Background: an optimization exercise with open tools, aiming at a short achievable clock period and few clock cycles. Do not read the settings as production practice.
Where RTL was checked, it was by simulation tests only, not by an equivalence proof against the original.
Some runs may be left out. An edit can pass the tests and still lose a function that they never use.
No functional check of the RTL was part of runs 6 to 9.
Power and IR-drop figures of this design are not reliable: the tool's default activity estimate is inflated in some of its runs.

**design/flow/design.v**
```verilog
module vericlash_cpu (
    input  wire        clk,
    input  wire        rst,
    output wire [9:0]  imem_addr,
    input  wire [31:0] imem_rdata,
    output wire [9:0]  dmem_addr,
    output wire [31:0] dmem_wdata,
    output wire        dmem_we,
    input  wire [31:0] dmem_rdata,
    output wire        halted
);
    localparam OP_HLT = 4'h0, OP_MOV = 4'h1, OP_MVI = 4'h2, OP_LOD = 4'h3,
               OP_STR = 4'h4, OP_ADD = 4'h5, OP_SUB = 4'h6, OP_MUL = 4'h7,
               OP_AND = 4'h8, OP_ORR = 4'h9, OP_NOT = 4'ha, OP_LES = 4'hb,
               OP_GTR = 4'hc, OP_JEZ = 4'hd, OP_JNZ = 4'he, OP_JMP = 4'hf;
    reg  [31:0] ip;
    reg  [511:0] regs;    
    wire [31:0] instr = imem_rdata;
    wire [3:0]  op    = instr[31:28];
    wire [3:0]  rd    = instr[27:24];
    wire [3:0]  ra    = instr[23:20];
    wire [3:0]  rb    = instr[19:16];
    wire [31:0] imm   = {{16{instr[15]}}, instr[15:0]};
    wire [31:0] va = regs[ra*32 +: 32];
    wire [31:0] vb = regs[rb*32 +: 32];
    wire [31:0] vd = regs[rd*32 +: 32];
    wire [31:0] ea = va + imm;
    reg  [31:0] result;
    reg         wr_reg;
    reg  [31:0] ip_next;
    always @(*) begin
        result  = 32'd0;
        wr_reg  = 1'b1;
        ip_next = ip + 32'd1;
        case (op)
            OP_HLT: begin wr_reg = 1'b0; ip_next = ip; end
            OP_MOV: result = va;
            OP_MVI: result = imm;
            OP_LOD: result = dmem_rdata;
            OP_STR: wr_reg = 1'b0;
            OP_ADD: result = va + vb;
            OP_SUB: result = va - vb;
            OP_MUL: result = va * vb;
            OP_AND: result = va & vb;
            OP_ORR: result = va | vb;
            OP_NOT: result = (va == 32'd0) ? 32'd1 : 32'd0;
            OP_LES: result = ($signed(va) < $signed(vb)) ? 32'd1 : 32'd0;
            OP_GTR: result = ($signed(va) > $signed(vb)) ? 32'd1 : 32'd0;
            OP_JEZ: begin wr_reg = 1'b0; if (vd == 32'd0) ip_next = imm; end
            OP_JNZ: begin wr_reg = 1'b0; if (vd != 32'd0) ip_next = imm; end
            OP_JMP: begin wr_reg = 1'b0; ip_next = imm; end
        endcase
    end
    always @(posedge clk) begin
        if (rst) ip <= 32'd0;
        else     ip <= ip_next;
    end
    genvar g;
    generate
        for (g = 0; g < 16; g = g + 1) begin : rf
            always @(posedge clk) begin
                if (rst)
                    regs[g*32 +: 32] <= 32'd0;
                else if (wr_reg && rd == g)
                    regs[g*32 +: 32] <= result;
            end
        end
    endgenerate
    assign imem_addr  = ip[9:0];
    assign dmem_addr  = ea[9:0];
    assign dmem_wdata = vd;
    assign dmem_we    = (op == OP_STR) && !rst;
    assign halted     = (op == OP_HLT);
endmodule
```
**design/flow/run.sh**
```bash
#!/bin/bash
# synth_recipe.tcl (not shown) runs the flow's synth.tcl, then flattens the netlist and writes it again
# the make line also repeats each setting of config.mk as NAME=value (left out here)
make -C /OpenROAD-flow-scripts/flow DESIGN_CONFIG=/design/flow/config.mk WORK_HOME=/design/flow/orfs CLKGATE_MAP_FILE= SYNTH_SCRIPT=/design/flow/synth_recipe.tcl finish
```
**design/flow/config.mk**
```make
export PLATFORM = sky130hd
export DESIGN_NAME = vericlash_cpu
export DESIGN_NICKNAME = vericlash_cpu
export VERILOG_FILES = /design/flow/design.v
export SDC_FILE = /design/flow/constraint.sdc
export NUM_CORES = 4
export LEC_CHECK = 0
export CAP_MARGIN = 20
export CORE_MARGIN = 2
export CORE_UTILIZATION = 40
export PLACE_DENSITY = 0.6
export SLEW_MARGIN = 20
```
**design/flow/constraint.sdc**
```tcl
create_clock -name core_clock -period 12.0 [get_ports {clk}]
set_input_delay 2.4000 -clock core_clock [delete_from_list [all_inputs] [get_ports {clk}]]
set_output_delay 2.4000 -clock core_clock [all_outputs]
set_load 0.01 [all_outputs]
```
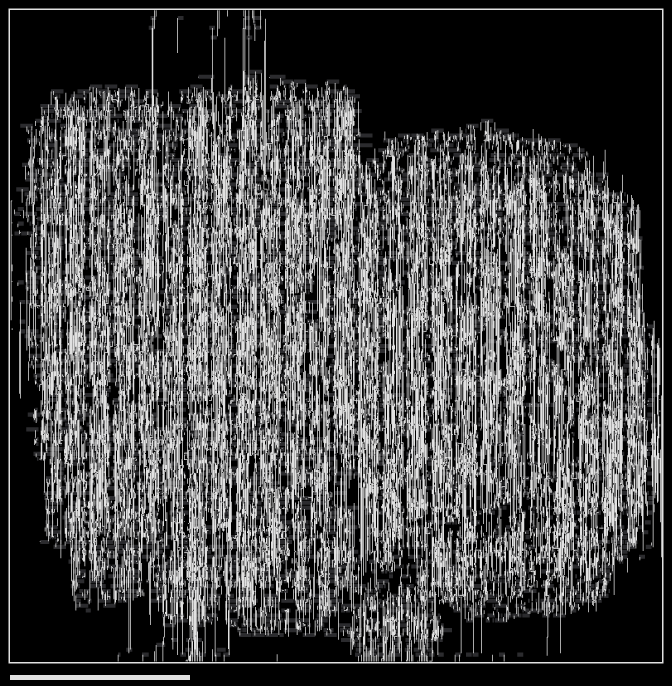
Figure 1: run 1, met2 routing.
The bar under the picture is 100 µm long. Cells faint in the background.
wire length on this layer = 98.1 mm
nets with wire on the layer = 5070
main direction = vertical
longest straight run = 122 µm
DR vias: 46600
final wirelength: 223000 µm
met2 Use GR: 51.5%

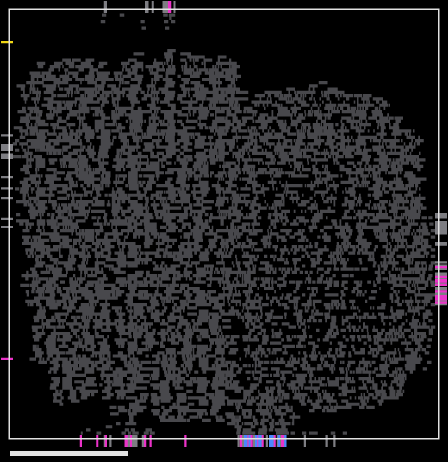
Figure 2: run 1, I/O pins on the die edge.
The bar under the picture is 100 µm long. Pins as bars across the die edge, other pins in grey.
`imem_rdata` -> magenta  # pins 32, direction input, edge 19 bottom, 10 right, 2 top, 1 left
`dmem_addr` -> blue  # pins 10, direction output, edge bottom
`clk` -> yellow  # pins 1, direction input, edge left
all pins by edge = 58 bottom, 36 right, 15 left, 11 top
die width: 362 µm
I/O Buffers: 119
die height: 362 µm

==> impl_metrics.toml, run 1 <==
[finish]
finalNetCount = 6372
final_cell_mix = "nand2_1 (1005), inv_1 (545), a21oi_1 (537), dfxtp_1 (522), nor2_1 (508)"
mostFrequentLayoutCell = "nand2_1"
syn_to_final_growth_pct = 12.0
stdcell_count = 7371
fin_area_mm2 = 0.0574
drive_above_1_share_pct = 16.8
final_util_pct = 45.1

[pwr]
clock_power_share_pct = 41.8
power.switching_uw = 1300
ir_drop_mv = 0.0985
p_per_area_mw_per_mm2 = 76.0
finalPower_uw = 4370
leakagePower_uw = 0.0219
pwr-share-seq_pct = 40.6
p_int_uw = 3070
p_comb_share_pct = 17.6
swShare_pct = 29.7

[logic_synthesis]
syn_avg_cell_area_um2 = 9.10
synthSimpleGateAreaFrac_pct = 14.4
synth-main-ff-cell = "dfxtp_1"
synth_top_area_share_pct = 20.4
ys_seq_area_share_pct = 20.4
yosys_warnings = 1
yosysTopAreaCell = "dfxtp_1"
synth-edff-count = 0
yosys.area_share.adder_pct = 21.6
syn_inst = 5638
yosysMostFrequentCell = "nand2_1"
syn_nets = 6344
synth_area_leaders = "dfxtp_1 (20%), mux4_2 (19%), fa_1 (16%)"
synth_area_mm2 = 0.0513
synth_top_family_by_area = "adder cells"
synthMuxAreaShare_pct = 20.6
synth_compound_area_share_pct = 13.4
synth_xor_area_share_pct = 1.80
synth_common_cells = "nand2_1 (1017), inv_1 (545), a21oi_1 (539)"
async_flop_share_pct = 0
synthDistinctLibCells = 85
synth-seq-cells = 522

[global_routing]
grt_overflow = 0
antenna_found_initial = 9
first_global_vias = 45600
grt_use_total_pct = 33.7
grt_pass1_wl_um = 322000
grt_max_degree = 150

[hold_path]
min_to = "regs[212]$_SDFFE_PP0P_"
hold_depth = 2
hp-class = "reg -> reg"
holdCritStartpoint = "regs[212]$_SDFFE_PP0P_"

[worst_setup_path]
worst_setup_path_start_kind = "input pin"
crit_fanout = 23
critPathMostFrequentCell = "fa_1"
reg2reg_to = "regs[29]$_SDFFE_PP0P_"
crit_family = "adder cells"
required_ps = 12550
reg2regPathDepth = 29
r2r_start = "regs[234]$_SDFFE_PP0P_"
slowest_stage = "fa_1"
rrSetupSlack_ps = 2620
cp-endpoint = "regs[29]$_SDFFE_PP0P_"
end_kind = "register"
arrival_ps = 11970
worst-path-stages = 31
crit_buf_inv = 8
crit_type = "in -> reg"
startpoint = "imem_rdata[20]"
critPathMaxStageDelay_ps = 590

[clocking]
cts-resized-gates = 0
clk_path_buf_depth = 3
postCtsHoldBufs = 0
clock-root-buffer = "clkbuf_16"
path_clk_slew_ps = 60
post_cts_buffers = 0
htreeDepth = 2
clk_latency_ps = 640
cts_tree = "done"

[sta]
layout_setup_ws_ps = 582
skew_ps = 18.7
fin_setup_tns_ps = 0
setup_viol = 0
slew_violations = 0
final_hold_viol_count = 0
fmax_mhz = 87.6
rsz0062_at_grt = "no"
max_slew_margin_pct = 14.9
tightestPinTransition_ps = 1280
period_needed_ps = 11420
whs_ps = 477
finalCritPeriodShare_pct = 95.2

[outcome]
run_status = "timing/DRC/antenna clean"

[route]
viasPerCell = 6.32
remaining_drc_errors = 0
wire_per_inst_um = 30.3
ant_nets = 0
dr.pass1.iters = 6
initialDrtViolationCount = 5907

[place]
dp_hpwl_um = 157000
placed_area_mm2 = 0.0555
gp_congestion = 1.04
dp_slack_ps = 150
dp.cells = 7270

[die]
start_util_pct = 40.3
io_pins = 120
core_mm2 = 0.127
num_rows = 131
die-area_mm2 = 0.131

[flow_run]
max_cap_violations = 0
Testbench counts for the RTL of run 1, summed over its fixed seeds: cycles 17,298.
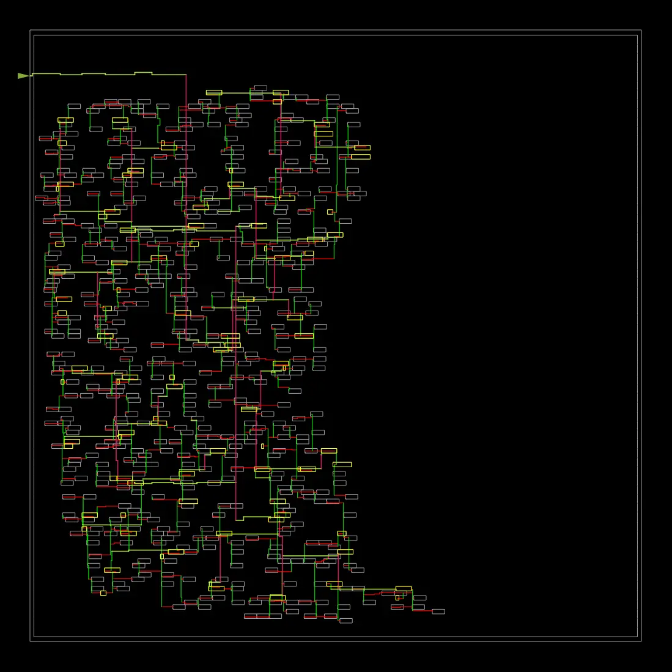
Figure 3: run 1, clock routing.
CLK BUF: 75
CTS buffer count: 56
Clock Sinks: 522
clk pwr: 1820 µW

[run 1: power by group through the flow]
| stage | logic [µW] | registers [µW] | clock network (µW) |
|---|---|---|---|
| detailed placement | 742 | 1810 | 0 |
| global placement | 740 | 1810 | 0 |
| CTS | 745 | 1770 | 1840 |
| floorplan | 426 | 1810 | 0 |
| global route | 789 | 1780 | 1900 |
| finish | 768 | 1770 | 1820 |
[run 1: per-layer routing]
metal	global-route usage (%)	wire length (µm)	vias up
met3	7.55	25500	845
met4	22.0	17500	12
li1	-	-	19500
met1	43.0	82300	23100
met2	51.5	98100	3063
met5	0	70	-
[run 1: layout make-up]
type | count | area, µm²
well taps | 1662 | 2080
fillers | 12200 | 69900
repair buffers | 404 | 3620
clock buffers | 75 | 1600
diodes | 6 | 15.0
inverters | 562 | 2110
multi-input cells | 4120 | 37300
clock inverters | 20 | 274
flip-flops and latches | 522 | 10500
[run 1: worst min-delay path, delay by kind of cell (launching register included)]
family	cells	cell delay, ps
simple gates	1	60
flops	1	320
compound gates	1	50
[run 1: flip-flops by register name (all words and copies together), names as in the netlist]
name / cells
ip: 10
regs: 512
Figure 4. Selected gate families (run 1).
The bar under the picture is 100 µm long.
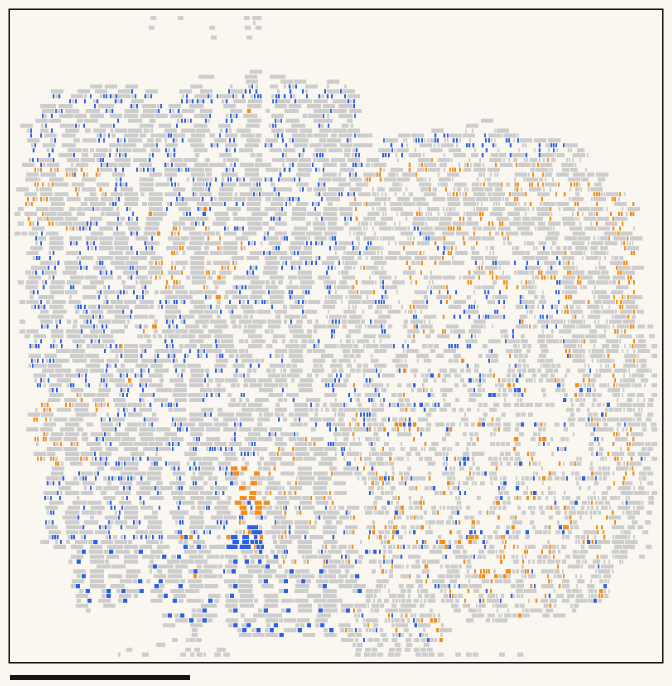

## Run 2: large edit since run 1, in outline
design/flow/design.v: 74 -> 2145 lines; modules unchanged: 0
  vericlash_cpu: edited, 74 -> 281 lines
  mul_st1: new, 1248 lines
  mul_st2: new, 616 lines
==> module vericlash_cpu as of run 2 <==
module vericlash_cpu (
    input  wire        clk,
    input  wire        rst,
    output wire [9:0]  imem_addr,
    input  wire [31:0] imem_rdata,
    output wire [9:0]  dmem_addr,
    output wire [31:0] dmem_wdata,
    output wire        dmem_we,
    input  wire [31:0] dmem_rdata,
    output wire        halted
);
    localparam OP_HLT = 4'h0, OP_MOV = 4'h1, OP_MVI = 4'h2, OP_LOD = 4'h3,
               OP_STR = 4'h4, OP_ADD = 4'h5, OP_SUB = 4'h6, OP_MUL = 4'h7,
               OP_AND = 4'h8, OP_ORR = 4'h9, OP_NOT = 4'ha, OP_LES = 4'hb,
               OP_GTR = 4'hc, OP_JEZ = 4'hd, OP_JNZ = 4'he, OP_JMP = 4'hf;
    localparam N1 = 338;
    reg  [9:0]   pc;             
    reg          hlt_seen;       
    reg          d_valid;
    reg  [31:0]  d_ir;
    reg  [9:0]   d_pcp1;
    reg          d_pred;         
    reg          e_valid;
    reg  [3:0]   e_op;
    reg  [3:0]   e_rd;
    reg          e_wr, e_late, e_mul, e_lod, e_str, e_hlt, e_br;
    reg  [15:0]  e_imm;
    reg  [9:0]   e_pcp1;
    reg  [31:0]  e_a, e_b, e_d;      
    reg  [31:0]  e_ma, e_mb;         
    reg  [9:0]   e_aa;               
    reg          m_valid, m_wr, m_mul, m_lod;
    reg  [3:0]   m_rd;
    reg  [31:0]  em_res;
    reg  [9:0]   m_addr;
    reg  [31:0]  m_wdata;
    reg          m_we;
    reg  [N1-1:0] m_mp;
    reg          w_valid, w_wr, w_mul;
    reg  [3:0]   w_rd;
    reg  [31:0]  mw_res;
    reg  [31:0]  w_ms, w_mc;
    reg  [511:0] regs;           
    reg  [15:0]  zf;             
    reg          halted_q;
    reg  [31:0]  result;          
    reg          e_fz, e_fz_ok;   
    wire [31:0] mul_final = w_ms + w_mc;
    wire [31:0] w_value   = w_mul ? mul_final : mw_res;
    wire        w_we      = w_valid & w_wr;
    wire        mw_zero   = (mw_res == 32'd0);
    wire        mul_zero  = ((w_ms ^ w_mc) == {w_ms[30:0] | w_mc[30:0], 1'b0});
    wire        w_zero    = w_mul ? mul_zero : mw_zero;
    wire [3:0]  d_op = d_ir[31:28];
    wire [3:0]  d_rd = d_ir[27:24];
    wire [3:0]  d_ra = d_ir[23:20];
    wire [3:0]  d_rb = d_ir[19:16];
    reg d_uses_a, d_uses_b, d_uses_d, d_wr;
    always @(*) begin
        d_uses_a = 1'b0; d_uses_b = 1'b0; d_uses_d = 1'b0; d_wr = 1'b0;
        case (d_op)
            OP_MOV, OP_NOT: begin d_uses_a = 1'b1; d_wr = 1'b1; end
            OP_MVI:         d_wr = 1'b1;
            OP_LOD:         begin d_uses_a = 1'b1; d_wr = 1'b1; end
            OP_STR:         begin d_uses_a = 1'b1; d_uses_d = 1'b1; end
            OP_ADD, OP_SUB, OP_MUL, OP_AND, OP_ORR, OP_LES, OP_GTR:
                            begin d_uses_a = 1'b1; d_uses_b = 1'b1; d_wr = 1'b1; end
            OP_JEZ, OP_JNZ: d_uses_d = 1'b1;
            default: ;
        endcase
    end
    wire d_hlt = (d_op == OP_HLT);
    wire d_br  = (d_op == OP_JEZ) | (d_op == OP_JNZ);
    wire d_mul = (d_op == OP_MUL);
    wire d_lod = (d_op == OP_LOD);
    wire a_hitE = e_valid & e_wr & (e_rd == d_ra);
    wire a_hitM = m_valid & m_wr & (m_rd == d_ra);
    wire a_hitW = w_we & (w_rd == d_ra);
    wire b_hitE = e_valid & e_wr & (e_rd == d_rb);
    wire b_hitM = m_valid & m_wr & (m_rd == d_rb);
    wire b_hitW = w_we & (w_rd == d_rb);
    wire x_hitE = e_valid & e_wr & (e_rd == d_rd);
    wire x_hitM = m_valid & m_wr & (m_rd == d_rd);
    wire x_hitW = w_we & (w_rd == d_rd);
    wire a_stall = a_hitE ? e_late : (a_hitM & m_mul);
    wire b_stall = b_hitE ? e_late : (b_hitM & m_mul);
    wire x_stall = x_hitE ? e_late : (x_hitM & m_mul);
    wire stall = d_valid & ((d_uses_a & a_stall) | (d_uses_b & b_stall) | (d_uses_d & x_stall));
    wire [31:0] rf_a = regs[d_ra*32 +: 32];
    wire [31:0] rf_b = regs[d_rb*32 +: 32];
    wire [31:0] rf_d = regs[d_rd*32 +: 32];
    wire [31:0] m_value = m_lod ? dmem_rdata : em_res;
    wire [31:0] d_a0 = a_hitM ? m_value : a_hitW ? w_value : rf_a;
    wire [31:0] d_b0 = b_hitM ? m_value : b_hitW ? w_value : rf_b;
    wire [31:0] d_d0 = x_hitM ? m_value : x_hitW ? w_value : rf_d;
    wire [31:0] d_a  = a_hitE ? result : d_a0;
    wire [31:0] d_b  = b_hitE ? result : d_b0;
    wire [31:0] d_d  = x_hitE ? result : d_d0;
    wire em_zero    = (em_res == 32'd0);
    wire d_br_known = x_hitE ? e_fz_ok : x_hitM ? ~(m_lod | m_mul) : 1'b1;
    wire d_zero     = x_hitE ? e_fz : x_hitM ? em_zero : x_hitW ? w_zero : zf[d_rd];
    wire d_taken    = (d_op == OP_JEZ) ? d_zero : ~d_zero;
    reg d_fz, d_fz_ok;
    always @(*) begin
        d_fz_ok = d_valid & ~(d_uses_a & a_hitE) & ~(d_uses_b & b_hitE);
        case (d_op)
            OP_MOV: d_fz = (d_a0 == 32'd0);
            OP_MVI: d_fz = (d_ir[15:0] == 16'd0);
            OP_ADD: d_fz = ((d_a0 ^ d_b0) == {d_a0[30:0] | d_b0[30:0], 1'b0});
            OP_SUB: d_fz = (d_a0 == d_b0);
            OP_AND: d_fz = ((d_a0 & d_b0) == 32'd0);
            OP_ORR: d_fz = ((d_a0 | d_b0) == 32'd0);
            OP_NOT: d_fz = (d_a0 != 32'd0);
            default: begin d_fz = 1'b0; d_fz_ok = 1'b0; end
        endcase
    end
    wire [31:0] a = e_a;
    wire [31:0] b = e_b;
    wire [31:0] d = e_d;
    wire [31:0] imm = {{16{e_imm[15]}}, e_imm};
    always @(*) begin
        case (e_op)
            OP_MOV: result = a;
            OP_MVI: result = imm;
            OP_ADD: result = a + b;
            OP_SUB: result = a - b;
            OP_AND: result = a & b;
            OP_ORR: result = a | b;
            OP_NOT: result = {31'd0, a == 32'd0};
            OP_LES: result = {31'd0, $signed(a) < $signed(b)};
            OP_GTR: result = {31'd0, $signed(a) > $signed(b)};
            default: result = 32'd0;
        endcase
    end
    always @(*) begin
        e_fz_ok = 1'b1;
        case (e_op)
            OP_MOV: e_fz = (a == 32'd0);
            OP_MVI: e_fz = (e_imm == 16'd0);
            OP_ADD: e_fz = ((a ^ b) == {a[30:0] | b[30:0], 1'b0});
            OP_SUB: e_fz = (a == b);
            OP_AND: e_fz = ((a & b) == 32'd0);
            OP_ORR: e_fz = ((a | b) == 32'd0);
            OP_NOT: e_fz = (a != 32'd0);
            default: begin e_fz = 1'b0; e_fz_ok = 1'b0; end
        endcase
    end
    wire e_zero  = (d == 32'd0);
    wire e_taken = (e_op == OP_JEZ) ? e_zero : ~e_zero;
    reg  e_pred;
    wire e_redirect = e_valid & e_br & (e_taken != e_pred);
    wire [9:0] e_target = e_taken ? e_imm[9:0] : e_pcp1;
    wire d_redirect = d_valid & d_br & d_br_known & (d_taken != d_pred) & ~e_redirect;
    wire [9:0] d_target = d_taken ? d_ir[9:0] : d_pcp1;
    wire [N1-1:0] mp1;
    mul_st1 u_mul1 (.a(e_ma), .b(e_mb), .o(mp1));
    wire [31:0] ms2, mc2;
    mul_st2 u_mul2 (.p(m_mp), .s(ms2), .c(mc2));
    wire d_hold = stall | (d_valid & d_hlt) | hlt_seen;
    wire [3:0] f_op = imem_rdata[31:28];
    wire [3:0] f_rd = imem_rdata[27:24];
    wire f_pD = d_valid & d_wr & (d_rd == f_rd);
    wire f_pE = e_valid & e_wr & (e_rd == f_rd);
    wire f_pM = m_valid & m_wr & (m_rd == f_rd);
    wire f_pW = w_we & (w_rd == f_rd);
    wire f_known = f_pD ? d_fz_ok : f_pE ? e_fz_ok : f_pM ? ~(m_lod | m_mul) : 1'b1;
    wire f_zero  = f_pD ? d_fz : f_pE ? e_fz : f_pM ? em_zero : f_pW ? w_zero : zf[f_rd];
    wire f_jnz_t = f_known ? ~f_zero : 1'b1;
    wire f_jez_t = f_known ? f_zero : 1'b0;
    wire f_take  = (f_op == OP_JMP) | ((f_op == OP_JNZ) & f_jnz_t) | ((f_op == OP_JEZ) & f_jez_t);
    wire [9:0] pc_p1 = pc + 10'd1;
    always @(posedge clk) begin
        if (rst)
            pc <= 10'd0;
        else if (e_redirect)
            pc <= e_target;
        else if (d_redirect)
            pc <= d_target;
        else if (!d_hold)
            pc <= f_take ? imem_rdata[9:0] : pc_p1;
    end
    always @(posedge clk) begin
        if (rst) begin
            d_valid  <= 1'b0;
            hlt_seen <= 1'b0;
        end else begin
            if (e_redirect | d_redirect)
                d_valid <= 1'b0;
            else if (!stall)
                d_valid <= ~((d_valid & d_hlt) | hlt_seen);
            if (d_valid & d_hlt & ~e_redirect)
                hlt_seen <= 1'b1;
        end
        if (!stall) begin
            d_ir   <= imem_rdata;
            d_pcp1 <= pc_p1;
            d_pred <= f_take;
        end
    end
    always @(posedge clk) begin
        if (rst)
            e_valid <= 1'b0;
        else
            e_valid <= d_valid & ~stall & ~e_redirect;
        e_op   <= d_op;
        e_rd   <= d_rd;
        e_wr   <= d_wr;
        e_late <= d_mul | d_lod;
        e_mul  <= d_mul;
        e_lod  <= d_lod;
        e_str  <= (d_op == OP_STR);
        e_hlt  <= d_hlt;
        e_br   <= d_br & ~d_br_known;
        e_imm  <= d_ir[15:0];
        e_pcp1 <= d_pcp1;
        e_pred <= d_pred;
        e_a    <= d_a;
        e_b    <= d_b;
        e_d    <= d_d;
        if (d_mul) begin
            e_ma <= d_a;
            e_mb <= d_b;
        end
        if (d_lod | (d_op == OP_STR))
            e_aa <= d_a[9:0];
    end
    always @(posedge clk) begin
        if (rst) begin
            m_valid <= 1'b0;
            m_we    <= 1'b0;
        end else begin
            m_valid <= e_valid;
            m_we    <= e_valid & e_str;
        end
        m_wr    <= e_wr;
        m_mul   <= e_mul;
        m_lod   <= e_lod;
        m_rd    <= e_rd;
        em_res  <= result;
        m_addr  <= e_aa + e_imm[9:0];
        m_wdata <= d;
        m_mp    <= mp1;
    end
    always @(posedge clk) begin
        if (rst)
            w_valid <= 1'b0;
        else
            w_valid <= m_valid;
        w_wr   <= m_wr;
        w_mul  <= m_mul;
        w_rd   <= m_rd;
        mw_res <= m_lod ? dmem_rdata : em_res;
        w_ms   <= ms2;
        w_mc   <= mc2;
    end
    genvar g;
    generate
        for (g = 0; g < 16; g = g + 1) begin : rf
            always @(posedge clk) begin
                if (rst) begin
                    regs[g*32 +: 32] <= 32'd0;
                    zf[g] <= 1'b1;
                end else if (w_we && w_rd == g) begin
                    regs[g*32 +: 32] <= w_value;
                    zf[g] <= w_zero;
                end
            end
        end
    endgenerate
    always @(posedge clk) begin
        if (rst)
            halted_q <= 1'b0;
        else if (e_valid & e_hlt)
            halted_q <= 1'b1;
    end
    assign imem_addr  = pc;
    assign dmem_addr  = m_addr;
    assign dmem_wdata = m_wdata;
    assign dmem_we    = m_we;
    assign halted     = halted_q;
endmodule
==> design/flow/flow/run.sh (new file) <==
#!/bin/bash
set -euo pipefail
cd "$(dirname "$0")/.."
MARGIN=${MARGIN:-9}
bash standard.sh synth > synth.log 2>&1
bash standard.sh SETUP_SLACK_MARGIN=$MARGIN finish > layout.log 2>&1
==> design/flow/standard.sh (new file) <==
#!/bin/bash
# synth_recipe.tcl (not shown) runs the flow's synth.tcl, then flattens the netlist and writes it again
# the make line also repeats each setting of config.mk as NAME=value (left out here)
make -C /OpenROAD-flow-scripts/flow DESIGN_CONFIG=/design/flow/config.mk WORK_HOME=/design/flow/orfs CLKGATE_MAP_FILE= SYNTH_SCRIPT=/design/flow/synth_recipe.tcl "${@:-finish}"
--- a/design/flow/config.mk
+++ b/design/flow/config.mk
@@ -6,7 +6,8 @@
 export NUM_CORES = 4
 export LEC_CHECK = 0
+export ABC_CLOCK_PERIOD_IN_PS = 2500
 export CAP_MARGIN = 20
 export CORE_MARGIN = 2
-export CORE_UTILIZATION = 40
-export PLACE_DENSITY = 0.6
+export CORE_UTILIZATION = 55
+export PLACE_DENSITY = 0.65
 export SLEW_MARGIN = 20
removed: design/flow/run.sh
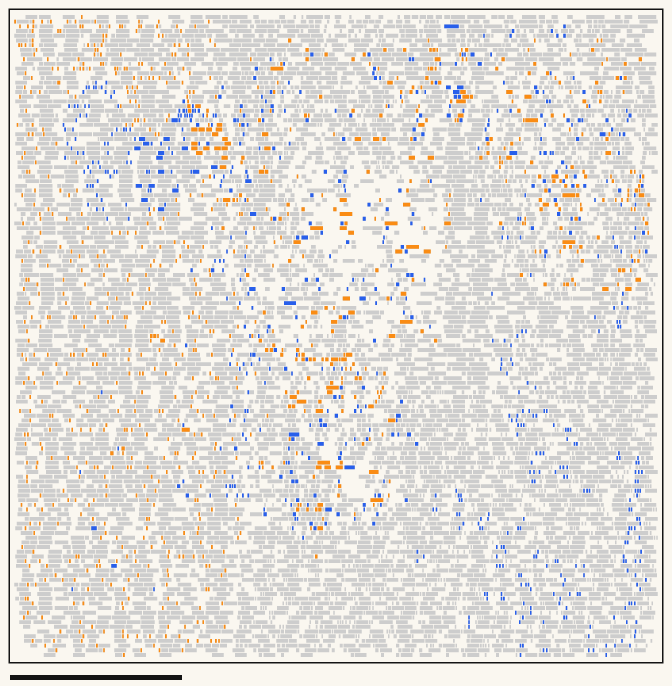
Figure 5: run 2, selected gate families.
The bar under the picture is 100 µm long.
nand cells -> blue  # cells 692, where widely spread
nor cells -> orange  # cells 937, where widely spread
fin cells: 9818
commonest non-fill, non-tap cell in the layout: dfxtp_1
fraction of area in multi-input gates: 52.4%

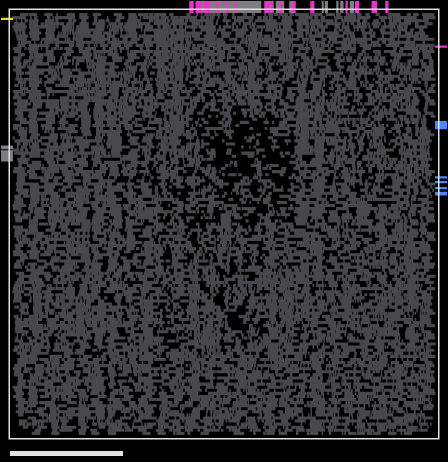
Figure 6: run 2, I/O pins on the die edge.
The bar under the picture is 100 µm long. Pins as bars across the die edge, other pins in grey.
`imem_rdata` -> magenta  # pins 32, direction input, edge 31 top, 1 right
`clk` -> yellow  # pins 1, direction input, edge left
`dmem_addr` -> blue  # pins 10, direction output, edge right

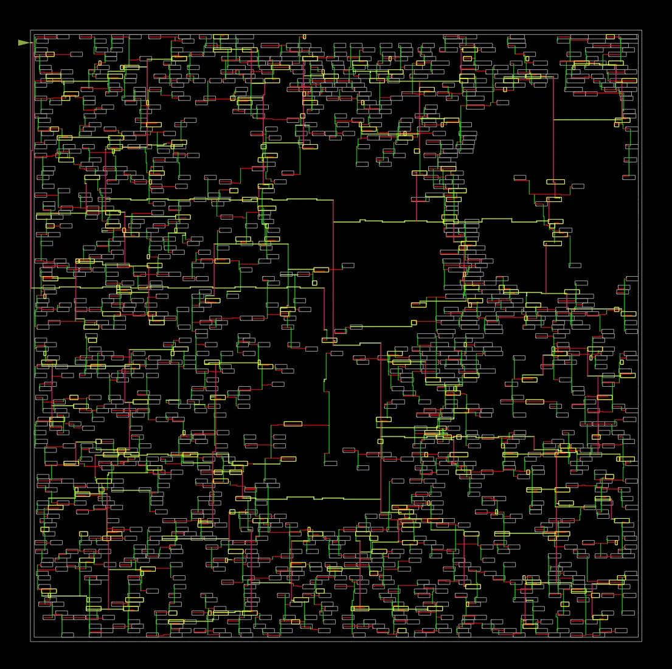
Figure 7: run 2, clock routing.
Clock Sinks: 1324
clk pwr: 4720 µW

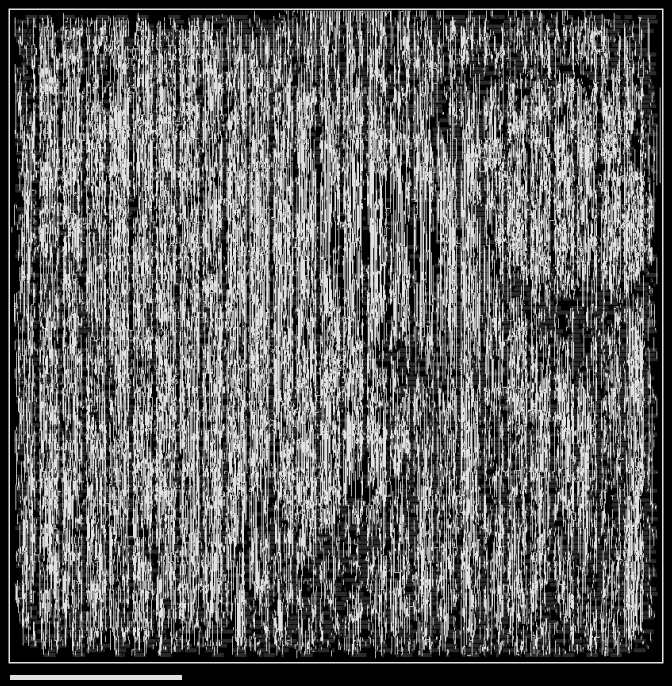
Figure 8: run 2, met2 routing.
The bar under the picture is 100 µm long. Cells faint in the background.
final wirelength: 301000 µm
met2 Use GR: 63.5%

==> run 2 against run 1 <==
Clock skew increased by 28 ps. Cell count increased by 33%. Register-to-register slack improved by 3900 ps. Combinational power increased to 5.3 times the previous value. Total power increased to 3.1 times the previous value. First-iteration DRC count increased by 24%. Routed wire length increased by 35%. Cell area increased by 68%. Setup slack improved by 5900 ps. Clock-buffer cell count increased by 140. Utilization increased by 24 points. Largest cell class unchanged. Highest routed layer unchanged.
==> impl_metrics.toml, run 2 <==
[clocking]
path_clk_slew_ps = 60
htreeDepth = 4
post_cts_buffers = 281
postCtsHoldBufs = 0
cts-resized-gates = 1251
cts_tree = "done"
clock-root-buffer = "clkbuf_16"
clk_latency_ps = 810
numCtsBuffers = 149
clk_path_buf_depth = 3

[route]
wire_per_inst_um = 30.7
wl_met2_um = 134000
remaining_drc_errors = 0
vias = 63500
ant_nets = 0
viasPerCell = 6.47
initialDrtViolationCount = 7349
dr_wl_met3_um = 31500
dr.max_layer_used = "met5"
wl_met1_um = 115000
dr.pass1.iters = 6

[logic_synthesis]
synth_area_mm2 = 0.0770
synth_compound_area_share_pct = 12.1
synth_top_family_by_area = "multiplexers"
yosys.area_share.adder_pct = 14.9
synth-edff-count = 117
async_flop_share_pct = 0
synth_xor_area_share_pct = 2.70
synthMuxAreaShare_pct = 15.3
syn_inst = 7556
yosys_warnings = 1
synth-seq-cells = 1324
synth_top_area_share_pct = 31.4
yosysMostFrequentCell = "dfxtp_1"
syn_avg_cell_area_um2 = 10.2
ys_seq_area_share_pct = 36.0
synth_area_leaders = "dfxtp_1 (31%), mux4_2 (14%), fa_1 (11%)"
syn_nets = 8293
synth_common_cells = "dfxtp_1 (1207), inv_1 (785), nor2_1 (736)"
yosysTopAreaCell = "dfxtp_1"
synth-main-ff-cell = "dfxtp_1"
synthDistinctLibCells = 86
synthSimpleGateAreaFrac_pct = 12.2

[sta]
layout_setup_ws_ps = 6510
slew_violations = 0
period_needed_ps = 5490
final_hold_viol_count = 0
whs_ps = 327
rsz0062_at_grt = "yes"
tightestPinTransition_ps = 1140
fmax_mhz = 182
finalCritPeriodShare_pct = 45.7
max_slew_margin_pct = 23.8
skew_ps = 46.4
setup_viol = 0
fin_setup_tns_ps = 0

[global_routing]
use_met3_pct = 9.33
grt_busiest_layer = "met2"
grt_max_degree = 85
grt_overflow = 0
use_met1_pct = 54.9
grt_use_total_pct = 41.6
first_global_vias = 62000
grt_pass1_wl_um = 432000
antenna_found_initial = 8

[flow_run]
max_cap_violations = 0

[pwr]
power.switching_uw = 4510
pwr-share-seq_pct = 35.3
ir_drop_mv = 0.147
finalPower_uw = 13600
p_comb_share_pct = 30.0
swShare_pct = 33.2
p_int_uw = 9080
clock_power_share_pct = 34.7
p_per_area_mw_per_mm2 = 141
leakagePower_uw = 0.0375

[finish]
syn_to_final_growth_pct = 25.1
final_util_pct = 69.2
top_regs = "regs: 512 flops, m_mp: 338 flops"
dominant_cells = "multi-input gates"
clock_area_share_pct = 5.26
regArea_mm2 = 0.0279
nFlopsAndLatches = 1324
inverters_excl_clock = 791
nonClkBufAreaFrac_pct = 7.79
fin_area_mm2 = 0.0963
multi_input_gates = 4873
final_cell_mix = "dfxtp_1 (1090), nor2_1 (682), inv_1 (661), nand2_1 (490), mux4_2 (467)"
diodes = 0
num-nonclk-buffers = 683
fillers = 10500
regMostFlops = "regs"
finalNetCount = 8559
drive_above_1_share_pct = 32.5
clock_buffers = 215
largest_reg_flops = 512
seq_share_pct = 28.9
multiInputGateArea_mm2 = 0.0505

[hold_path]
holdCritStartpoint = "m_mp[5]$_DFF_P_"
hp-class = "reg -> reg"
hold_depth = 0
min_to = "w_mc[2]$_DFF_P_"

[die]
die-area_mm2 = 0.143
io_pins = 120
taps = 1876
num_rows = 137
die_h_um = 378
core_mm2 = 0.139
die_w_um = 378
start_util_pct = 55.3

[place]
dp.cells = 9105
gp_congestion = 1.03
port_buffers = 119
dp_hpwl_um = 194000
placed_area_mm2 = 0.0814
dp_slack_ps = 5150

[worst_setup_path]
crit_type = "reg -> reg"
reg2regPathDepth = 25
end_kind = "register"
reg2reg_to = "d_pred$_DFFE_PN_"
required_ps = 12660
arrival_ps = 6150
worst_setup_path_start_kind = "register"
cp-endpoint = "d_pred$_DFFE_PN_"
rrSetupSlack_ps = 6510
r2r_start = "w_mc[16]$_DFF_P_"
startpoint = "w_mc[16]$_DFF_P_"
crit_fanout = 7

[outcome]
run_status = "timing/DRC/antenna clean"
Testbench counts for the RTL of run 2, summed over its fixed seeds: cycles 17,906.
## run 2: cell types whose count changed after synthesis, moves of 117 or more
cell	delta
nor2_1	+211
clkbuf_1	+152
a21oi_1	-249
inv_1	+240
dfxtp_1	+685
edfxtp_1	+117
and2_1	+327
a211oi_1	+423
nand2_1	-485
## run 2: critical path, cell delays in order (launching register included)
cell and delay (ps):
dfxtp_1 340, inv_1 70, ha_4 280, nor3_1 320, o31a_1 340, nor4_2 80
a21oi_2 180, nand2_1 80, xor2_1 190, a21boi_2 100, buf_12 180, o211ai_1 560
o21ai_2 190, buf_4 210, ha_1 240, xor2_1 180, nand4_1 180, nor4_4 360
a31oi_4 150, o221ai_2 100, o311a_4 260, buf_12 110, mux2_4 350, buf_4 150
buf_6 110, inv_2 30
## run 2: power by group through the flow
stage               Combinational, µW  Sequential [µW]  Clock (µW)
floorplan                        1790             4820           0
global placement                 2780             4880           0
detailed placement               2770             4880           0
CTS                              3580             4780        4750
global route                     4280             4810        4930
finish                           4080             4790        4720
## Run 3: what changed since run 2
--- a/design/flow/config.mk
+++ b/design/flow/config.mk
@@ -8,6 +8,6 @@
 export ABC_CLOCK_PERIOD_IN_PS = 2500
 export CAP_MARGIN = 20
 export CORE_MARGIN = 2
-export CORE_UTILIZATION = 55
-export PLACE_DENSITY = 0.65
+export CORE_UTILIZATION = 40
+export PLACE_DENSITY = 0.6
 export SLEW_MARGIN = 20
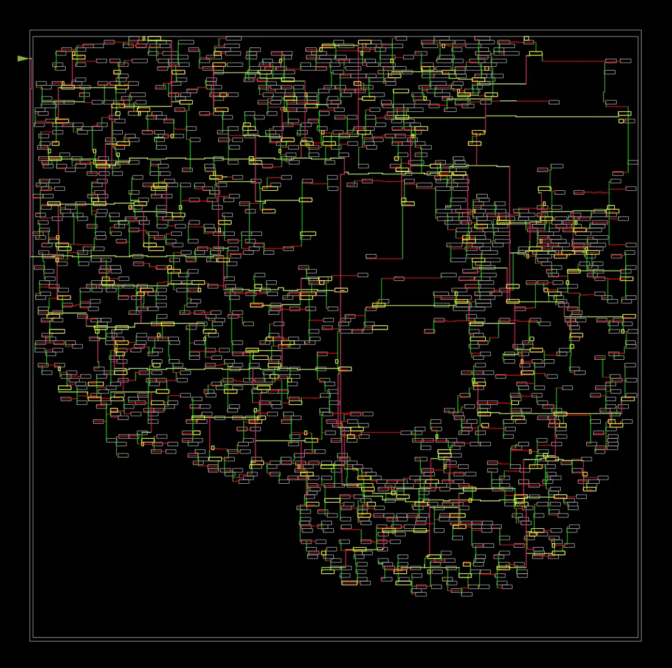
Figure 9: run 3, clock routing.
CTS buffer count: 147
CLK BUF: 199
Clock Skews: 66.7 ps
sequential cell count: 1324
clock latency (worst-skew pair): 850 ps

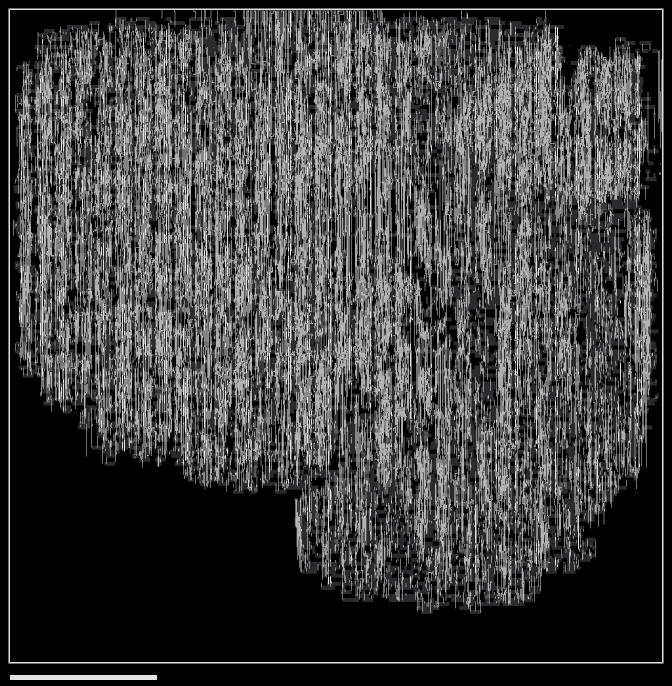
Figure 10: run 3, met2 routing.
The bar under the picture is 100 µm long. Cells faint in the background.
share of all routed wire = 44%
main direction = vertical
longest straight run = 144 µm
nets with wire on the layer = 7216
wire length on this layer = 135 mm

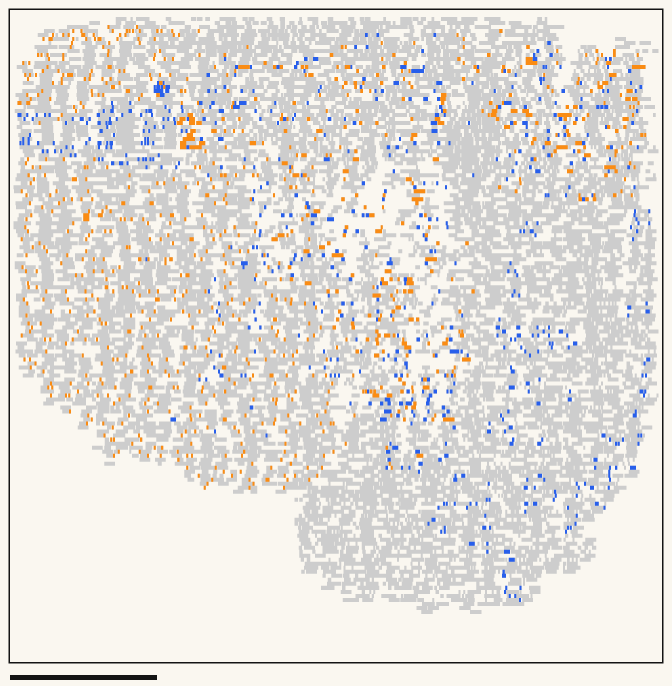
Figure 11: run 3, selected gate families.
The bar under the picture is 100 µm long.
nor cells -> orange  # cells 939
nand cells -> blue  # cells 692
fraction of area in multi-input gates: 51.9%
fin cells: 10400

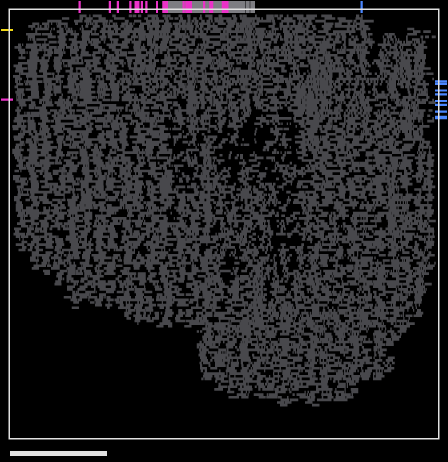
Figure 12: run 3, I/O pins on the die edge.
The bar under the picture is 100 µm long. Pins as bars across the die edge, other pins in grey.
`clk` -> yellow  # pins 1, direction input, edge left
`imem_rdata` -> magenta  # pins 32, direction input, edge 31 top, 1 left
`dmem_addr` -> blue  # pins 10, direction output, edge 9 right, 1 top
all pins by edge = 109 top, 9 right, 2 left

==> run 3 against run 2 <==
Total power is 1.2% lower. Sequential power hardly changed. Clock power is 2% higher. Largest power group is now the clock network.
==> impl_metrics.toml, run 3 <==
[outcome]
run_status = "timing/DRC/antenna clean"

[finish]
fillers = 16900
drive_above_1_share_pct = 31.5
largest_reg_flops = 512
syn_to_final_growth_pct = 25.1
finalNetCount = 8506
top_regs = "regs: 512 flops, m_mp: 338 flops"
mostFrequentLayoutCell = "dfxtp_1"
final_cell_mix = "dfxtp_1 (1083), nor2_1 (682), inv_1 (662), nand2_1 (503), mux4_2 (467)"
final_util_pct = 50.5

[sta]
finalCritPeriodShare_pct = 45.5
period_needed_ps = 5470
layout_setup_ws_ps = 6530
fin_setup_tns_ps = 0
whs_ps = 322
slew_violations = 0
fmax_mhz = 183
final_hold_viol_count = 0

[logic_synthesis]
yosys_warnings = 1
yosysMostFrequentCell = "dfxtp_1"
synth_area_leaders = "dfxtp_1 (31%), mux4_2 (14%), fa_1 (11%)"
synth-main-ff-cell = "dfxtp_1"
async_flop_share_pct = 0
syn_inst = 7556
synth-seq-cells = 1324
synth_top_area_share_pct = 31.4
synthDistinctLibCells = 86
syn_avg_cell_area_um2 = 10.2
syn_nets = 8293

[pwr]
power.switching_uw = 4410
p_int_uw = 9020
clock_power_share_pct = 35.8
p_comb_share_pct = 28.6
ir_drop_mv = 0.152
swShare_pct = 32.9
power-top-group = "the clock network"
finalPower_uw = 13400
comb-power_uw = 3840
leakagePower_uw = 0.0369
clock_net_power_uw = 4810
pg_seq_uw = 4790

[route]
ant_nets = 0
viasPerCell = 6.05
wl_met2_um = 135000
dr_wl_met3_um = 31000
dr.max_layer_used = "met5"
dr.pass1.iters = 10
initialDrtViolationCount = 7234
wire_per_inst_um = 29.3
remaining_drc_errors = 0
vias = 63000

[clocking]
postCtsHoldBufs = 0
path_clk_slew_ps = 70
clock-root-buffer = "clkbuf_16"
cts_tree = "done"
post_cts_buffers = 244
cts-resized-gates = 1246

[worst_setup_path]
reg2regPathDepth = 25
rrSetupSlack_ps = 6600
worst_setup_path_start_kind = "input pin"
arrival_ps = 6170
r2r_start = "w_ms[1]$_DFF_P_"
crit_fanout = 6
cp-endpoint = "pc[5]$_SDFFE_PP0P_"
reg2reg_to = "pc[7]$_SDFFE_PP0P_"
crit_type = "in -> reg"

[place]
dp_hpwl_um = 199000
gp_congestion = 1.01
port_buffers = 119
dp.cells = 9752
placed_area_mm2 = 0.0823

[global_routing]
grt_use_met2_pct = 46.6
grt_busiest_layer = "met2"
first_global_vias = 62200
use_met3_pct = 6.64
grt_use_total_pct = 30.3
grt_overflow = 0
use_met1_pct = 40.5
grt_max_degree = 77

[die]
die_h_um = 443
num_rows = 160
start_util_pct = 40.4
core_mm2 = 0.191
die-area_mm2 = 0.196

[flow_run]
max_cap_violations = 0

[hold_path]
min_to = "m_mul$_DFF_P_"
hp-class = "reg -> reg"
[run 3: critical path, stage by stage]
cell and delay, ps:
clkdlybuf4s50_1 410, mux2i_1 370, o221a_2 340, inv_1 140
ha_2 420, nor4_4 50, nand4_1 140, nor4_2 50
a31oi_1 230, nand3_1 170, a31oi_4 230, o31ai_2 100
o311a_4 360, buf_4 150, mux2_4 360, mux2i_1 160
o21ai_1 80
[run 3: kinds of logic (layout without fill, tap and decap cells)]
group	after synthesis	count (layout)	share of synthesized area, %
buffers and inverters	1361	1691	6.81
xor gates and xnor gates	237	237	2.70
adders and majority gates	671	671	14.9
DFF	1324	1324	36.0
muxes	583	584	15.3
AOI/OAI and AO/OA	1362	1363	12.1
and+or+nand+nor	2018	2020	12.2
other	0	7	0
[run 3: cell type report]
class                           count  area [µm²]  area share (%)
Antenna cell                        7        17.5          0.0182
Clock buffer                      199        4190            4.35
Timing Repair Buffer              629        7120            7.40
Multi-Input combinational cell   4875       50000            51.9
Tap cell                         2511        3140            3.26
Sequential cell                  1324       27900            29.0
Inverter                          788        2980            3.10
Clock inverter                     71         882           0.916
Timing Repair inverter              4        30.0          0.0312
## Run 4: what changed since run 3
--- a/design/flow/design.v
+++ b/design/flow/design.v
@@ -19,7 +19,6 @@
     reg          d_valid;
     reg  [31:0]  d_ir;
     reg  [9:0]   d_pcp1;
-    reg          d_pred;         
     reg          e_valid;
     reg  [3:0]   e_op;
     reg  [3:0]   e_rd;
@@ -97,23 +96,10 @@
     wire [31:0] d_b  = b_hitE ? result : d_b0;
     wire [31:0] d_d  = x_hitE ? result : d_d0;
     wire em_zero    = (em_res == 32'd0);
-    wire d_br_known = x_hitE ? e_fz_ok : x_hitM ? ~(m_lod | m_mul) : 1'b1;
-    wire d_zero     = x_hitE ? e_fz : x_hitM ? em_zero : x_hitW ? w_zero : zf[d_rd];
+    wire d_br_known = x_hitE ? e_fz_ok : x_hitM ? ~m_lod : x_hitW ? ~w_mul : 1'b1;
+    wire d_zero     = x_hitE ? e_fz : x_hitM ? em_zero : x_hitW ? mw_zero : zf[d_rd];
     wire d_taken    = (d_op == OP_JEZ) ? d_zero : ~d_zero;
-    reg d_fz, d_fz_ok;
-    always @(*) begin
-        d_fz_ok = d_valid & ~(d_uses_a & a_hitE) & ~(d_uses_b & b_hitE);
-        case (d_op)
-            OP_MOV: d_fz = (d_a0 == 32'd0);
-            OP_MVI: d_fz = (d_ir[15:0] == 16'd0);
-            OP_ADD: d_fz = ((d_a0 ^ d_b0) == {d_a0[30:0] | d_b0[30:0], 1'b0});
-            OP_SUB: d_fz = (d_a0 == d_b0);
-            OP_AND: d_fz = ((d_a0 & d_b0) == 32'd0);
-            OP_ORR: d_fz = ((d_a0 | d_b0) == 32'd0);
-            OP_NOT: d_fz = (d_a0 != 32'd0);
-            default: begin d_fz = 1'b0; d_fz_ok = 1'b0; end
-        endcase
-    end
+    wire d_pred     = (d_op == OP_JNZ);
     wire [31:0] a = e_a;
     wire [31:0] b = e_b;
     wire [31:0] d = e_d;
@@ -147,7 +133,7 @@
     end
     wire e_zero  = (d == 32'd0);
     wire e_taken = (e_op == OP_JEZ) ? e_zero : ~e_zero;
-    reg  e_pred;
+    wire e_pred  = (e_op == OP_JNZ);
     wire e_redirect = e_valid & e_br & (e_taken != e_pred);
     wire [9:0] e_target = e_taken ? e_imm[9:0] : e_pcp1;
     wire d_redirect = d_valid & d_br & d_br_known & (d_taken != d_pred) & ~e_redirect;
@@ -157,17 +143,7 @@
     wire [31:0] ms2, mc2;
     mul_st2 u_mul2 (.p(m_mp), .s(ms2), .c(mc2));
     wire d_hold = stall | (d_valid & d_hlt) | hlt_seen;
-    wire [3:0] f_op = imem_rdata[31:28];
-    wire [3:0] f_rd = imem_rdata[27:24];
-    wire f_pD = d_valid & d_wr & (d_rd == f_rd);
-    wire f_pE = e_valid & e_wr & (e_rd == f_rd);
-    wire f_pM = m_valid & m_wr & (m_rd == f_rd);
-    wire f_pW = w_we & (w_rd == f_rd);
-    wire f_known = f_pD ? d_fz_ok : f_pE ? e_fz_ok : f_pM ? ~(m_lod | m_mul) : 1'b1;
-    wire f_zero  = f_pD ? d_fz : f_pE ? e_fz : f_pM ? em_zero : f_pW ? w_zero : zf[f_rd];
-    wire f_jnz_t = f_known ? ~f_zero : 1'b1;
-    wire f_jez_t = f_known ? f_zero : 1'b0;
-    wire f_take  = (f_op == OP_JMP) | ((f_op == OP_JNZ) & f_jnz_t) | ((f_op == OP_JEZ) & f_jez_t);
+    wire f_take = imem_rdata[31] & imem_rdata[30] & imem_rdata[29];   
     wire [9:0] pc_p1 = pc + 10'd1;
     always @(posedge clk) begin
         if (rst)
@@ -194,7 +170,6 @@
         if (!stall) begin
             d_ir   <= imem_rdata;
             d_pcp1 <= pc_p1;
-            d_pred <= f_take;
         end
     end
     always @(posedge clk) begin
@@ -213,7 +188,6 @@
         e_br   <= d_br & ~d_br_known;
         e_imm  <= d_ir[15:0];
         e_pcp1 <= d_pcp1;
-        e_pred <= d_pred;
         e_a    <= d_a;
         e_b    <= d_b;
         e_d    <= d_d;
--- a/design/flow/config.mk
+++ b/design/flow/config.mk
@@ -8,6 +8,8 @@
 export ABC_CLOCK_PERIOD_IN_PS = 2500
 export CAP_MARGIN = 20
 export CORE_MARGIN = 2
-export CORE_UTILIZATION = 40
-export PLACE_DENSITY = 0.6
+export CORE_UTILIZATION = 55
+export CTS_CLUSTER_DIAMETER = 80
+export CTS_CLUSTER_SIZE = 30
+export PLACE_DENSITY = 0.7
 export SLEW_MARGIN = 20
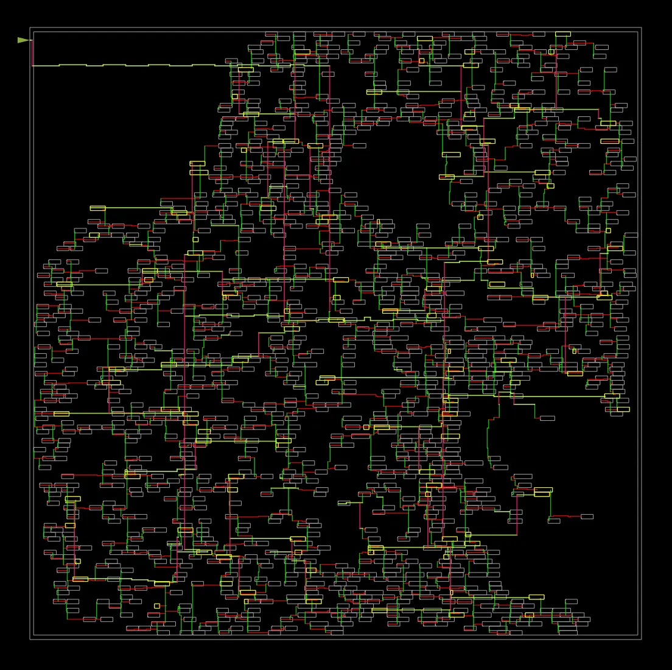
Figure 13: run 4, clock routing.
clock latency (worst-skew pair): 750 ps
sequential cell count: 1322
clk pwr: 3030 µW
Clock Skews: 60.5 ps

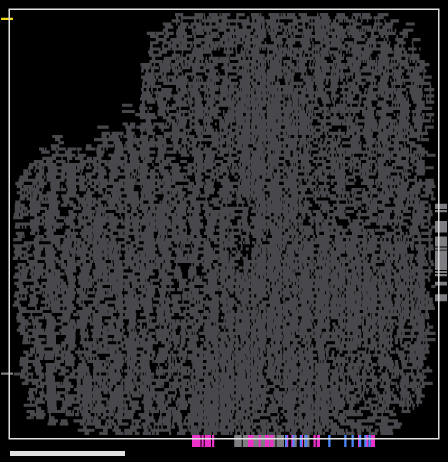
Figure 14: run 4, I/O pins on the die edge.
The bar under the picture is 100 µm long. Pins as bars across the die edge, other pins in grey.
die width: 373 µm
die height: 373 µm

==> run 4 against run 3 <==
Largest cell class unchanged. Clock power fell by 37%. Now fails the layout checks on max-capacitance violations, max-slew violations. Synthesized cell count is 5.1% lower. Die area decreased by 29%. Setup slack improved by 1700 ps. Cell count decreased by 11%. Clock skew shrank 6.2 ps. Highest routed layer unchanged. Critical path type is now reg -> reg. Cell area fell by 3.2%.
==> impl_metrics.toml, run 4 <==
[outcome]
run_status = "failed layout checks"
so.violations = "max-capacitance violations, max-slew violations"

[place]
dp_slack_ps = 6860
port_buffers = 119
dp.cells = 8632
placed_area_mm2 = 0.0798
gp_congestion = 1.06
dp_hpwl_um = 169000

[route]
ant_nets = 0
wire_per_inst_um = 30.9
viasPerCell = 6.79
remaining_drc_errors = 0
initialDrtViolationCount = 9849
dr.pass1.iters = 9

[sta]
tightestPinTransition_ps = 1500
slew_violations = 15
rsz0062_at_grt = "yes"
layout_setup_ws_ps = 8240
fmax_mhz = 266
final_hold_viol_count = 0
max_slew_margin_pct = -0.394
whs_ps = 337
finalCritPeriodShare_pct = 31.3
setup_viol = 0
period_needed_ps = 3760
fin_setup_tns_ps = 0

[finish]
diodes = 9
clock_area_share_pct = 2.70
num-nonclk-buffers = 709
nonClkBufAreaFrac_pct = 9.06
multi_input_gates = 4561
finalNetCount = 8108
seq_share_pct = 29.9
fillers = 9327
regMostFlops = "regs"
regArea_mm2 = 0.0279
syn_to_final_growth_pct = 24.8
top_regs = "regs: 512 flops, m_mp: 338 flops"
final_util_pct = 69.0
final_cell_mix = "dfxtp_1 (1081), inv_1 (626), nor2_1 (585), mux4_2 (485), nand2_1 (459)"
mostFrequentLayoutCell = "dfxtp_1"
drive_above_1_share_pct = 35.4
multiInputGateArea_mm2 = 0.0493
clock_buffers = 81
fin_area_mm2 = 0.0932
largest_reg_flops = 512
dominant_cells = "multi-input gates"
inverters_excl_clock = 749

[die]
io_pins = 120
num_rows = 135
taps = 1781
core_mm2 = 0.135
die-area_mm2 = 0.139
start_util_pct = 55.3

[logic_synthesis]
syn_nets = 7863
synth_top_area_share_pct = 32.3
yosysMostFrequentCell = "dfxtp_1"
synth_common_cells = "dfxtp_1 (1206), inv_1 (744), nor2_1 (650)"
syn_inst = 7168
synthDistinctLibCells = 95
synth-edff-count = 116
synth_area_leaders = "dfxtp_1 (32%), mux4_2 (15%), fa_1 (11%)"
synth-main-ff-cell = "dfxtp_1"
synth_area_mm2 = 0.0747
yosys_warnings = 1
async_flop_share_pct = 0
ys_seq_area_share_pct = 37.0
synth-seq-cells = 1322
syn_avg_cell_area_um2 = 10.4
yosysTopAreaCell = "dfxtp_1"

[worst_setup_path]
crit_chain = "inv_4 -> ha_4 -> buf_4 -> nor4_4 -> inv_2 -> a211oi_4 -> o32ai_4 -> nor4b_4 -> o41ai_4 -> buf_4 -> a31o_1 -> mux2_4 -> a22oi_2 -> buf_6 -> o22ai_4"
r2r_start = "e_a[6]$_DFF_P_"
critPathMaxStageDelay_ps = 460
crit_type = "reg -> reg"
required_ps = 12460
arrival_ps = 4210
cp-endpoint = "e_mb[31]$_DFFE_PP_"
worst_setup_path_start_kind = "register"
crit_buf_inv = 5
startpoint = "e_a[6]$_DFF_P_"
crit_family = "compound AO/OA/AOI/OAI gates"
end_kind = "register"
reg2reg_to = "e_mb[31]$_DFFE_PP_"
worst-path-stages = 15
rrSetupSlack_ps = 8240
reg2regPathDepth = 15
critPathMostFrequentCell = "buf_4"
crit_fanout = 4
slowest_stage = "dfxtp_4"

[global_routing]
grt_overflow = 0
grt_max_degree = 81
grt_use_total_pct = 39.4
use_met1_pct = 50.7
use_met3_pct = 14.3
grt_busiest_layer = "met2"
grt_pass1_wl_um = 402000
antenna_found_initial = 27
first_global_vias = 60600

[clocking]
clk_path_buf_depth = 3
clock-root-buffer = "clkbuf_16"
cts-resized-gates = 1270
postCtsHoldBufs = 0
path_clk_slew_ps = 110
cts.sink_count = 1322
htreeDepth = 3
post_cts_buffers = 278
cts_tree = "done"
numCtsBuffers = 70

[pwr]
finalPower_uw = 11700
p_per_area_mw_per_mm2 = 125
leakagePower_uw = 0.0358
ir_drop_mv = 0.197

[flow_run]
max_cap_violations = 1

[hold_path]
hp-class = "reg -> reg"
Testbench counts for the RTL of run 4, summed over its fixed seeds: cycles 18,330.
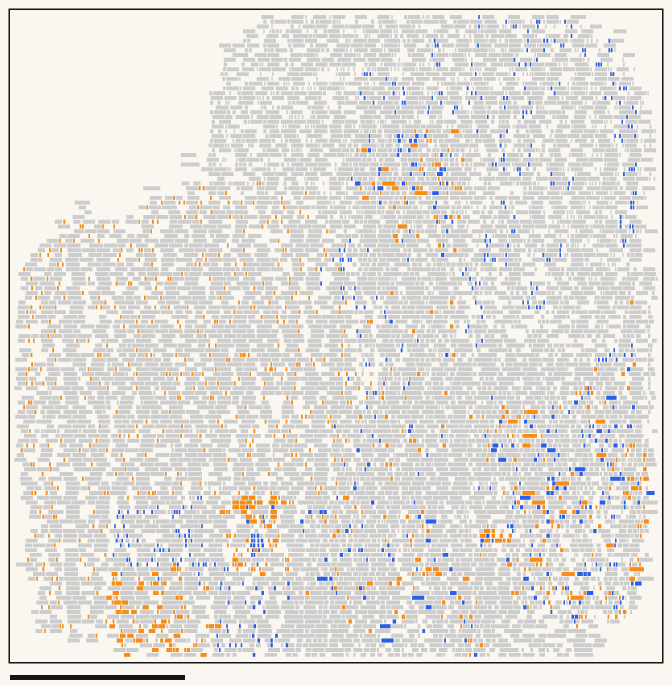
Figure 15: run 4, selected gate families.
The bar under the picture is 100 µm long.
fin cells: 9256
fraction of area in multi-input gates: 52.9%

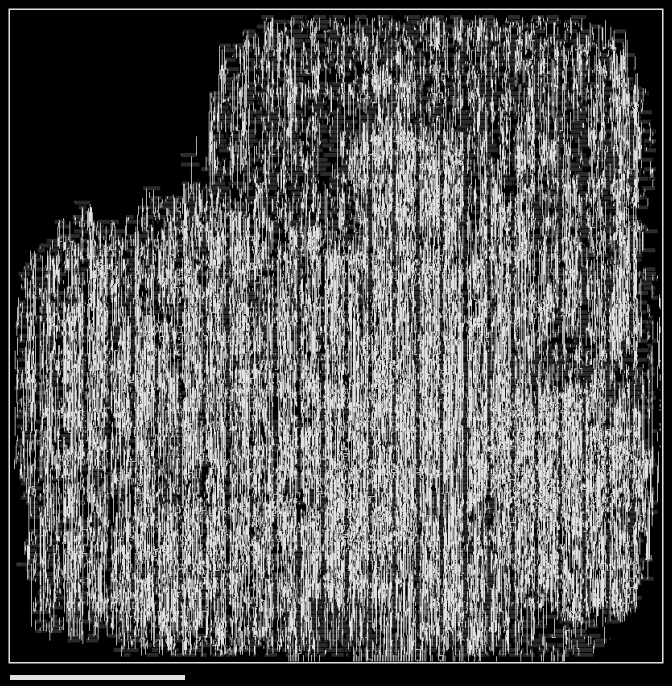
Figure 16: run 4, met2 routing.
The bar under the picture is 100 µm long. Cells faint in the background.
main direction = vertical
share of all routed wire = 42%
final wirelength: 286000 µm
DR vias: 62900
met2 Use GR: 56.3%

[run 4: worst min path at each step]
stage	start	to	slack, ps	depth (start not counted)
global placement	e_lod$_DFF_P_	m_lod$_DFF_P_	310	0
finish	m_mp[1]$_DFF_P_	w_ms[1]$_DFF_P_	340	0
CTS	m_mp[1]$_DFF_P_	w_ms[1]$_DFF_P_	330	0
floorplan	d_wr$_DFF_P_	e_wr$_DFF_P_	310	0
global route	m_mp[1]$_DFF_P_	w_ms[1]$_DFF_P_	340	0
detailed placement	m_mp[1]$_DFF_P_	w_ms[1]$_DFF_P_	310	0
[run 4: kinds of logic after synthesis]
kind of cell	after synthesis	share of synthesized area [%]
AO/OA/AOI/OAI	1297	11.9
flip-flops	1322	37.0
buffers and inverters	1301	6.60
adder cells (fa/ha/maj)	629	14.7
XOR/XNOR	196	2.32
AND/OR/NAND/NOR	1827	11.4
multiplexers	596	16.2
[run 4: power by group]
group / switching, µW / total (µW) / internal, µW
clock network: 1740 / 3030 / 1290
logic: 2230 / 3900 / 1670
registers: 138 / 4760 / 4620
[run 4: per-layer routing]
layer,vias up,part of all wire (%)
met5,-,0.065
met4,18,7.8
met3,1392,15
met2,4984,42
met1,31100,35
li1,25400,-
## Run 5: what changed since run 4
--- a/design/flow/config.mk
+++ b/design/flow/config.mk
@@ -8,8 +8,6 @@
 export ABC_CLOCK_PERIOD_IN_PS = 2500
 export CAP_MARGIN = 20
 export CORE_MARGIN = 2
-export CORE_UTILIZATION = 55
-export CTS_CLUSTER_DIAMETER = 80
-export CTS_CLUSTER_SIZE = 30
-export PLACE_DENSITY = 0.7
+export CORE_UTILIZATION = 40
+export PLACE_DENSITY = 0.6
 export SLEW_MARGIN = 20
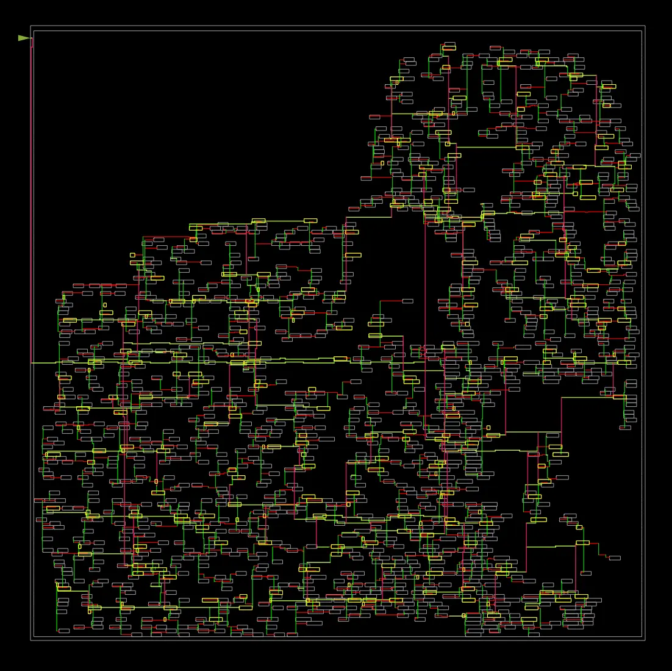
Figure 17: run 5, clock routing.
clock latency (worst-skew pair): 870 ps
clk pwr: 5070 µW
Clock Skews: 65.2 ps
CLK BUF: 210
CTS buffer count: 151

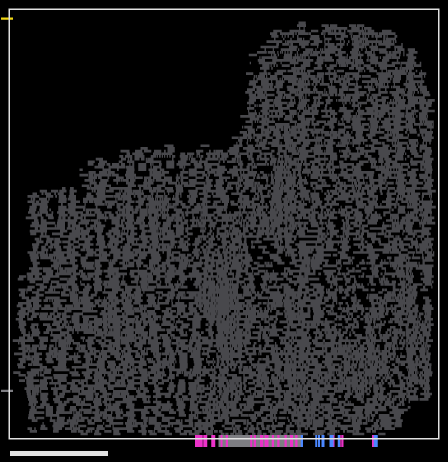
Figure 18: run 5, I/O pins on the die edge.
The bar under the picture is 100 µm long. Pins as bars across the die edge, other pins in grey.
die height: 436 µm
die width: 436 µm

==> run 5 against run 4 <==
Now clean on timing, DRC and antenna. Via count is 1.7% lower. Clock skew is 4.6 ps higher. Total power is 16% higher. Combinational power is 5% lower. Critical path depth is 14 lower. Critical endpoint is now halted. Largest power group is now the clock network. Highest routed layer unchanged.
==> impl_metrics.toml, run 5 <==
[outcome]
run_status = "timing/DRC/antenna clean"

[finish]
clock_area_share_pct = 5.62
multiInputGateArea_mm2 = 0.0493
drive_above_1_share_pct = 37.0
diodes = 13
regArea_mm2 = 0.0279
seq_share_pct = 28.7
final_cell_mix = "dfxtp_1 (1057), inv_1 (602), nor2_1 (586), mux4_2 (485), nand2_1 (457)"
dominant_cells = "multi-input gates"
final_util_pct = 52.4
finalNetCount = 8192
multi_input_gates = 4558
syn_to_final_growth_pct = 30.0
largest_reg_flops = 512
regMostFlops = "regs"
top_regs = "regs: 512 flops, m_mp: 338 flops"
num-nonclk-buffers = 714
nonClkBufAreaFrac_pct = 8.67
fillers = 15800
inverters_excl_clock = 750
mostFrequentLayoutCell = "dfxtp_1"
nFlopsAndLatches = 1322

[clocking]
clk_path_buf_depth = 3
clock-root-buffer = "clkbuf_16"
htreeDepth = 4
cts.sink_count = 1322
cts_tree = "done"
path_clk_slew_ps = 60
postCtsHoldBufs = 0

[pwr]
clock_power_share_pct = 37.4
ir_drop_mv = 0.131
pwr-share-seq_pct = 35.2
power-top-group = "the clock network"
swShare_pct = 31.9
pg_seq_uw = 4770
p_comb_share_pct = 27.3
power.switching_uw = 4330
leakagePower_uw = 0.0373
comb-power_uw = 3710
p_int_uw = 9220
p_per_area_mw_per_mm2 = 140

[route]
viasPerCell = 6.11
wl_met1_um = 113000
wl_met2_um = 132000
dr_wl_met3_um = 34900
dr.max_layer_used = "met5"
initialDrtViolationCount = 7644
dr.pass1.iters = 6
remaining_drc_errors = 0
wire_per_inst_um = 29.7
ant_nets = 0

[logic_synthesis]
synth_top_family_by_area = "multiplexers"
synthMuxAreaShare_pct = 16.2
synthSimpleGateAreaFrac_pct = 11.4
synth_top_area_share_pct = 32.3
yosysTopAreaCell = "dfxtp_1"
synth_area_mm2 = 0.0747
synth_compound_area_share_pct = 11.9
synth-seq-cells = 1322
syn_avg_cell_area_um2 = 10.4
synth_common_cells = "dfxtp_1 (1206), inv_1 (744), nor2_1 (650)"
syn_nets = 7863
synth_area_leaders = "dfxtp_1 (32%), mux4_2 (15%), fa_1 (11%)"
async_flop_share_pct = 0
synth-edff-count = 116
ys_seq_area_share_pct = 37.0
synth-main-ff-cell = "dfxtp_1"
synthDistinctLibCells = 95
synth_xor_area_share_pct = 2.32
syn_inst = 7168
yosysMostFrequentCell = "dfxtp_1"
yosys.area_share.adder_pct = 14.7
yosys_warnings = 1

[sta]
period_needed_ps = 3710
fmax_mhz = 270
rsz0062_at_grt = "yes"
finalCritPeriodShare_pct = 30.9
final_hold_viol_count = 0
fin_setup_tns_ps = 0
tightestPinTransition_ps = 1310
max_slew_margin_pct = 12.6
slew_violations = 0
setup_viol = 0

[global_routing]
first_global_vias = 60500
grt_busiest_layer = "met2"
grt_use_total_pct = 30.4
use_met3_pct = 8.08
grt_pass1_wl_um = 425000
use_met1_pct = 39.5
antenna_found_initial = 27
grt_max_degree = 107
grt_overflow = 0

[worst_setup_path]
crit_chain = "buf_6"
arrival_ps = 1310
crit_type = "reg -> out"
slowest_stage = "dfxtp_4"
crit_family = "flip-flops"
worst_setup_path_start_kind = "register"
crit_fanout = 2
end_kind = "output port"
required_ps = 9600
crit_buf_inv = 1
critPathMaxStageDelay_ps = 380

[place]
dp_hpwl_um = 180000
port_buffers = 119
gp_congestion = 0.992

[flow_run]
max_cap_violations = 0

[die]
io_pins = 120
num_rows = 158
core_mm2 = 0.185
taps = 2480
die-area_mm2 = 0.190
start_util_pct = 40.3

[hold_path]
hp-class = "reg -> reg"
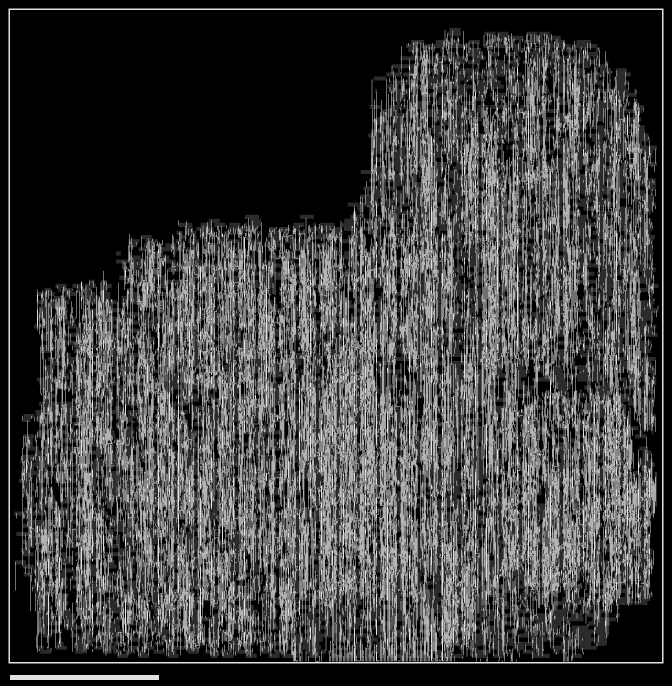
Figure 19: run 5, met2 routing.
The bar under the picture is 100 µm long. Cells faint in the background.
DR vias: 61800
final wirelength: 300000 µm
met2 Use GR: 45.7%

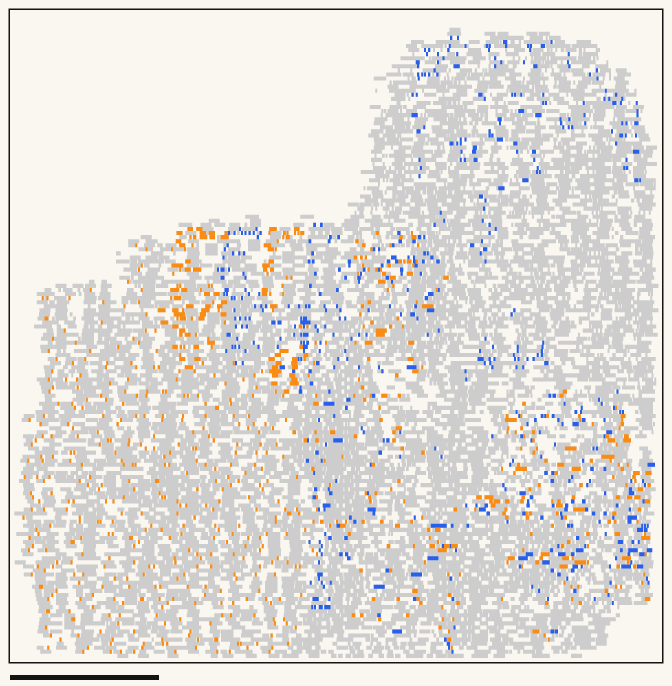
Figure 20: run 5, selected gate families.
The bar under the picture is 100 µm long.
fin cells: 10100
fraction of area in multi-input gates: 50.8%

[run 5: path summary, 6_finish.rpt]
kind / startpoint / end / slack, ps / depth (start not counted)
max: halted_q$_SDFFE_PP0P_ / halted / 8290 / 1
min reg2reg: e_mul$_DFF_P_ / m_mul$_DFF_P_ / 330 / 0
min: e_mul$_DFF_P_ / m_mul$_DFF_P_ / 330 / 0
max reg2reg: e_a[0]$_DFF_P_ / e_ma[18]$_DFFE_PP_ / 8430 / 18
[run 5: per-stage QoR]
step | instances | area (µm²) | power [µW] | hold WS, ps | setup WS (ps)
6_report | 10100 | 97100 | 13500 | 332 | 8290
5_1_grt | 10100 | 97100 | 14000 | 338 | 8280
4_1_cts | 9909 | 93500 | 13200 | 331 | 8250
3_5_place_dp | 9343 | 80900 | 7430 | 315 | 7100
3_3_place_gp | 9341 | 80800 | 7430 | 314 | 7090
2_1_floorplan | 7168 | 78500 | 6480 | 310 | 8700
[run 5: repair_timing]
action | 4_1_cts | 5_1_grt
setup buffers | 239 | 167
gates resized for setup | 1261 | 475
gates cloned | 49 | 25
endpoints found under the setup margin | 799 | 579
pin swaps | 345 | 290
hold endpoints to repair | 0 | 0
## Run 6: what changed since run 5
--- a/design/flow/design.v
+++ b/design/flow/design.v
@@ -25,9 +25,8 @@
     reg          e_wr, e_late, e_mul, e_lod, e_str, e_hlt, e_br;
     reg  [15:0]  e_imm;
     reg  [9:0]   e_pcp1;
-    reg  [31:0]  e_a, e_b, e_d;      
-    reg  [31:0]  e_ma, e_mb;         
-    reg  [9:0]   e_aa;               
+    reg  [31:0]  e_a, e_b, e_d;
+    reg          e_fa_em, e_fa_mw, e_fb_em, e_fb_mw, e_fd_em, e_fd_mw;
     reg          m_valid, m_wr, m_mul, m_lod;
     reg  [3:0]   m_rd;
     reg  [31:0]  em_res;
@@ -42,14 +41,12 @@
     reg  [511:0] regs;           
     reg  [15:0]  zf;             
     reg          halted_q;
-    reg  [31:0]  result;          
     reg          e_fz, e_fz_ok;   
     wire [31:0] mul_final = w_ms + w_mc;
     wire [31:0] w_value   = w_mul ? mul_final : mw_res;
     wire        w_we      = w_valid & w_wr;
     wire        mw_zero   = (mw_res == 32'd0);
-    wire        mul_zero  = ((w_ms ^ w_mc) == {w_ms[30:0] | w_mc[30:0], 1'b0});
-    wire        w_zero    = w_mul ? mul_zero : mw_zero;
+    wire        w_zero    = (w_value == 32'd0);
     wire [3:0]  d_op = d_ir[31:28];
     wire [3:0]  d_rd = d_ir[27:24];
     wire [3:0]  d_ra = d_ir[23:20];
@@ -88,22 +85,19 @@
     wire [31:0] rf_a = regs[d_ra*32 +: 32];
     wire [31:0] rf_b = regs[d_rb*32 +: 32];
     wire [31:0] rf_d = regs[d_rd*32 +: 32];
-    wire [31:0] m_value = m_lod ? dmem_rdata : em_res;
-    wire [31:0] d_a0 = a_hitM ? m_value : a_hitW ? w_value : rf_a;
-    wire [31:0] d_b0 = b_hitM ? m_value : b_hitW ? w_value : rf_b;
-    wire [31:0] d_d0 = x_hitM ? m_value : x_hitW ? w_value : rf_d;
-    wire [31:0] d_a  = a_hitE ? result : d_a0;
-    wire [31:0] d_b  = b_hitE ? result : d_b0;
-    wire [31:0] d_d  = x_hitE ? result : d_d0;
+    wire [31:0] d_a = a_hitW ? w_value : rf_a;
+    wire [31:0] d_b = b_hitW ? w_value : rf_b;
+    wire [31:0] d_d = x_hitW ? w_value : rf_d;
     wire em_zero    = (em_res == 32'd0);
     wire d_br_known = x_hitE ? e_fz_ok : x_hitM ? ~m_lod : x_hitW ? ~w_mul : 1'b1;
     wire d_zero     = x_hitE ? e_fz : x_hitM ? em_zero : x_hitW ? mw_zero : zf[d_rd];
     wire d_taken    = (d_op == OP_JEZ) ? d_zero : ~d_zero;
     wire d_pred     = (d_op == OP_JNZ);
-    wire [31:0] a = e_a;
-    wire [31:0] b = e_b;
-    wire [31:0] d = e_d;
+    wire [31:0] a = e_fa_em ? em_res : e_fa_mw ? mw_res : e_a;
+    wire [31:0] b = e_fb_em ? em_res : e_fb_mw ? mw_res : e_b;
+    wire [31:0] d = e_fd_em ? em_res : e_fd_mw ? mw_res : e_d;
     wire [31:0] imm = {{16{e_imm[15]}}, e_imm};
+    reg [31:0] result;
     always @(*) begin
         case (e_op)
             OP_MOV: result = a;
@@ -139,7 +133,7 @@
     wire d_redirect = d_valid & d_br & d_br_known & (d_taken != d_pred) & ~e_redirect;
     wire [9:0] d_target = d_taken ? d_ir[9:0] : d_pcp1;
     wire [N1-1:0] mp1;
-    mul_st1 u_mul1 (.a(e_ma), .b(e_mb), .o(mp1));
+    mul_st1 u_mul1 (.a(a), .b(b), .o(mp1));
     wire [31:0] ms2, mc2;
     mul_st2 u_mul2 (.p(m_mp), .s(ms2), .c(mc2));
     wire d_hold = stall | (d_valid & d_hlt) | hlt_seen;
@@ -191,12 +185,12 @@
         e_a    <= d_a;
         e_b    <= d_b;
         e_d    <= d_d;
-        if (d_mul) begin
-            e_ma <= d_a;
-            e_mb <= d_b;
-        end
-        if (d_lod | (d_op == OP_STR))
-            e_aa <= d_a[9:0];
+        e_fa_em <= a_hitE;
+        e_fa_mw <= ~a_hitE & a_hitM;
+        e_fb_em <= b_hitE;
+        e_fb_mw <= ~b_hitE & b_hitM;
+        e_fd_em <= x_hitE;
+        e_fd_mw <= ~x_hitE & x_hitM;
     end
     always @(posedge clk) begin
         if (rst) begin
@@ -211,7 +205,7 @@
         m_lod   <= e_lod;
         m_rd    <= e_rd;
         em_res  <= result;
-        m_addr  <= e_aa + e_imm[9:0];
+        m_addr  <= a[9:0] + e_imm[9:0];
         m_wdata <= d;
         m_mp    <= mp1;
     end
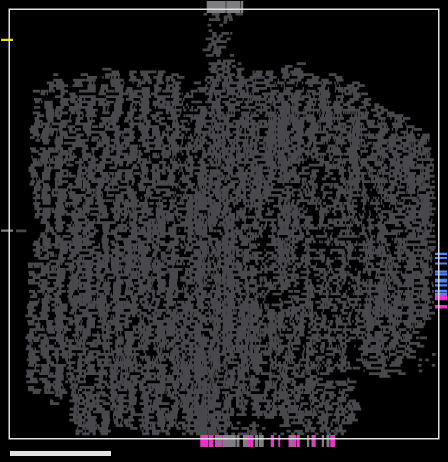
Figure 21: run 6, I/O pins on the die edge.
The bar under the picture is 100 µm long. Pins as bars across the die edge, other pins in grey.
die width: 424 µm
die height: 424 µm

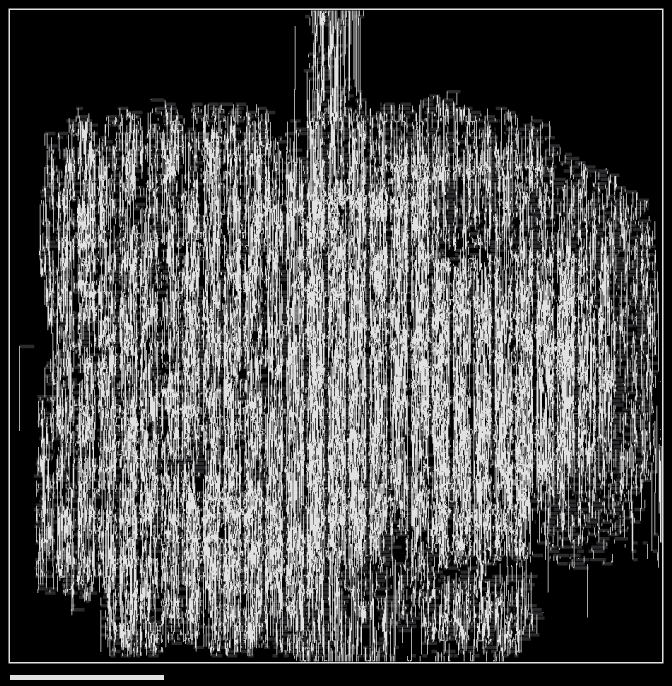
Figure 22: run 6, met2 routing.
The bar under the picture is 100 µm long. Cells faint in the background.
main direction = vertical
share of all routed wire = 44%
wire length on this layer = 130 mm
nets with wire on the layer = 6792
longest straight run = 119 µm

==> run 6 against run 5 <==
Setup slack got worse by 380 ps. Critical path type is now reg -> reg. Largest cell class unchanged. Still clean on timing, DRC and antenna. Clock power fell by 11%. Non-clock buffer count rose by 39. Combinational power fell by 78%. Utilization barely moved. Register-to-register slack got worse by 520 ps. Sequential power fell by 9.9%. Critical endpoint is now pc[1]$_SDFFE_PP0P_.
==> impl_metrics.toml, run 6 <==
[logic_synthesis]
synth_area_leaders = "dfxtp_1 (34%), mux4_2 (15%), fa_1 (12%)"
yosysTopAreaCell = "dfxtp_1"
yosysMostFrequentCell = "dfxtp_1"
synth_xor_area_share_pct = 1.97
synth_common_cells = "dfxtp_1 (1212), nor2_1 (1003), inv_1 (609)"
yosys.area_share.adder_pct = 15.0
syn_avg_cell_area_um2 = 10.2
synth_area_mm2 = 0.0707
syn_inst = 6921
synthSimpleGateAreaFrac_pct = 10.8
synthDistinctLibCells = 75
ys_seq_area_share_pct = 36.1
synth-edff-count = 42
syn_nets = 7590
synth-main-ff-cell = "dfxtp_1"
synthMuxAreaShare_pct = 18.4
synth_top_family_by_area = "multiplexers"
synth_compound_area_share_pct = 11.4
synth_top_area_share_pct = 34.3
async_flop_share_pct = 0
synth-seq-cells = 1254
yosys_warnings = 1

[global_routing]
grt_overflow = 0
grt_use_met2_pct = 48.3
grt_busiest_layer = "met2"
grt_pass1_wl_um = 413000
grt_use_total_pct = 31.6
grt_max_degree = 102
use_met3_pct = 8.15
antenna_found_initial = 11
use_met1_pct = 39.0
first_global_vias = 58600

[route]
wire_per_inst_um = 30.1
initialDrtViolationCount = 7101
wl_um = 293000
wl_met1_um = 107000
remaining_drc_errors = 0
wl_met2_um = 130000
vias = 59200
ant_nets = 0
viasPerCell = 6.08
dr_wl_met3_um = 31300
dr.max_layer_used = "met5"
dr.pass1.iters = 8

[hold_path]
hold_depth = 0
hp-class = "reg -> reg"
holdCritStartpoint = "e_lod$_DFF_P_"

[finish]
regArea_mm2 = 0.0257
final_util_pct = 52.4
mostFrequentLayoutCell = "dfxtp_1"
fin_area_mm2 = 0.0922
finalNetCount = 7950
drive_above_1_share_pct = 36.2
fillers = 15000
regMostFlops = "regs"
top_regs = "regs: 512 flops, m_mp: 338 flops"
multiInputGateArea_mm2 = 0.0470
largest_reg_flops = 512
syn_to_final_growth_pct = 30.4
final_cell_mix = "dfxtp_1 (1121), nor2_1 (930), inv_1 (515), nand2_1 (488), mux4_2 (484)"

[pwr]
power.switching_uw = 2460
leakagePower_uw = 0.0347
comb-power_uw = 817
clock_power_share_pct = 46.8
p_per_area_mw_per_mm2 = 104
p_comb_share_pct = 8.5
pg_seq_uw = 4300
clock_net_power_uw = 4510
pwr-share-seq_pct = 44.7
finalPower_uw = 9630
p_int_uw = 7170
ir_drop_mv = 0.0895
swShare_pct = 25.5
power-top-group = "the clock network"

[place]
dp_slack_ps = 6560
port_buffers = 119
placed_area_mm2 = 0.0759
gp_congestion = 0.968
dp.cells = 8975
dp_hpwl_um = 175000

[sta]
setup_viol = 0
final_hold_viol_count = 0
period_needed_ps = 4090
skew_ps = 61.4
max_slew_margin_pct = 8.18
finalCritPeriodShare_pct = 34.1
fin_setup_tns_ps = 0
layout_setup_ws_ps = 7910
rsz0062_at_grt = "yes"
fmax_mhz = 245
whs_ps = 330
slew_violations = 0
tightestPinTransition_ps = 1370

[clocking]
htreeDepth = 4
cts_tree = "done"
path_clk_slew_ps = 60
clock-root-buffer = "clkbuf_16"
postCtsHoldBufs = 0
clk_path_buf_depth = 3

[die]
core_mm2 = 0.176
start_util_pct = 40.2
num_rows = 154
die-area_mm2 = 0.180
io_pins = 120

[worst_setup_path]
worst_setup_path_start_kind = "register"
crit_fanout = 16
reg2regPathDepth = 17
end_kind = "register"
arrival_ps = 4750
r2r_start = "e_fb_mw$_DFF_P_"
crit_type = "reg -> reg"
startpoint = "e_fb_mw$_DFF_P_"
required_ps = 12670

[flow_run]
max_cap_violations = 0

[outcome]
run_status = "timing/DRC/antenna clean"
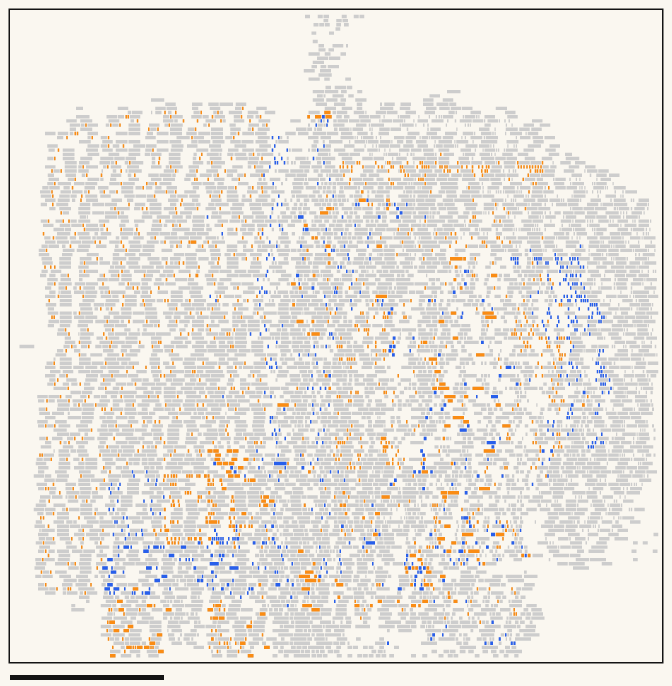
Figure 23: run 6, selected gate families.
The bar under the picture is 100 µm long.
fraction of area in multi-input gates: 51.0%
fin cells: 9737

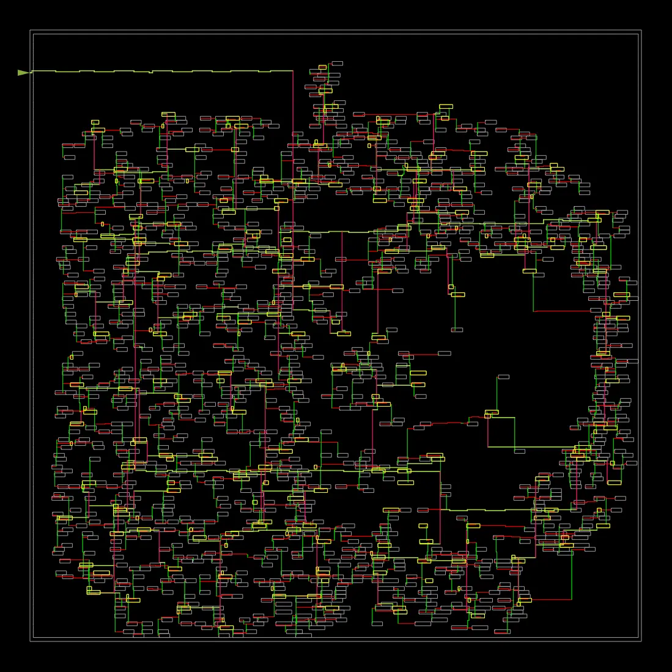
Figure 24: run 6, clock routing.
CTS buffer count: 140
Clock Sinks: 1254
clock latency (worst-skew pair): 840 ps
CLK BUF: 193
sequential cell count: 1254

## run 6: worst paths after layout
kind | endpoint | slack [ps]
worst max-delay path | pc[1]$_SDFFE_PP0P_ | 7910
worst min-delay path | m_lod$_DFF_P_ | 330
worst max register to register | pc[1]$_SDFFE_PP0P_ | 7910
worst min register to register | m_lod$_DFF_P_ | 330
## run 6: critical path, stage by stage (launching register included)
cell	delay, ps
dfxtp_4	420
buf_12	120
buf_16	170
mux2i_1	240
o21a_1	150
buf_6	200
clkinvlp_4	150
ha_4	210
nor4_4	410
nand4_1	220
nor4_4	380
nor3_2	110
nand2_1	140
o31ai_4	80
xnor2_1	190
buf_6	150
a2111oi_2	430
a2111oi_2	100
## run 6: layout make-up
class                   count  area share [%]
multi-input cells        4493            51.0
flip-flops and latches   1254            27.8
repair buffers            753            9.89
clock buffers             193            4.34
well taps                2340            3.18
inverters                 638            2.85
clock inverters            61           0.877
diodes                      4          0.0109
repair inverters            1         0.00814
## run 6: what timing repair did
action                     in CTS  in global routing
gates cloned                   68                 18
setup endpoints to repair     907                623
hold endpoints to repair        0                  0
buffers inserted              282                135
gates resized for setup      1273                514
pin swaps                     315                275
## Run 7: what changed since run 6
--- a/design/flow/design.v
+++ b/design/flow/design.v
@@ -19,20 +19,21 @@
     reg          d_valid;
     reg  [31:0]  d_ir;
     reg  [9:0]   d_pcp1;
+    reg          d_pred;         
+    reg  [31:0]  d_rfa, d_rfb, d_rfd;   
     reg          e_valid;
     reg  [3:0]   e_op;
     reg  [3:0]   e_rd;
-    reg          e_wr, e_late, e_mul, e_lod, e_str, e_hlt, e_br;
+    reg          e_wr, e_late, e_mul, e_lod, e_br;
     reg  [15:0]  e_imm;
     reg  [9:0]   e_pcp1;
-    reg  [31:0]  e_a, e_b, e_d;
-    reg          e_fa_em, e_fa_mw, e_fb_em, e_fb_mw, e_fd_em, e_fd_mw;
-    reg          m_valid, m_wr, m_mul, m_lod;
+    reg  [31:0]  e_a, e_b, e_d;      
+    reg  [31:0]  e_ma, e_mb;         
+    reg  [9:0]   e_addr;             
+    reg          e_we;               
+    reg          m_valid, m_wr, m_mul;
     reg  [3:0]   m_rd;
     reg  [31:0]  em_res;
-    reg  [9:0]   m_addr;
-    reg  [31:0]  m_wdata;
-    reg          m_we;
     reg  [N1-1:0] m_mp;
     reg          w_valid, w_wr, w_mul;
     reg  [3:0]   w_rd;
@@ -41,12 +42,15 @@
     reg  [511:0] regs;           
     reg  [15:0]  zf;             
     reg          halted_q;
+    reg  [31:0]  result;          
+    wire [31:0]  e_value;         
     reg          e_fz, e_fz_ok;   
     wire [31:0] mul_final = w_ms + w_mc;
     wire [31:0] w_value   = w_mul ? mul_final : mw_res;
     wire        w_we      = w_valid & w_wr;
     wire        mw_zero   = (mw_res == 32'd0);
-    wire        w_zero    = (w_value == 32'd0);
+    wire        mul_zero  = ((w_ms ^ w_mc) == {w_ms[30:0] | w_mc[30:0], 1'b0});
+    wire        w_zero    = w_mul ? mul_zero : mw_zero;
     wire [3:0]  d_op = d_ir[31:28];
     wire [3:0]  d_rd = d_ir[27:24];
     wire [3:0]  d_ra = d_ir[23:20];
@@ -69,6 +73,7 @@
     wire d_br  = (d_op == OP_JEZ) | (d_op == OP_JNZ);
     wire d_mul = (d_op == OP_MUL);
     wire d_lod = (d_op == OP_LOD);
+    wire d_str = (d_op == OP_STR);
     wire a_hitE = e_valid & e_wr & (e_rd == d_ra);
     wire a_hitM = m_valid & m_wr & (m_rd == d_ra);
     wire a_hitW = w_we & (w_rd == d_ra);
@@ -78,26 +83,40 @@
     wire x_hitE = e_valid & e_wr & (e_rd == d_rd);
     wire x_hitM = m_valid & m_wr & (m_rd == d_rd);
     wire x_hitW = w_we & (w_rd == d_rd);
-    wire a_stall = a_hitE ? e_late : (a_hitM & m_mul);
+    wire a_stall = a_hitE ? (e_late | d_lod | d_str) : (a_hitM & m_mul);
     wire b_stall = b_hitE ? e_late : (b_hitM & m_mul);
     wire x_stall = x_hitE ? e_late : (x_hitM & m_mul);
     wire stall = d_valid & ((d_uses_a & a_stall) | (d_uses_b & b_stall) | (d_uses_d & x_stall));
-    wire [31:0] rf_a = regs[d_ra*32 +: 32];
-    wire [31:0] rf_b = regs[d_rb*32 +: 32];
-    wire [31:0] rf_d = regs[d_rd*32 +: 32];
-    wire [31:0] d_a = a_hitW ? w_value : rf_a;
-    wire [31:0] d_b = b_hitW ? w_value : rf_b;
-    wire [31:0] d_d = x_hitW ? w_value : rf_d;
+    wire [31:0] rf_a = d_rfa;
+    wire [31:0] rf_b = d_rfb;
+    wire [31:0] rf_d = d_rfd;
+    wire [31:0] m_value = em_res;
+    wire [31:0] d_a0 = a_hitM ? m_value : a_hitW ? w_value : rf_a;
+    wire [31:0] d_b0 = b_hitM ? m_value : b_hitW ? w_value : rf_b;
+    wire [31:0] d_d0 = x_hitM ? m_value : x_hitW ? w_value : rf_d;
+    wire [31:0] d_a  = a_hitE ? e_value : d_a0;
+    wire [31:0] d_b  = b_hitE ? e_value : d_b0;
+    wire [31:0] d_d  = x_hitE ? e_value : d_d0;
+    wire [9:0]  d_addr = d_a0[9:0] + d_ir[9:0];
     wire em_zero    = (em_res == 32'd0);
-    wire d_br_known = x_hitE ? e_fz_ok : x_hitM ? ~m_lod : x_hitW ? ~w_mul : 1'b1;
-    wire d_zero     = x_hitE ? e_fz : x_hitM ? em_zero : x_hitW ? mw_zero : zf[d_rd];
+    wire d_br_known = x_hitE ? e_fz_ok : x_hitM ? ~m_mul : 1'b1;
+    wire d_zero     = x_hitE ? e_fz : x_hitM ? em_zero : x_hitW ? w_zero : zf[d_rd];
     wire d_taken    = (d_op == OP_JEZ) ? d_zero : ~d_zero;
-    wire d_pred     = (d_op == OP_JNZ);
-    wire [31:0] a = e_fa_em ? em_res : e_fa_mw ? mw_res : e_a;
-    wire [31:0] b = e_fb_em ? em_res : e_fb_mw ? mw_res : e_b;
-    wire [31:0] d = e_fd_em ? em_res : e_fd_mw ? mw_res : e_d;
+    reg d_fz, d_fz_ok;
+    always @(*) begin
+        d_fz_ok = d_valid & ~a_hitE & ~a_hitM & ~a_hitW & ~b_hitE & ~b_hitM & ~b_hitW;
+        case (d_op)
+            OP_MVI: begin d_fz = (d_ir[15:0] == 16'd0); d_fz_ok = d_valid; end
+            OP_ADD: d_fz = ((rf_a ^ rf_b) == {rf_a[30:0] | rf_b[30:0], 1'b0});
+            OP_SUB: d_fz = (rf_a == rf_b);
+            default: begin d_fz = 1'b0; d_fz_ok = 1'b0; end
+        endcase
+    end
+    wire [31:0] a = e_a;
+    wire [31:0] b = e_b;
+    wire [31:0] d = e_d;
     wire [31:0] imm = {{16{e_imm[15]}}, e_imm};
-    reg [31:0] result;
+    assign e_value = e_lod ? dmem_rdata : result;
     always @(*) begin
         case (e_op)
             OP_MOV: result = a;
@@ -127,27 +146,45 @@
     end
     wire e_zero  = (d == 32'd0);
     wire e_taken = (e_op == OP_JEZ) ? e_zero : ~e_zero;
-    wire e_pred  = (e_op == OP_JNZ);
+    reg  e_pred;
     wire e_redirect = e_valid & e_br & (e_taken != e_pred);
     wire [9:0] e_target = e_taken ? e_imm[9:0] : e_pcp1;
     wire d_redirect = d_valid & d_br & d_br_known & (d_taken != d_pred) & ~e_redirect;
     wire [9:0] d_target = d_taken ? d_ir[9:0] : d_pcp1;
     wire [N1-1:0] mp1;
-    mul_st1 u_mul1 (.a(a), .b(b), .o(mp1));
+    mul_st1 u_mul1 (.a(e_ma), .b(e_mb), .o(mp1));
     wire [31:0] ms2, mc2;
     mul_st2 u_mul2 (.p(m_mp), .s(ms2), .c(mc2));
     wire d_hold = stall | (d_valid & d_hlt) | hlt_seen;
-    wire f_take = imem_rdata[31] & imem_rdata[30] & imem_rdata[29];   
+    wire [3:0] f_op = imem_rdata[31:28];
+    wire [3:0] f_rd = imem_rdata[27:24];
+    wire f_pD = d_valid & d_wr & (d_rd == f_rd);
+    wire f_dz = f_pD & d_fz_ok & d_fz;
+    wire f_take  = (f_op == OP_JMP) | ((f_op == OP_JNZ) & ~f_dz) | ((f_op == OP_JEZ) & f_dz);
     wire [9:0] pc_p1 = pc + 10'd1;
+    wire [15:0] f_sa = 16'd1 << imem_rdata[23:20];
+    wire [15:0] f_sb = 16'd1 << imem_rdata[19:16];
+    wire [15:0] f_sd = 16'd1 << imem_rdata[27:24];
+    reg  [31:0] f_ra, f_rb, f_rdv;
+    integer k;
+    always @(*) begin
+        f_ra = 32'd0; f_rb = 32'd0; f_rdv = 32'd0;
+        for (k = 0; k < 16; k = k + 1) begin
+            f_ra  = f_ra  | ({32{f_sa[k]}} & regs[k*32 +: 32]);
+            f_rb  = f_rb  | ({32{f_sb[k]}} & regs[k*32 +: 32]);
+            f_rdv = f_rdv | ({32{f_sd[k]}} & regs[k*32 +: 32]);
+        end
+    end
+    wire [31:0] f_rfa = (w_we & (w_rd == imem_rdata[23:20])) ? w_value : f_ra;
+    wire [31:0] f_rfb = (w_we & (w_rd == imem_rdata[19:16])) ? w_value : f_rb;
+    wire [31:0] f_rfd = (w_we & (w_rd == imem_rdata[27:24])) ? w_value : f_rdv;
+    wire f_take_g = f_take & ~e_redirect & ~d_redirect & ~d_hold;
+    wire [9:0] pc_alt = e_redirect ? e_target : d_redirect ? d_target : d_hold ? pc : pc_p1;
     always @(posedge clk) begin
         if (rst)
             pc <= 10'd0;
-        else if (e_redirect)
-            pc <= e_target;
-        else if (d_redirect)
-            pc <= d_target;
-        else if (!d_hold)
-            pc <= f_take ? imem_rdata[9:0] : pc_p1;
+        else
+            pc <= f_take_g ? imem_rdata[9:0] : pc_alt;
     end
     always @(posedge clk) begin
         if (rst) begin
@@ -164,49 +201,52 @@
         if (!stall) begin
             d_ir   <= imem_rdata;
             d_pcp1 <= pc_p1;
+            d_pred <= f_take;
+            d_rfa  <= f_rfa;
+            d_rfb  <= f_rfb;
+            d_rfd  <= f_rfd;
+        end else begin
+            d_rfa  <= d_a0;
+            d_rfb  <= d_b0;
+            d_rfd  <= d_d0;
         end
     end
     always @(posedge clk) begin
-        if (rst)
+        if (rst) begin
             e_valid <= 1'b0;
-        else
+            e_we    <= 1'b0;
+        end else begin
             e_valid <= d_valid & ~stall & ~e_redirect;
+            e_we    <= d_valid & d_str & ~stall & ~e_redirect;
+        end
         e_op   <= d_op;
         e_rd   <= d_rd;
         e_wr   <= d_wr;
-        e_late <= d_mul | d_lod;
+        e_late <= d_mul;
         e_mul  <= d_mul;
         e_lod  <= d_lod;
-        e_str  <= (d_op == OP_STR);
-        e_hlt  <= d_hlt;
         e_br   <= d_br & ~d_br_known;
         e_imm  <= d_ir[15:0];
         e_pcp1 <= d_pcp1;
+        e_pred <= d_pred;
         e_a    <= d_a;
         e_b    <= d_b;
         e_d    <= d_d;
-        e_fa_em <= a_hitE;
-        e_fa_mw <= ~a_hitE & a_hitM;
-        e_fb_em <= b_hitE;
-        e_fb_mw <= ~b_hitE & b_hitM;
-        e_fd_em <= x_hitE;
-        e_fd_mw <= ~x_hitE & x_hitM;
+        if (d_mul) begin
+            e_ma <= d_a;
+            e_mb <= d_b;
+        end
+        e_addr <= d_addr;
     end
     always @(posedge clk) begin
-        if (rst) begin
+        if (rst)
             m_valid <= 1'b0;
-            m_we    <= 1'b0;
-        end else begin
+        else
             m_valid <= e_valid;
-            m_we    <= e_valid & e_str;
-        end
         m_wr    <= e_wr;
         m_mul   <= e_mul;
-        m_lod   <= e_lod;
         m_rd    <= e_rd;
-        em_res  <= result;
-        m_addr  <= a[9:0] + e_imm[9:0];
-        m_wdata <= d;
+        em_res  <= e_value;
         m_mp    <= mp1;
     end
     always @(posedge clk) begin
@@ -217,7 +257,7 @@
         w_wr   <= m_wr;
         w_mul  <= m_mul;
         w_rd   <= m_rd;
-        mw_res <= m_lod ? dmem_rdata : em_res;
+        mw_res <= em_res;
         w_ms   <= ms2;
         w_mc   <= mc2;
     end
@@ -238,13 +278,13 @@
     always @(posedge clk) begin
         if (rst)
             halted_q <= 1'b0;
-        else if (e_valid & e_hlt)
+        else if (d_valid & d_hlt & ~e_redirect)
             halted_q <= 1'b1;
     end
     assign imem_addr  = pc;
-    assign dmem_addr  = m_addr;
-    assign dmem_wdata = m_wdata;
-    assign dmem_we    = m_we;
+    assign dmem_addr  = e_addr;
+    assign dmem_wdata = e_d;
+    assign dmem_we    = e_we;
     assign halted     = halted_q;
 endmodule
 module mul_st1 (input wire [31:0] a, input wire [31:0] b, output wire [337:0] o);
==> design/flow/config.mk (replaced) <==
export PLATFORM = sky130hd
export DESIGN_NAME = vericlash_cpu
export DESIGN_NICKNAME = vericlash_cpu
export VERILOG_FILES = /design/flow/design.v
export SDC_FILE = /design/flow/constraint.sdc
export NUM_CORES = 4
export LEC_CHECK = 0
export ABC_CLOCK_PERIOD_IN_PS = 1500
export CAP_MARGIN = 20
export CORE_MARGIN = 2
export CORE_UTILIZATION = 50
export CTS_CLUSTER_DIAMETER = 120
export CTS_CLUSTER_SIZE = 20
export PLACE_DENSITY = 0.65
export SLEW_MARGIN = 20
==> run 7 against run 6 <==
The flow now stops in global routing. Synthesized cell count grew 22%. Synthesized area rose by 7.2%.
==> impl_metrics.toml, run 7 <==
[outcome]
run_status = "stopped before the end"
stop_stage = "global routing"
firstError = "[ERROR GRT-0232] Routing congestion too high. Check the congestion heatmap in the GUI."

[global_routing]
grt_use_met2_pct = 75.8
grt_use_total_pct = 58.7
grt_max_degree = 71
use_met1_pct = 63.1
grt_overflow = 1
grt_busiest_layer = "met2"
use_met3_pct = 38.4

[place]
placed_area_mm2 = 0.0831
gp_congestion = 1.06
dp_hpwl_um = 228000
port_buffers = 119
dp.cells = 10100
dp_slack_ps = 6100

[clocking]
clk_path_buf_depth = 3
numCtsBuffers = 78
post_cts_buffers = 677
cts.sink_count = 1373
clock-root-buffer = "clkbuf_16"
htreeDepth = 3
cts-resized-gates = 2191
postCtsHoldBufs = 0

[logic_synthesis]
yosys_warnings = 1
synth-seq-cells = 1373
syn_avg_cell_area_um2 = 8.95
syn_inst = 8471
ys_seq_area_share_pct = 37.7
yosysMostFrequentCell = "dfxtp_1"
synth_common_cells = "dfxtp_1 (1266), nor2_1 (944), inv_1 (777)"
async_flop_share_pct = 0
synth_area_mm2 = 0.0758
synth_top_area_share_pct = 33.4
synth_area_leaders = "dfxtp_1 (33%), fa_1 (11%), nor2_1 (4.7%)"
synth-edff-count = 107
synthDistinctLibCells = 91
synth-main-ff-cell = "dfxtp_1"
yosysTopAreaCell = "dfxtp_1"
syn_nets = 9174

[die]
io_pins = 120
die_w_um = 393
start_util_pct = 50.5
num_rows = 142
die_h_um = 393
run 7: cell types whose count changed after synthesis, moves of 124 or more:
cell      delta
clkbuf_1   +124
a22oi_1    +436
inv_1      +168
mux4_2     -479
nand3_1    +137
a221oi_1   +181
a22o_1     +171
and2_1     +332
run 7: how the worst max path moves through the flow:
stage	to	depth (start not counted)	start
after floorplan	pc[2]$_SDFFE_PP0P_	12	imem_rdata[25]
after global placement	d_rfb[22]$_DFF_P_	7	imem_rdata[19]
after detailed placement	d_rfb[22]$_DFF_P_	7	imem_rdata[19]
after CTS	pc[1]$_SDFFE_PP0P_	12	imem_rdata[25]
run 7: power by group through the flow:
stage / Clock [µW] / Combinational, µW / Sequential [µW]
CTS: 2870 / 3610 / 4930
floorplan: 0 / 1620 / 4970
global placement: 0 / 2380 / 5040
detailed placement: 0 / 2390 / 5040
run 7: cell families after synthesis:
logic type | after synthesis | share of synthesized area, %
simple gates | 2489 | 15.2
compound gates | 2143 | 20.4
buf+inv | 1426 | 7.10
flops | 1373 | 37.7
fa+ha+maj | 637 | 14.6
xor+xnor | 242 | 2.80
mux | 161 | 2.30
--- run 8: outline of the changes from run 7 ---
design/flow/design.v: 2153 -> 1922 lines; modules unchanged: 0
  vericlash_cpu: edited, 289 -> 274 lines
  mul_st1: edited, 1248 -> 1464 lines
  mul_st2: edited, 616 -> 184 lines
==> design/flow/config.mk (replaced) <==
export PLATFORM = sky130hd
export DESIGN_NAME = vericlash_cpu
export DESIGN_NICKNAME = vericlash_cpu
export VERILOG_FILES = /design/flow/design.v
export SDC_FILE = /design/flow/constraint.sdc
export NUM_CORES = 4
export LEC_CHECK = 0
export ABC_CLOCK_PERIOD_IN_PS = 2500
export CAP_MARGIN = 20
export CORE_MARGIN = 2
export CORE_UTILIZATION = 40
export PLACE_DENSITY = 0.6
export SLEW_MARGIN = 20
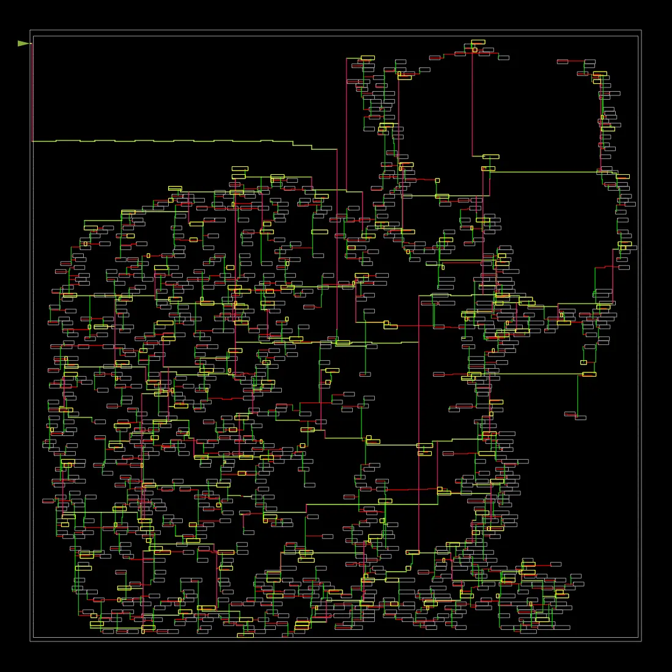
Figure 25: run 8, clock routing.
sequential cell count: 997
Clock Skews: 93.3 ps
CTS buffer count: 112

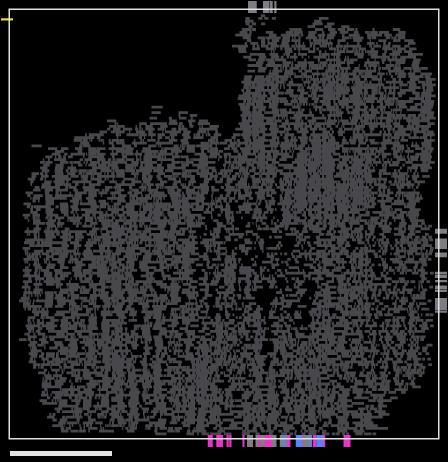
Figure 26: run 8, I/O pins on the die edge.
The bar under the picture is 100 µm long. Pins as bars across the die edge, other pins in grey.
`clk` -> yellow  # pins 1, direction input, edge left
`imem_rdata` -> magenta  # pins 32, direction input, edge bottom
`dmem_addr` -> blue  # pins 10, direction output, edge bottom
all pins by edge = 75 bottom, 29 right, 15 top, 1 left
die height: 420 µm
die width: 420 µm

==> run 8 against run 7 <==
Now clean on timing, DRC and antenna. Synthesized area fell by 8.5%. Synthesized cell count fell by 13%.
==> impl_metrics.toml, run 8 <==
[logic_synthesis]
yosys_warnings = 1
async_flop_share_pct = 0
yosys.area_share.adder_pct = 16.0
yosysTopAreaCell = "dfxtp_1"
synthMuxAreaShare_pct = 16.4
synthSimpleGateAreaFrac_pct = 15.5
synth_xor_area_share_pct = 2.92
yosysMostFrequentCell = "nand2_1"
synth-edff-count = 107
synth_common_cells = "nand2_1 (1392), dfxtp_1 (890), a21oi_1 (783)"
synth_top_area_share_pct = 25.7
synth_compound_area_share_pct = 12.5
synth_area_mm2 = 0.0693
syn_avg_cell_area_um2 = 9.41
synth_top_family_by_area = "multiplexers"
ys_seq_area_share_pct = 30.3
syn_nets = 8079
synth_area_leaders = "dfxtp_1 (26%), mux4_2 (15%), fa_1 (12%)"
syn_inst = 7372
synthDistinctLibCells = 82
synth-main-ff-cell = "dfxtp_1"
synth-seq-cells = 997

[finish]
fillers = 14900
drive_above_1_share_pct = 31.7
multiInputGateArea_mm2 = 0.0503
final_util_pct = 52.8
fin_area_mm2 = 0.0907
final_cell_mix = "nand2_1 (1323), dfxtp_1 (805), a21oi_1 (622), inv_1 (470), mux4_2 (460)"
largest_reg_flops = 512
stdcell_count = 10200
top_regs = "regs: 512 flops, m_mp: 122 flops"
finalNetCount = 8450
mostFrequentLayoutCell = "nand2_1"
regMostFlops = "regs"

[outcome]
run_status = "timing/DRC/antenna clean"

[global_routing]
grt_max_degree = 110
grt_overflow = 0
first_global_vias = 62300
grt_use_total_pct = 34.2
grt_pass1_wl_um = 439000
antenna_found_initial = 10

[route]
vias = 63300
wl_um = 311000
viasPerCell = 6.23
initialDrtViolationCount = 8476
wire_per_inst_um = 30.6
dr.pass1.iters = 8
remaining_drc_errors = 0
ant_nets = 0

[sta]
fin_setup_tns_ps = 0
rsz0062_at_grt = "yes"
max_slew_margin_pct = 17.2
whs_ps = 360
slew_violations = 0
final_hold_viol_count = 0
fmax_mhz = 188
period_needed_ps = 5320
tightestPinTransition_ps = 1240
setup_viol = 0

[die]
io_pins = 120
core_mm2 = 0.172
start_util_pct = 40.3

[pwr]
clock_net_power_uw = 3730
leakagePower_uw = 0.0340
comb-power_uw = 6230
power-top-group = "combinational logic"
p_per_area_mw_per_mm2 = 152
pwr-share-seq_pct = 27.6
finalPower_uw = 13800
pg_seq_uw = 3800
ir_drop_mv = 0.435
clock_power_share_pct = 27.1

[clocking]
post_cts_buffers = 388
clk_path_buf_depth = 3
path_clk_slew_ps = 60
htreeDepth = 3
cts_tree = "done"
postCtsHoldBufs = 0
clk_latency_ps = 820
clock-root-buffer = "clkbuf_16"
cts.sink_count = 997

[place]
dp_hpwl_um = 186000
dp.cells = 9323
placed_area_mm2 = 0.0731
gp_congestion = 0.974
dp_slack_ps = 4950
port_buffers = 119

[worst_setup_path]
end_kind = "register"
slowest_stage = "mux4_2"
arrival_ps = 5960
critPathMaxStageDelay_ps = 500
crit_chain = "buf_4 -> buf_6 -> buf_16 -> bufbuf_16 -> mux4_2 -> mux4_2 -> mux2i_2 -> a21oi_2 -> inv_2 -> ha_4 -> nor4_4 -> nand4_1 -> nor4_2 -> a41oi_2 -> o311ai_2 -> a31oi_2 -> o211ai_2 -> o21ai_2 -> mux2i_2 -> buf_6 -> mux2_4 -> a221oi_2 -> a2111oi_2"
crit_type = "reg -> reg"
rrSetupSlack_ps = 6680
crit_fanout = 12
required_ps = 12640
crit_buf_inv = 6
crit_family = "multiplexers"

[flow_run]
max_cap_violations = 0

[hold_path]
hp-class = "reg -> reg"
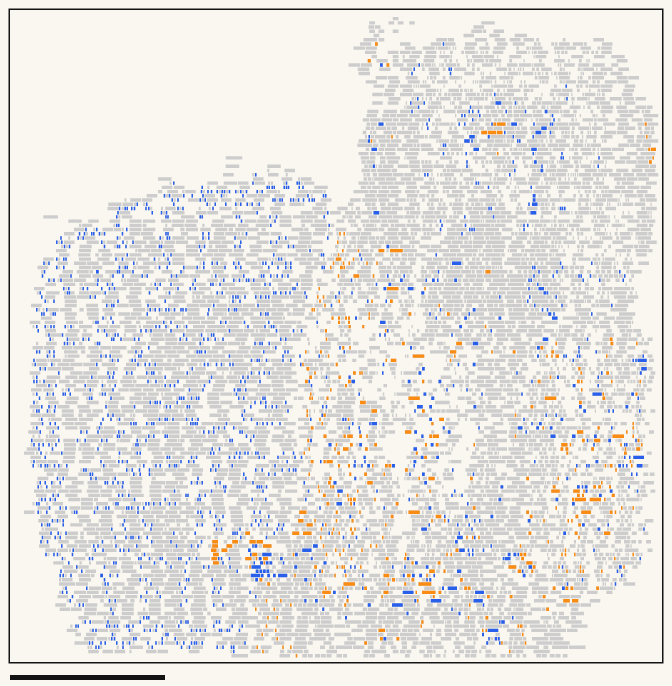
Figure 27: run 8, selected gate families.
The bar under the picture is 100 µm long.
nor cells -> orange  # cells 436
nand cells -> blue  # cells 1517

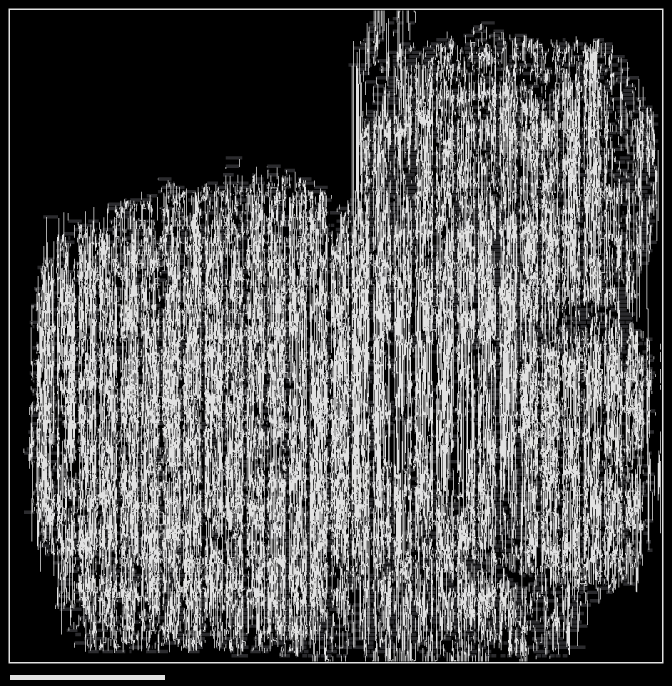
Figure 28: run 8, met2 routing.
The bar under the picture is 100 µm long. Cells faint in the background.
share of all routed wire = 45%
longest straight run = 132 µm

run 8: cell types whose count changed after synthesis, moves of 245 or more:
cell and delta:
inv_1 -245, nand2_1 +814, dfxtp_1 -376, mux4_2 +455, nor2_1 -697, a22oi_1 -413
a211oi_1 -448, a21oi_1 +451
run 8: area by class of cell:
cell class,instances,share of cell area (%)
diodes,6,0.0166
clock buffers,153,3.54
clock inverters,58,0.830
inverters,533,2.22
multi-input cells,5249,55.5
flip-flops and latches,997,23.4
well taps,2310,3.19
repair buffers,850,11.4
run 8: path summary, 6_finish.rpt:
check / startpoint / to / cells after the start
worst min-delay path: e_wr$_DFF_P_ / m_wr$_DFF_P_ / 0
worst max register to register: d_ir[17]$_DFFE_PN_ / pc[0]$_SDFFE_PP0P_ / 23
worst min register to register: e_wr$_DFF_P_ / m_wr$_DFF_P_ / 0
worst max-delay path: d_ir[17]$_DFFE_PN_ / pc[0]$_SDFFE_PP0P_ / 23
run 8: routing by layer:
layer  share of wire, %  global-route usage, %
met1                 36                   42.1
met2                 45                   53.0
met4                7.8                   22.6
met5              0.015                      0
met3                 12                   8.52
## Run 9: what changed since run 8
--- a/design/flow/design.v
+++ b/design/flow/design.v
@@ -101,16 +101,11 @@
     wire d_taken    = (d_op == OP_JEZ) ? d_zero : ~d_zero;
     reg d_fz, d_fz_ok;
     always @(*) begin
-        d_fz_ok = d_valid & ~(d_uses_a & (a_hitE | (a_hitM & m_mul)))
-                          & ~(d_uses_b & (b_hitE | (b_hitM & m_mul)));
+        d_fz_ok = d_valid & ~a_hitE & ~a_hitM & ~a_hitW & ~b_hitE & ~b_hitM & ~b_hitW;
         case (d_op)
-            OP_MOV: d_fz = (d_a1 == 32'd0);
-            OP_MVI: d_fz = (d_ir[15:0] == 16'd0);
-            OP_ADD: d_fz = ((d_a1 ^ d_b1) == {d_a1[30:0] | d_b1[30:0], 1'b0});
-            OP_SUB: d_fz = (d_a1 == d_b1);
-            OP_AND: d_fz = ((d_a1 & d_b1) == 32'd0);
-            OP_ORR: d_fz = ((d_a1 | d_b1) == 32'd0);
-            OP_NOT: d_fz = (d_a1 != 32'd0);
+            OP_MVI: begin d_fz = (d_ir[15:0] == 16'd0); d_fz_ok = d_valid; end
+            OP_ADD: d_fz = ((rf_a ^ rf_b) == {rf_a[30:0] | rf_b[30:0], 1'b0});
+            OP_SUB: d_fz = (rf_a == rf_b);
             default: begin d_fz = 1'b0; d_fz_ok = 1'b0; end
         endcase
     end
--- a/design/flow/config.mk
+++ b/design/flow/config.mk
@@ -8,6 +8,8 @@
 export ABC_CLOCK_PERIOD_IN_PS = 2500
 export CAP_MARGIN = 20
 export CORE_MARGIN = 2
-export CORE_UTILIZATION = 40
-export PLACE_DENSITY = 0.6
+export CORE_UTILIZATION = 50
+export CTS_CLUSTER_DIAMETER = 120
+export CTS_CLUSTER_SIZE = 20
+export PLACE_DENSITY = 0.65
 export SLEW_MARGIN = 20
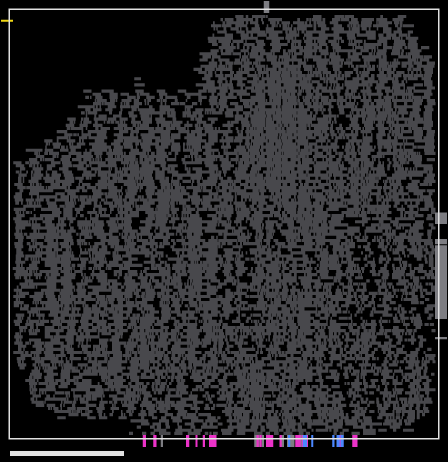
Figure 29: run 9, I/O pins on the die edge.
The bar under the picture is 100 µm long. Pins as bars across the die edge, other pins in grey.
`imem_rdata` -> magenta  # pins 32, direction input, edge bottom
`clk` -> yellow  # pins 1, direction input, edge left
`dmem_addr` -> blue  # pins 10, direction output, edge bottom
all pins by edge = 58 right, 57 bottom, 4 top, 1 left
die height: 374 µm
die width: 374 µm

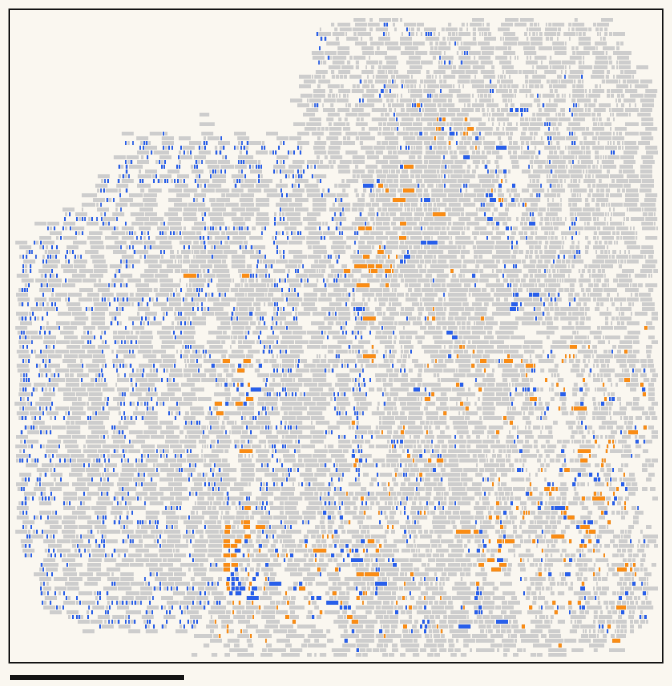
Figure 30: run 9, selected gate families.
The bar under the picture is 100 µm long.
nor cells -> orange  # cells 316
nand cells -> blue  # cells 1524, where widely spread

==> run 9 against run 8 <==
Setup slack improved by 530 ps. Critical path depth fell by 4. Fmax up 11%. Hold slack worse by 17 ps. First-iteration DRC count is 7.0% higher. Synthesized area decreased by 1.2%. Combinational power is about 40% lower. Sequential share of layout area grew 2.1 points. Clock-buffer cell count shrank 74. Critical path type unchanged. Largest cell class unchanged.
==> impl_metrics.toml, run 9 <==
[outcome]
run_status = "timing/DRC/antenna clean"

[finish]
top_regs = "regs: 512 flops, m_mp: 122 flops"
largest_reg_flops = 512
regMostFlops = "regs"
syn_to_final_growth_pct = 22.3
regArea_mm2 = 0.0213
stdcell_count = 9141
fin_area_mm2 = 0.0838
mostFrequentLayoutCell = "nand2_1"
drive_above_1_share_pct = 29.2
finalNetCount = 7999

[route]
wl_met1_um = 101000
viasPerCell = 6.67
dr_wl_met3_um = 38100
remaining_drc_errors = 0
initialDrtViolationCount = 9068
dr.pass1.iters = 8
wl_met2_um = 125000
wire_per_inst_um = 31.7

[place]
gp_congestion = 1.03
dp_hpwl_um = 178000
placed_area_mm2 = 0.0716

[pwr]
pwr-share-seq_pct = 38.8
finalPower_uw = 9670
p_per_area_mw_per_mm2 = 115
power-top-group = "combinational logic"
p_comb_share_pct = 38.9
swShare_pct = 38.0
clock_net_power_uw = 2160
comb-power_uw = 3760

[global_routing]
antenna_found_initial = 15
grt_max_degree = 121
use_met3_pct = 11.3
grt_use_total_pct = 39.9
grt_busiest_layer = "met2"

[hold_path]
min_to = "e_wr$_DFF_P_"
hold_depth = 0

[die]
start_util_pct = 50.5
die-area_mm2 = 0.140
io_pins = 120
core_mm2 = 0.136
num_rows = 135

[worst_setup_path]
slowest_stage = "mux4_2"
crit_type = "reg -> reg"
rrSetupSlack_ps = 7210
r2r_start = "d_ir[16]$_DFFE_PN_"
critPathMostFrequentCell = "buf_12"
reg2reg_to = "pc[5]$_SDFFE_PP0P_"
arrival_ps = 5350
reg2regPathDepth = 19
end_kind = "register"
required_ps = 12570
crit_buf_inv = 5

[logic_synthesis]
synth_top_family_by_area = "multiplexers"
synthSimpleGateAreaFrac_pct = 15.3
synth_top_area_share_pct = 26.0
yosysMostFrequentCell = "nand2_1"
synth-seq-cells = 997
yosysTopAreaCell = "dfxtp_1"
syn_avg_cell_area_um2 = 9.63
synthMuxAreaShare_pct = 18.5
synth-edff-count = 107
synthDistinctLibCells = 100
synth_area_mm2 = 0.0685
async_flop_share_pct = 0

[clocking]
htreeDepth = 2
clock-root-buffer = "clkbuf_16"
post_cts_buffers = 298
clk_path_buf_depth = 3
cts_tree = "done"
postCtsHoldBufs = 0
cts-resized-gates = 1170

[sta]
whs_ps = 342
max_slew_margin_pct = 16.6
rsz0062_at_grt = "yes"
finalCritPeriodShare_pct = 39.9
setup_viol = 0

[flow_run]
max_cap_violations = 0
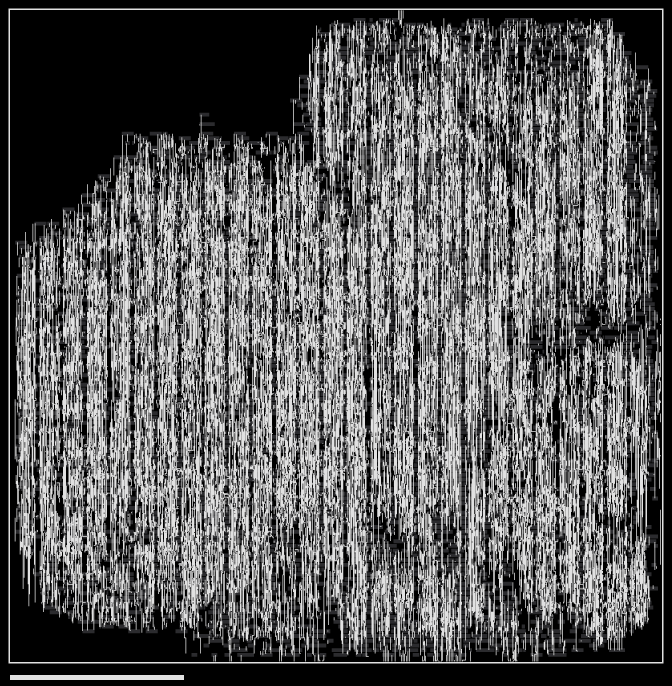
Figure 31: run 9, met2 routing.
The bar under the picture is 100 µm long. Cells faint in the background.
final wirelength: 289000 µm
met2 Use GR: 59.9%
DR vias: 61000

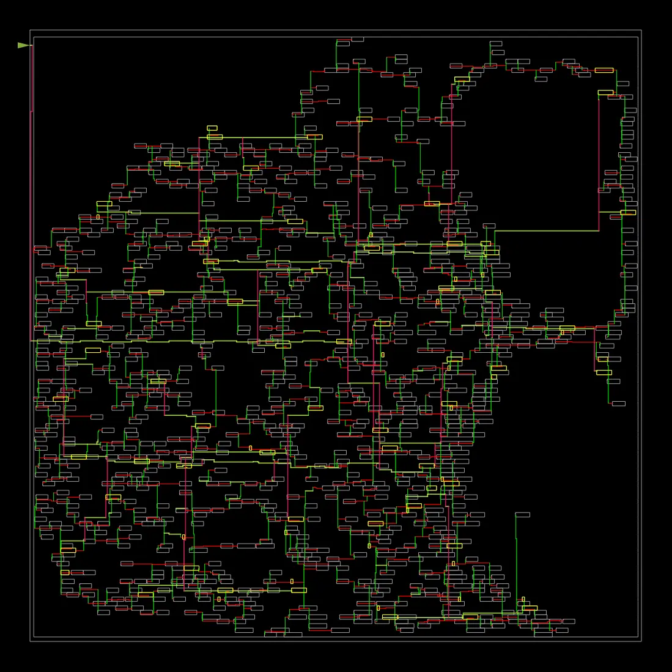
Figure 32: run 9, clock routing.
clock latency (worst-skew pair): 770 ps
Clock Skews: 79.5 ps
CLK BUF: 79
CTS buffer count: 57
Clock Sinks: 997

-- run 9: changes by cell type after synthesis, sizes merged, moves of 29 or more --
cell	change
a21oi	-86
a221oi	-42
clkbuf	-50
ha	-33
mux2i	+65
mux4	+29
nor2	-78
-- run 9: how the worst max path moves through the flow --
stage	cells after the start	slack [ps]	end	startpoint
after floorplan	13	7030	pc[3]$_SDFFE_PP0P_	imem_rdata[24]
after global routing	19	7140	pc[5]$_SDFFE_PP0P_	d_ir[16]$_DFFE_PN_
after detailed placement	12	5970	pc[5]$_SDFFE_PP0P_	imem_rdata[24]
after CTS	16	7350	e_mb[28]$_DFFE_PP_	m_mp[10]$_DFF_P_
after global placement	12	6060	pc[2]$_SDFFE_PP0P_	imem_rdata[24]
final	19	7210	pc[5]$_SDFFE_PP0P_	d_ir[16]$_DFFE_PN_
-- run 9: cell type report --
class,count,share of cell area (%)
Sequential cell,997,25.4
Clock inverter,7,0.134
Timing Repair Buffer,709,9.84
Inverter,524,2.36
Clock buffer,79,1.81
Antenna cell,8,0.0239
Multi-Input combinational cell,5036,57.7
Tap cell,1781,2.66

## port drivers added, routing unchanged
In the flow no input, the clock included, has a driving cell. The finished layouts below were timed again as built, in two steps.
Step 1 sets driving cells, clkbuf_16 on the clock port and buf_2 on the other inputs (assumed; they add their load-dependent delay and slew).
Step 2 moves the port delays by t, midway between the first and last clock arrival at a register: inputs arrive t later, outputs are due t later. That takes back most of the time a late clock gives input paths.
Slacks: ideal ports / drivers / drivers and shift; pairs: ideal ports / drivers.
run | t, ns | setup WS [ns] | clock arrival spread, ns | worst slew at a driven data input, ns
run 1 | 0.692 | 0.582 / 0.597 / -0.094 | 0.019 / 0.019 | 0.10
run 2 | 0.869 | 6.514 / 6.514 / 5.719 | 0.049 / 0.049 | 0.21
run 3 | 0.899 | 6.534 / 6.566 / 5.666 | 0.069 / 0.069 | 0.21
run 4 | 0.790 | 8.245 / 8.245 / 7.813 | 0.065 / 0.064 | 0.13
run 5 | 0.922 | 8.291 / 8.205 / 7.733 | 0.066 / 0.066 | 0.08
run 6 | 0.889 | 7.910 / 7.910 / 7.629 | 0.062 / 0.062 | 0.18
run 8 | 0.848 | 6.680 / 6.680 / 6.051 | 0.097 / 0.096 | 0.08
run 9 | 0.814 | 7.212 / 7.212 / 6.611 | 0.082 / 0.082 | 0.08
With both steps, setup timing fails in run 1, where it was met with ideal ports. For run 3, which loses most, drivers alone change the setup slack by +0.032 ns; drivers and shift together by -0.868 ns.
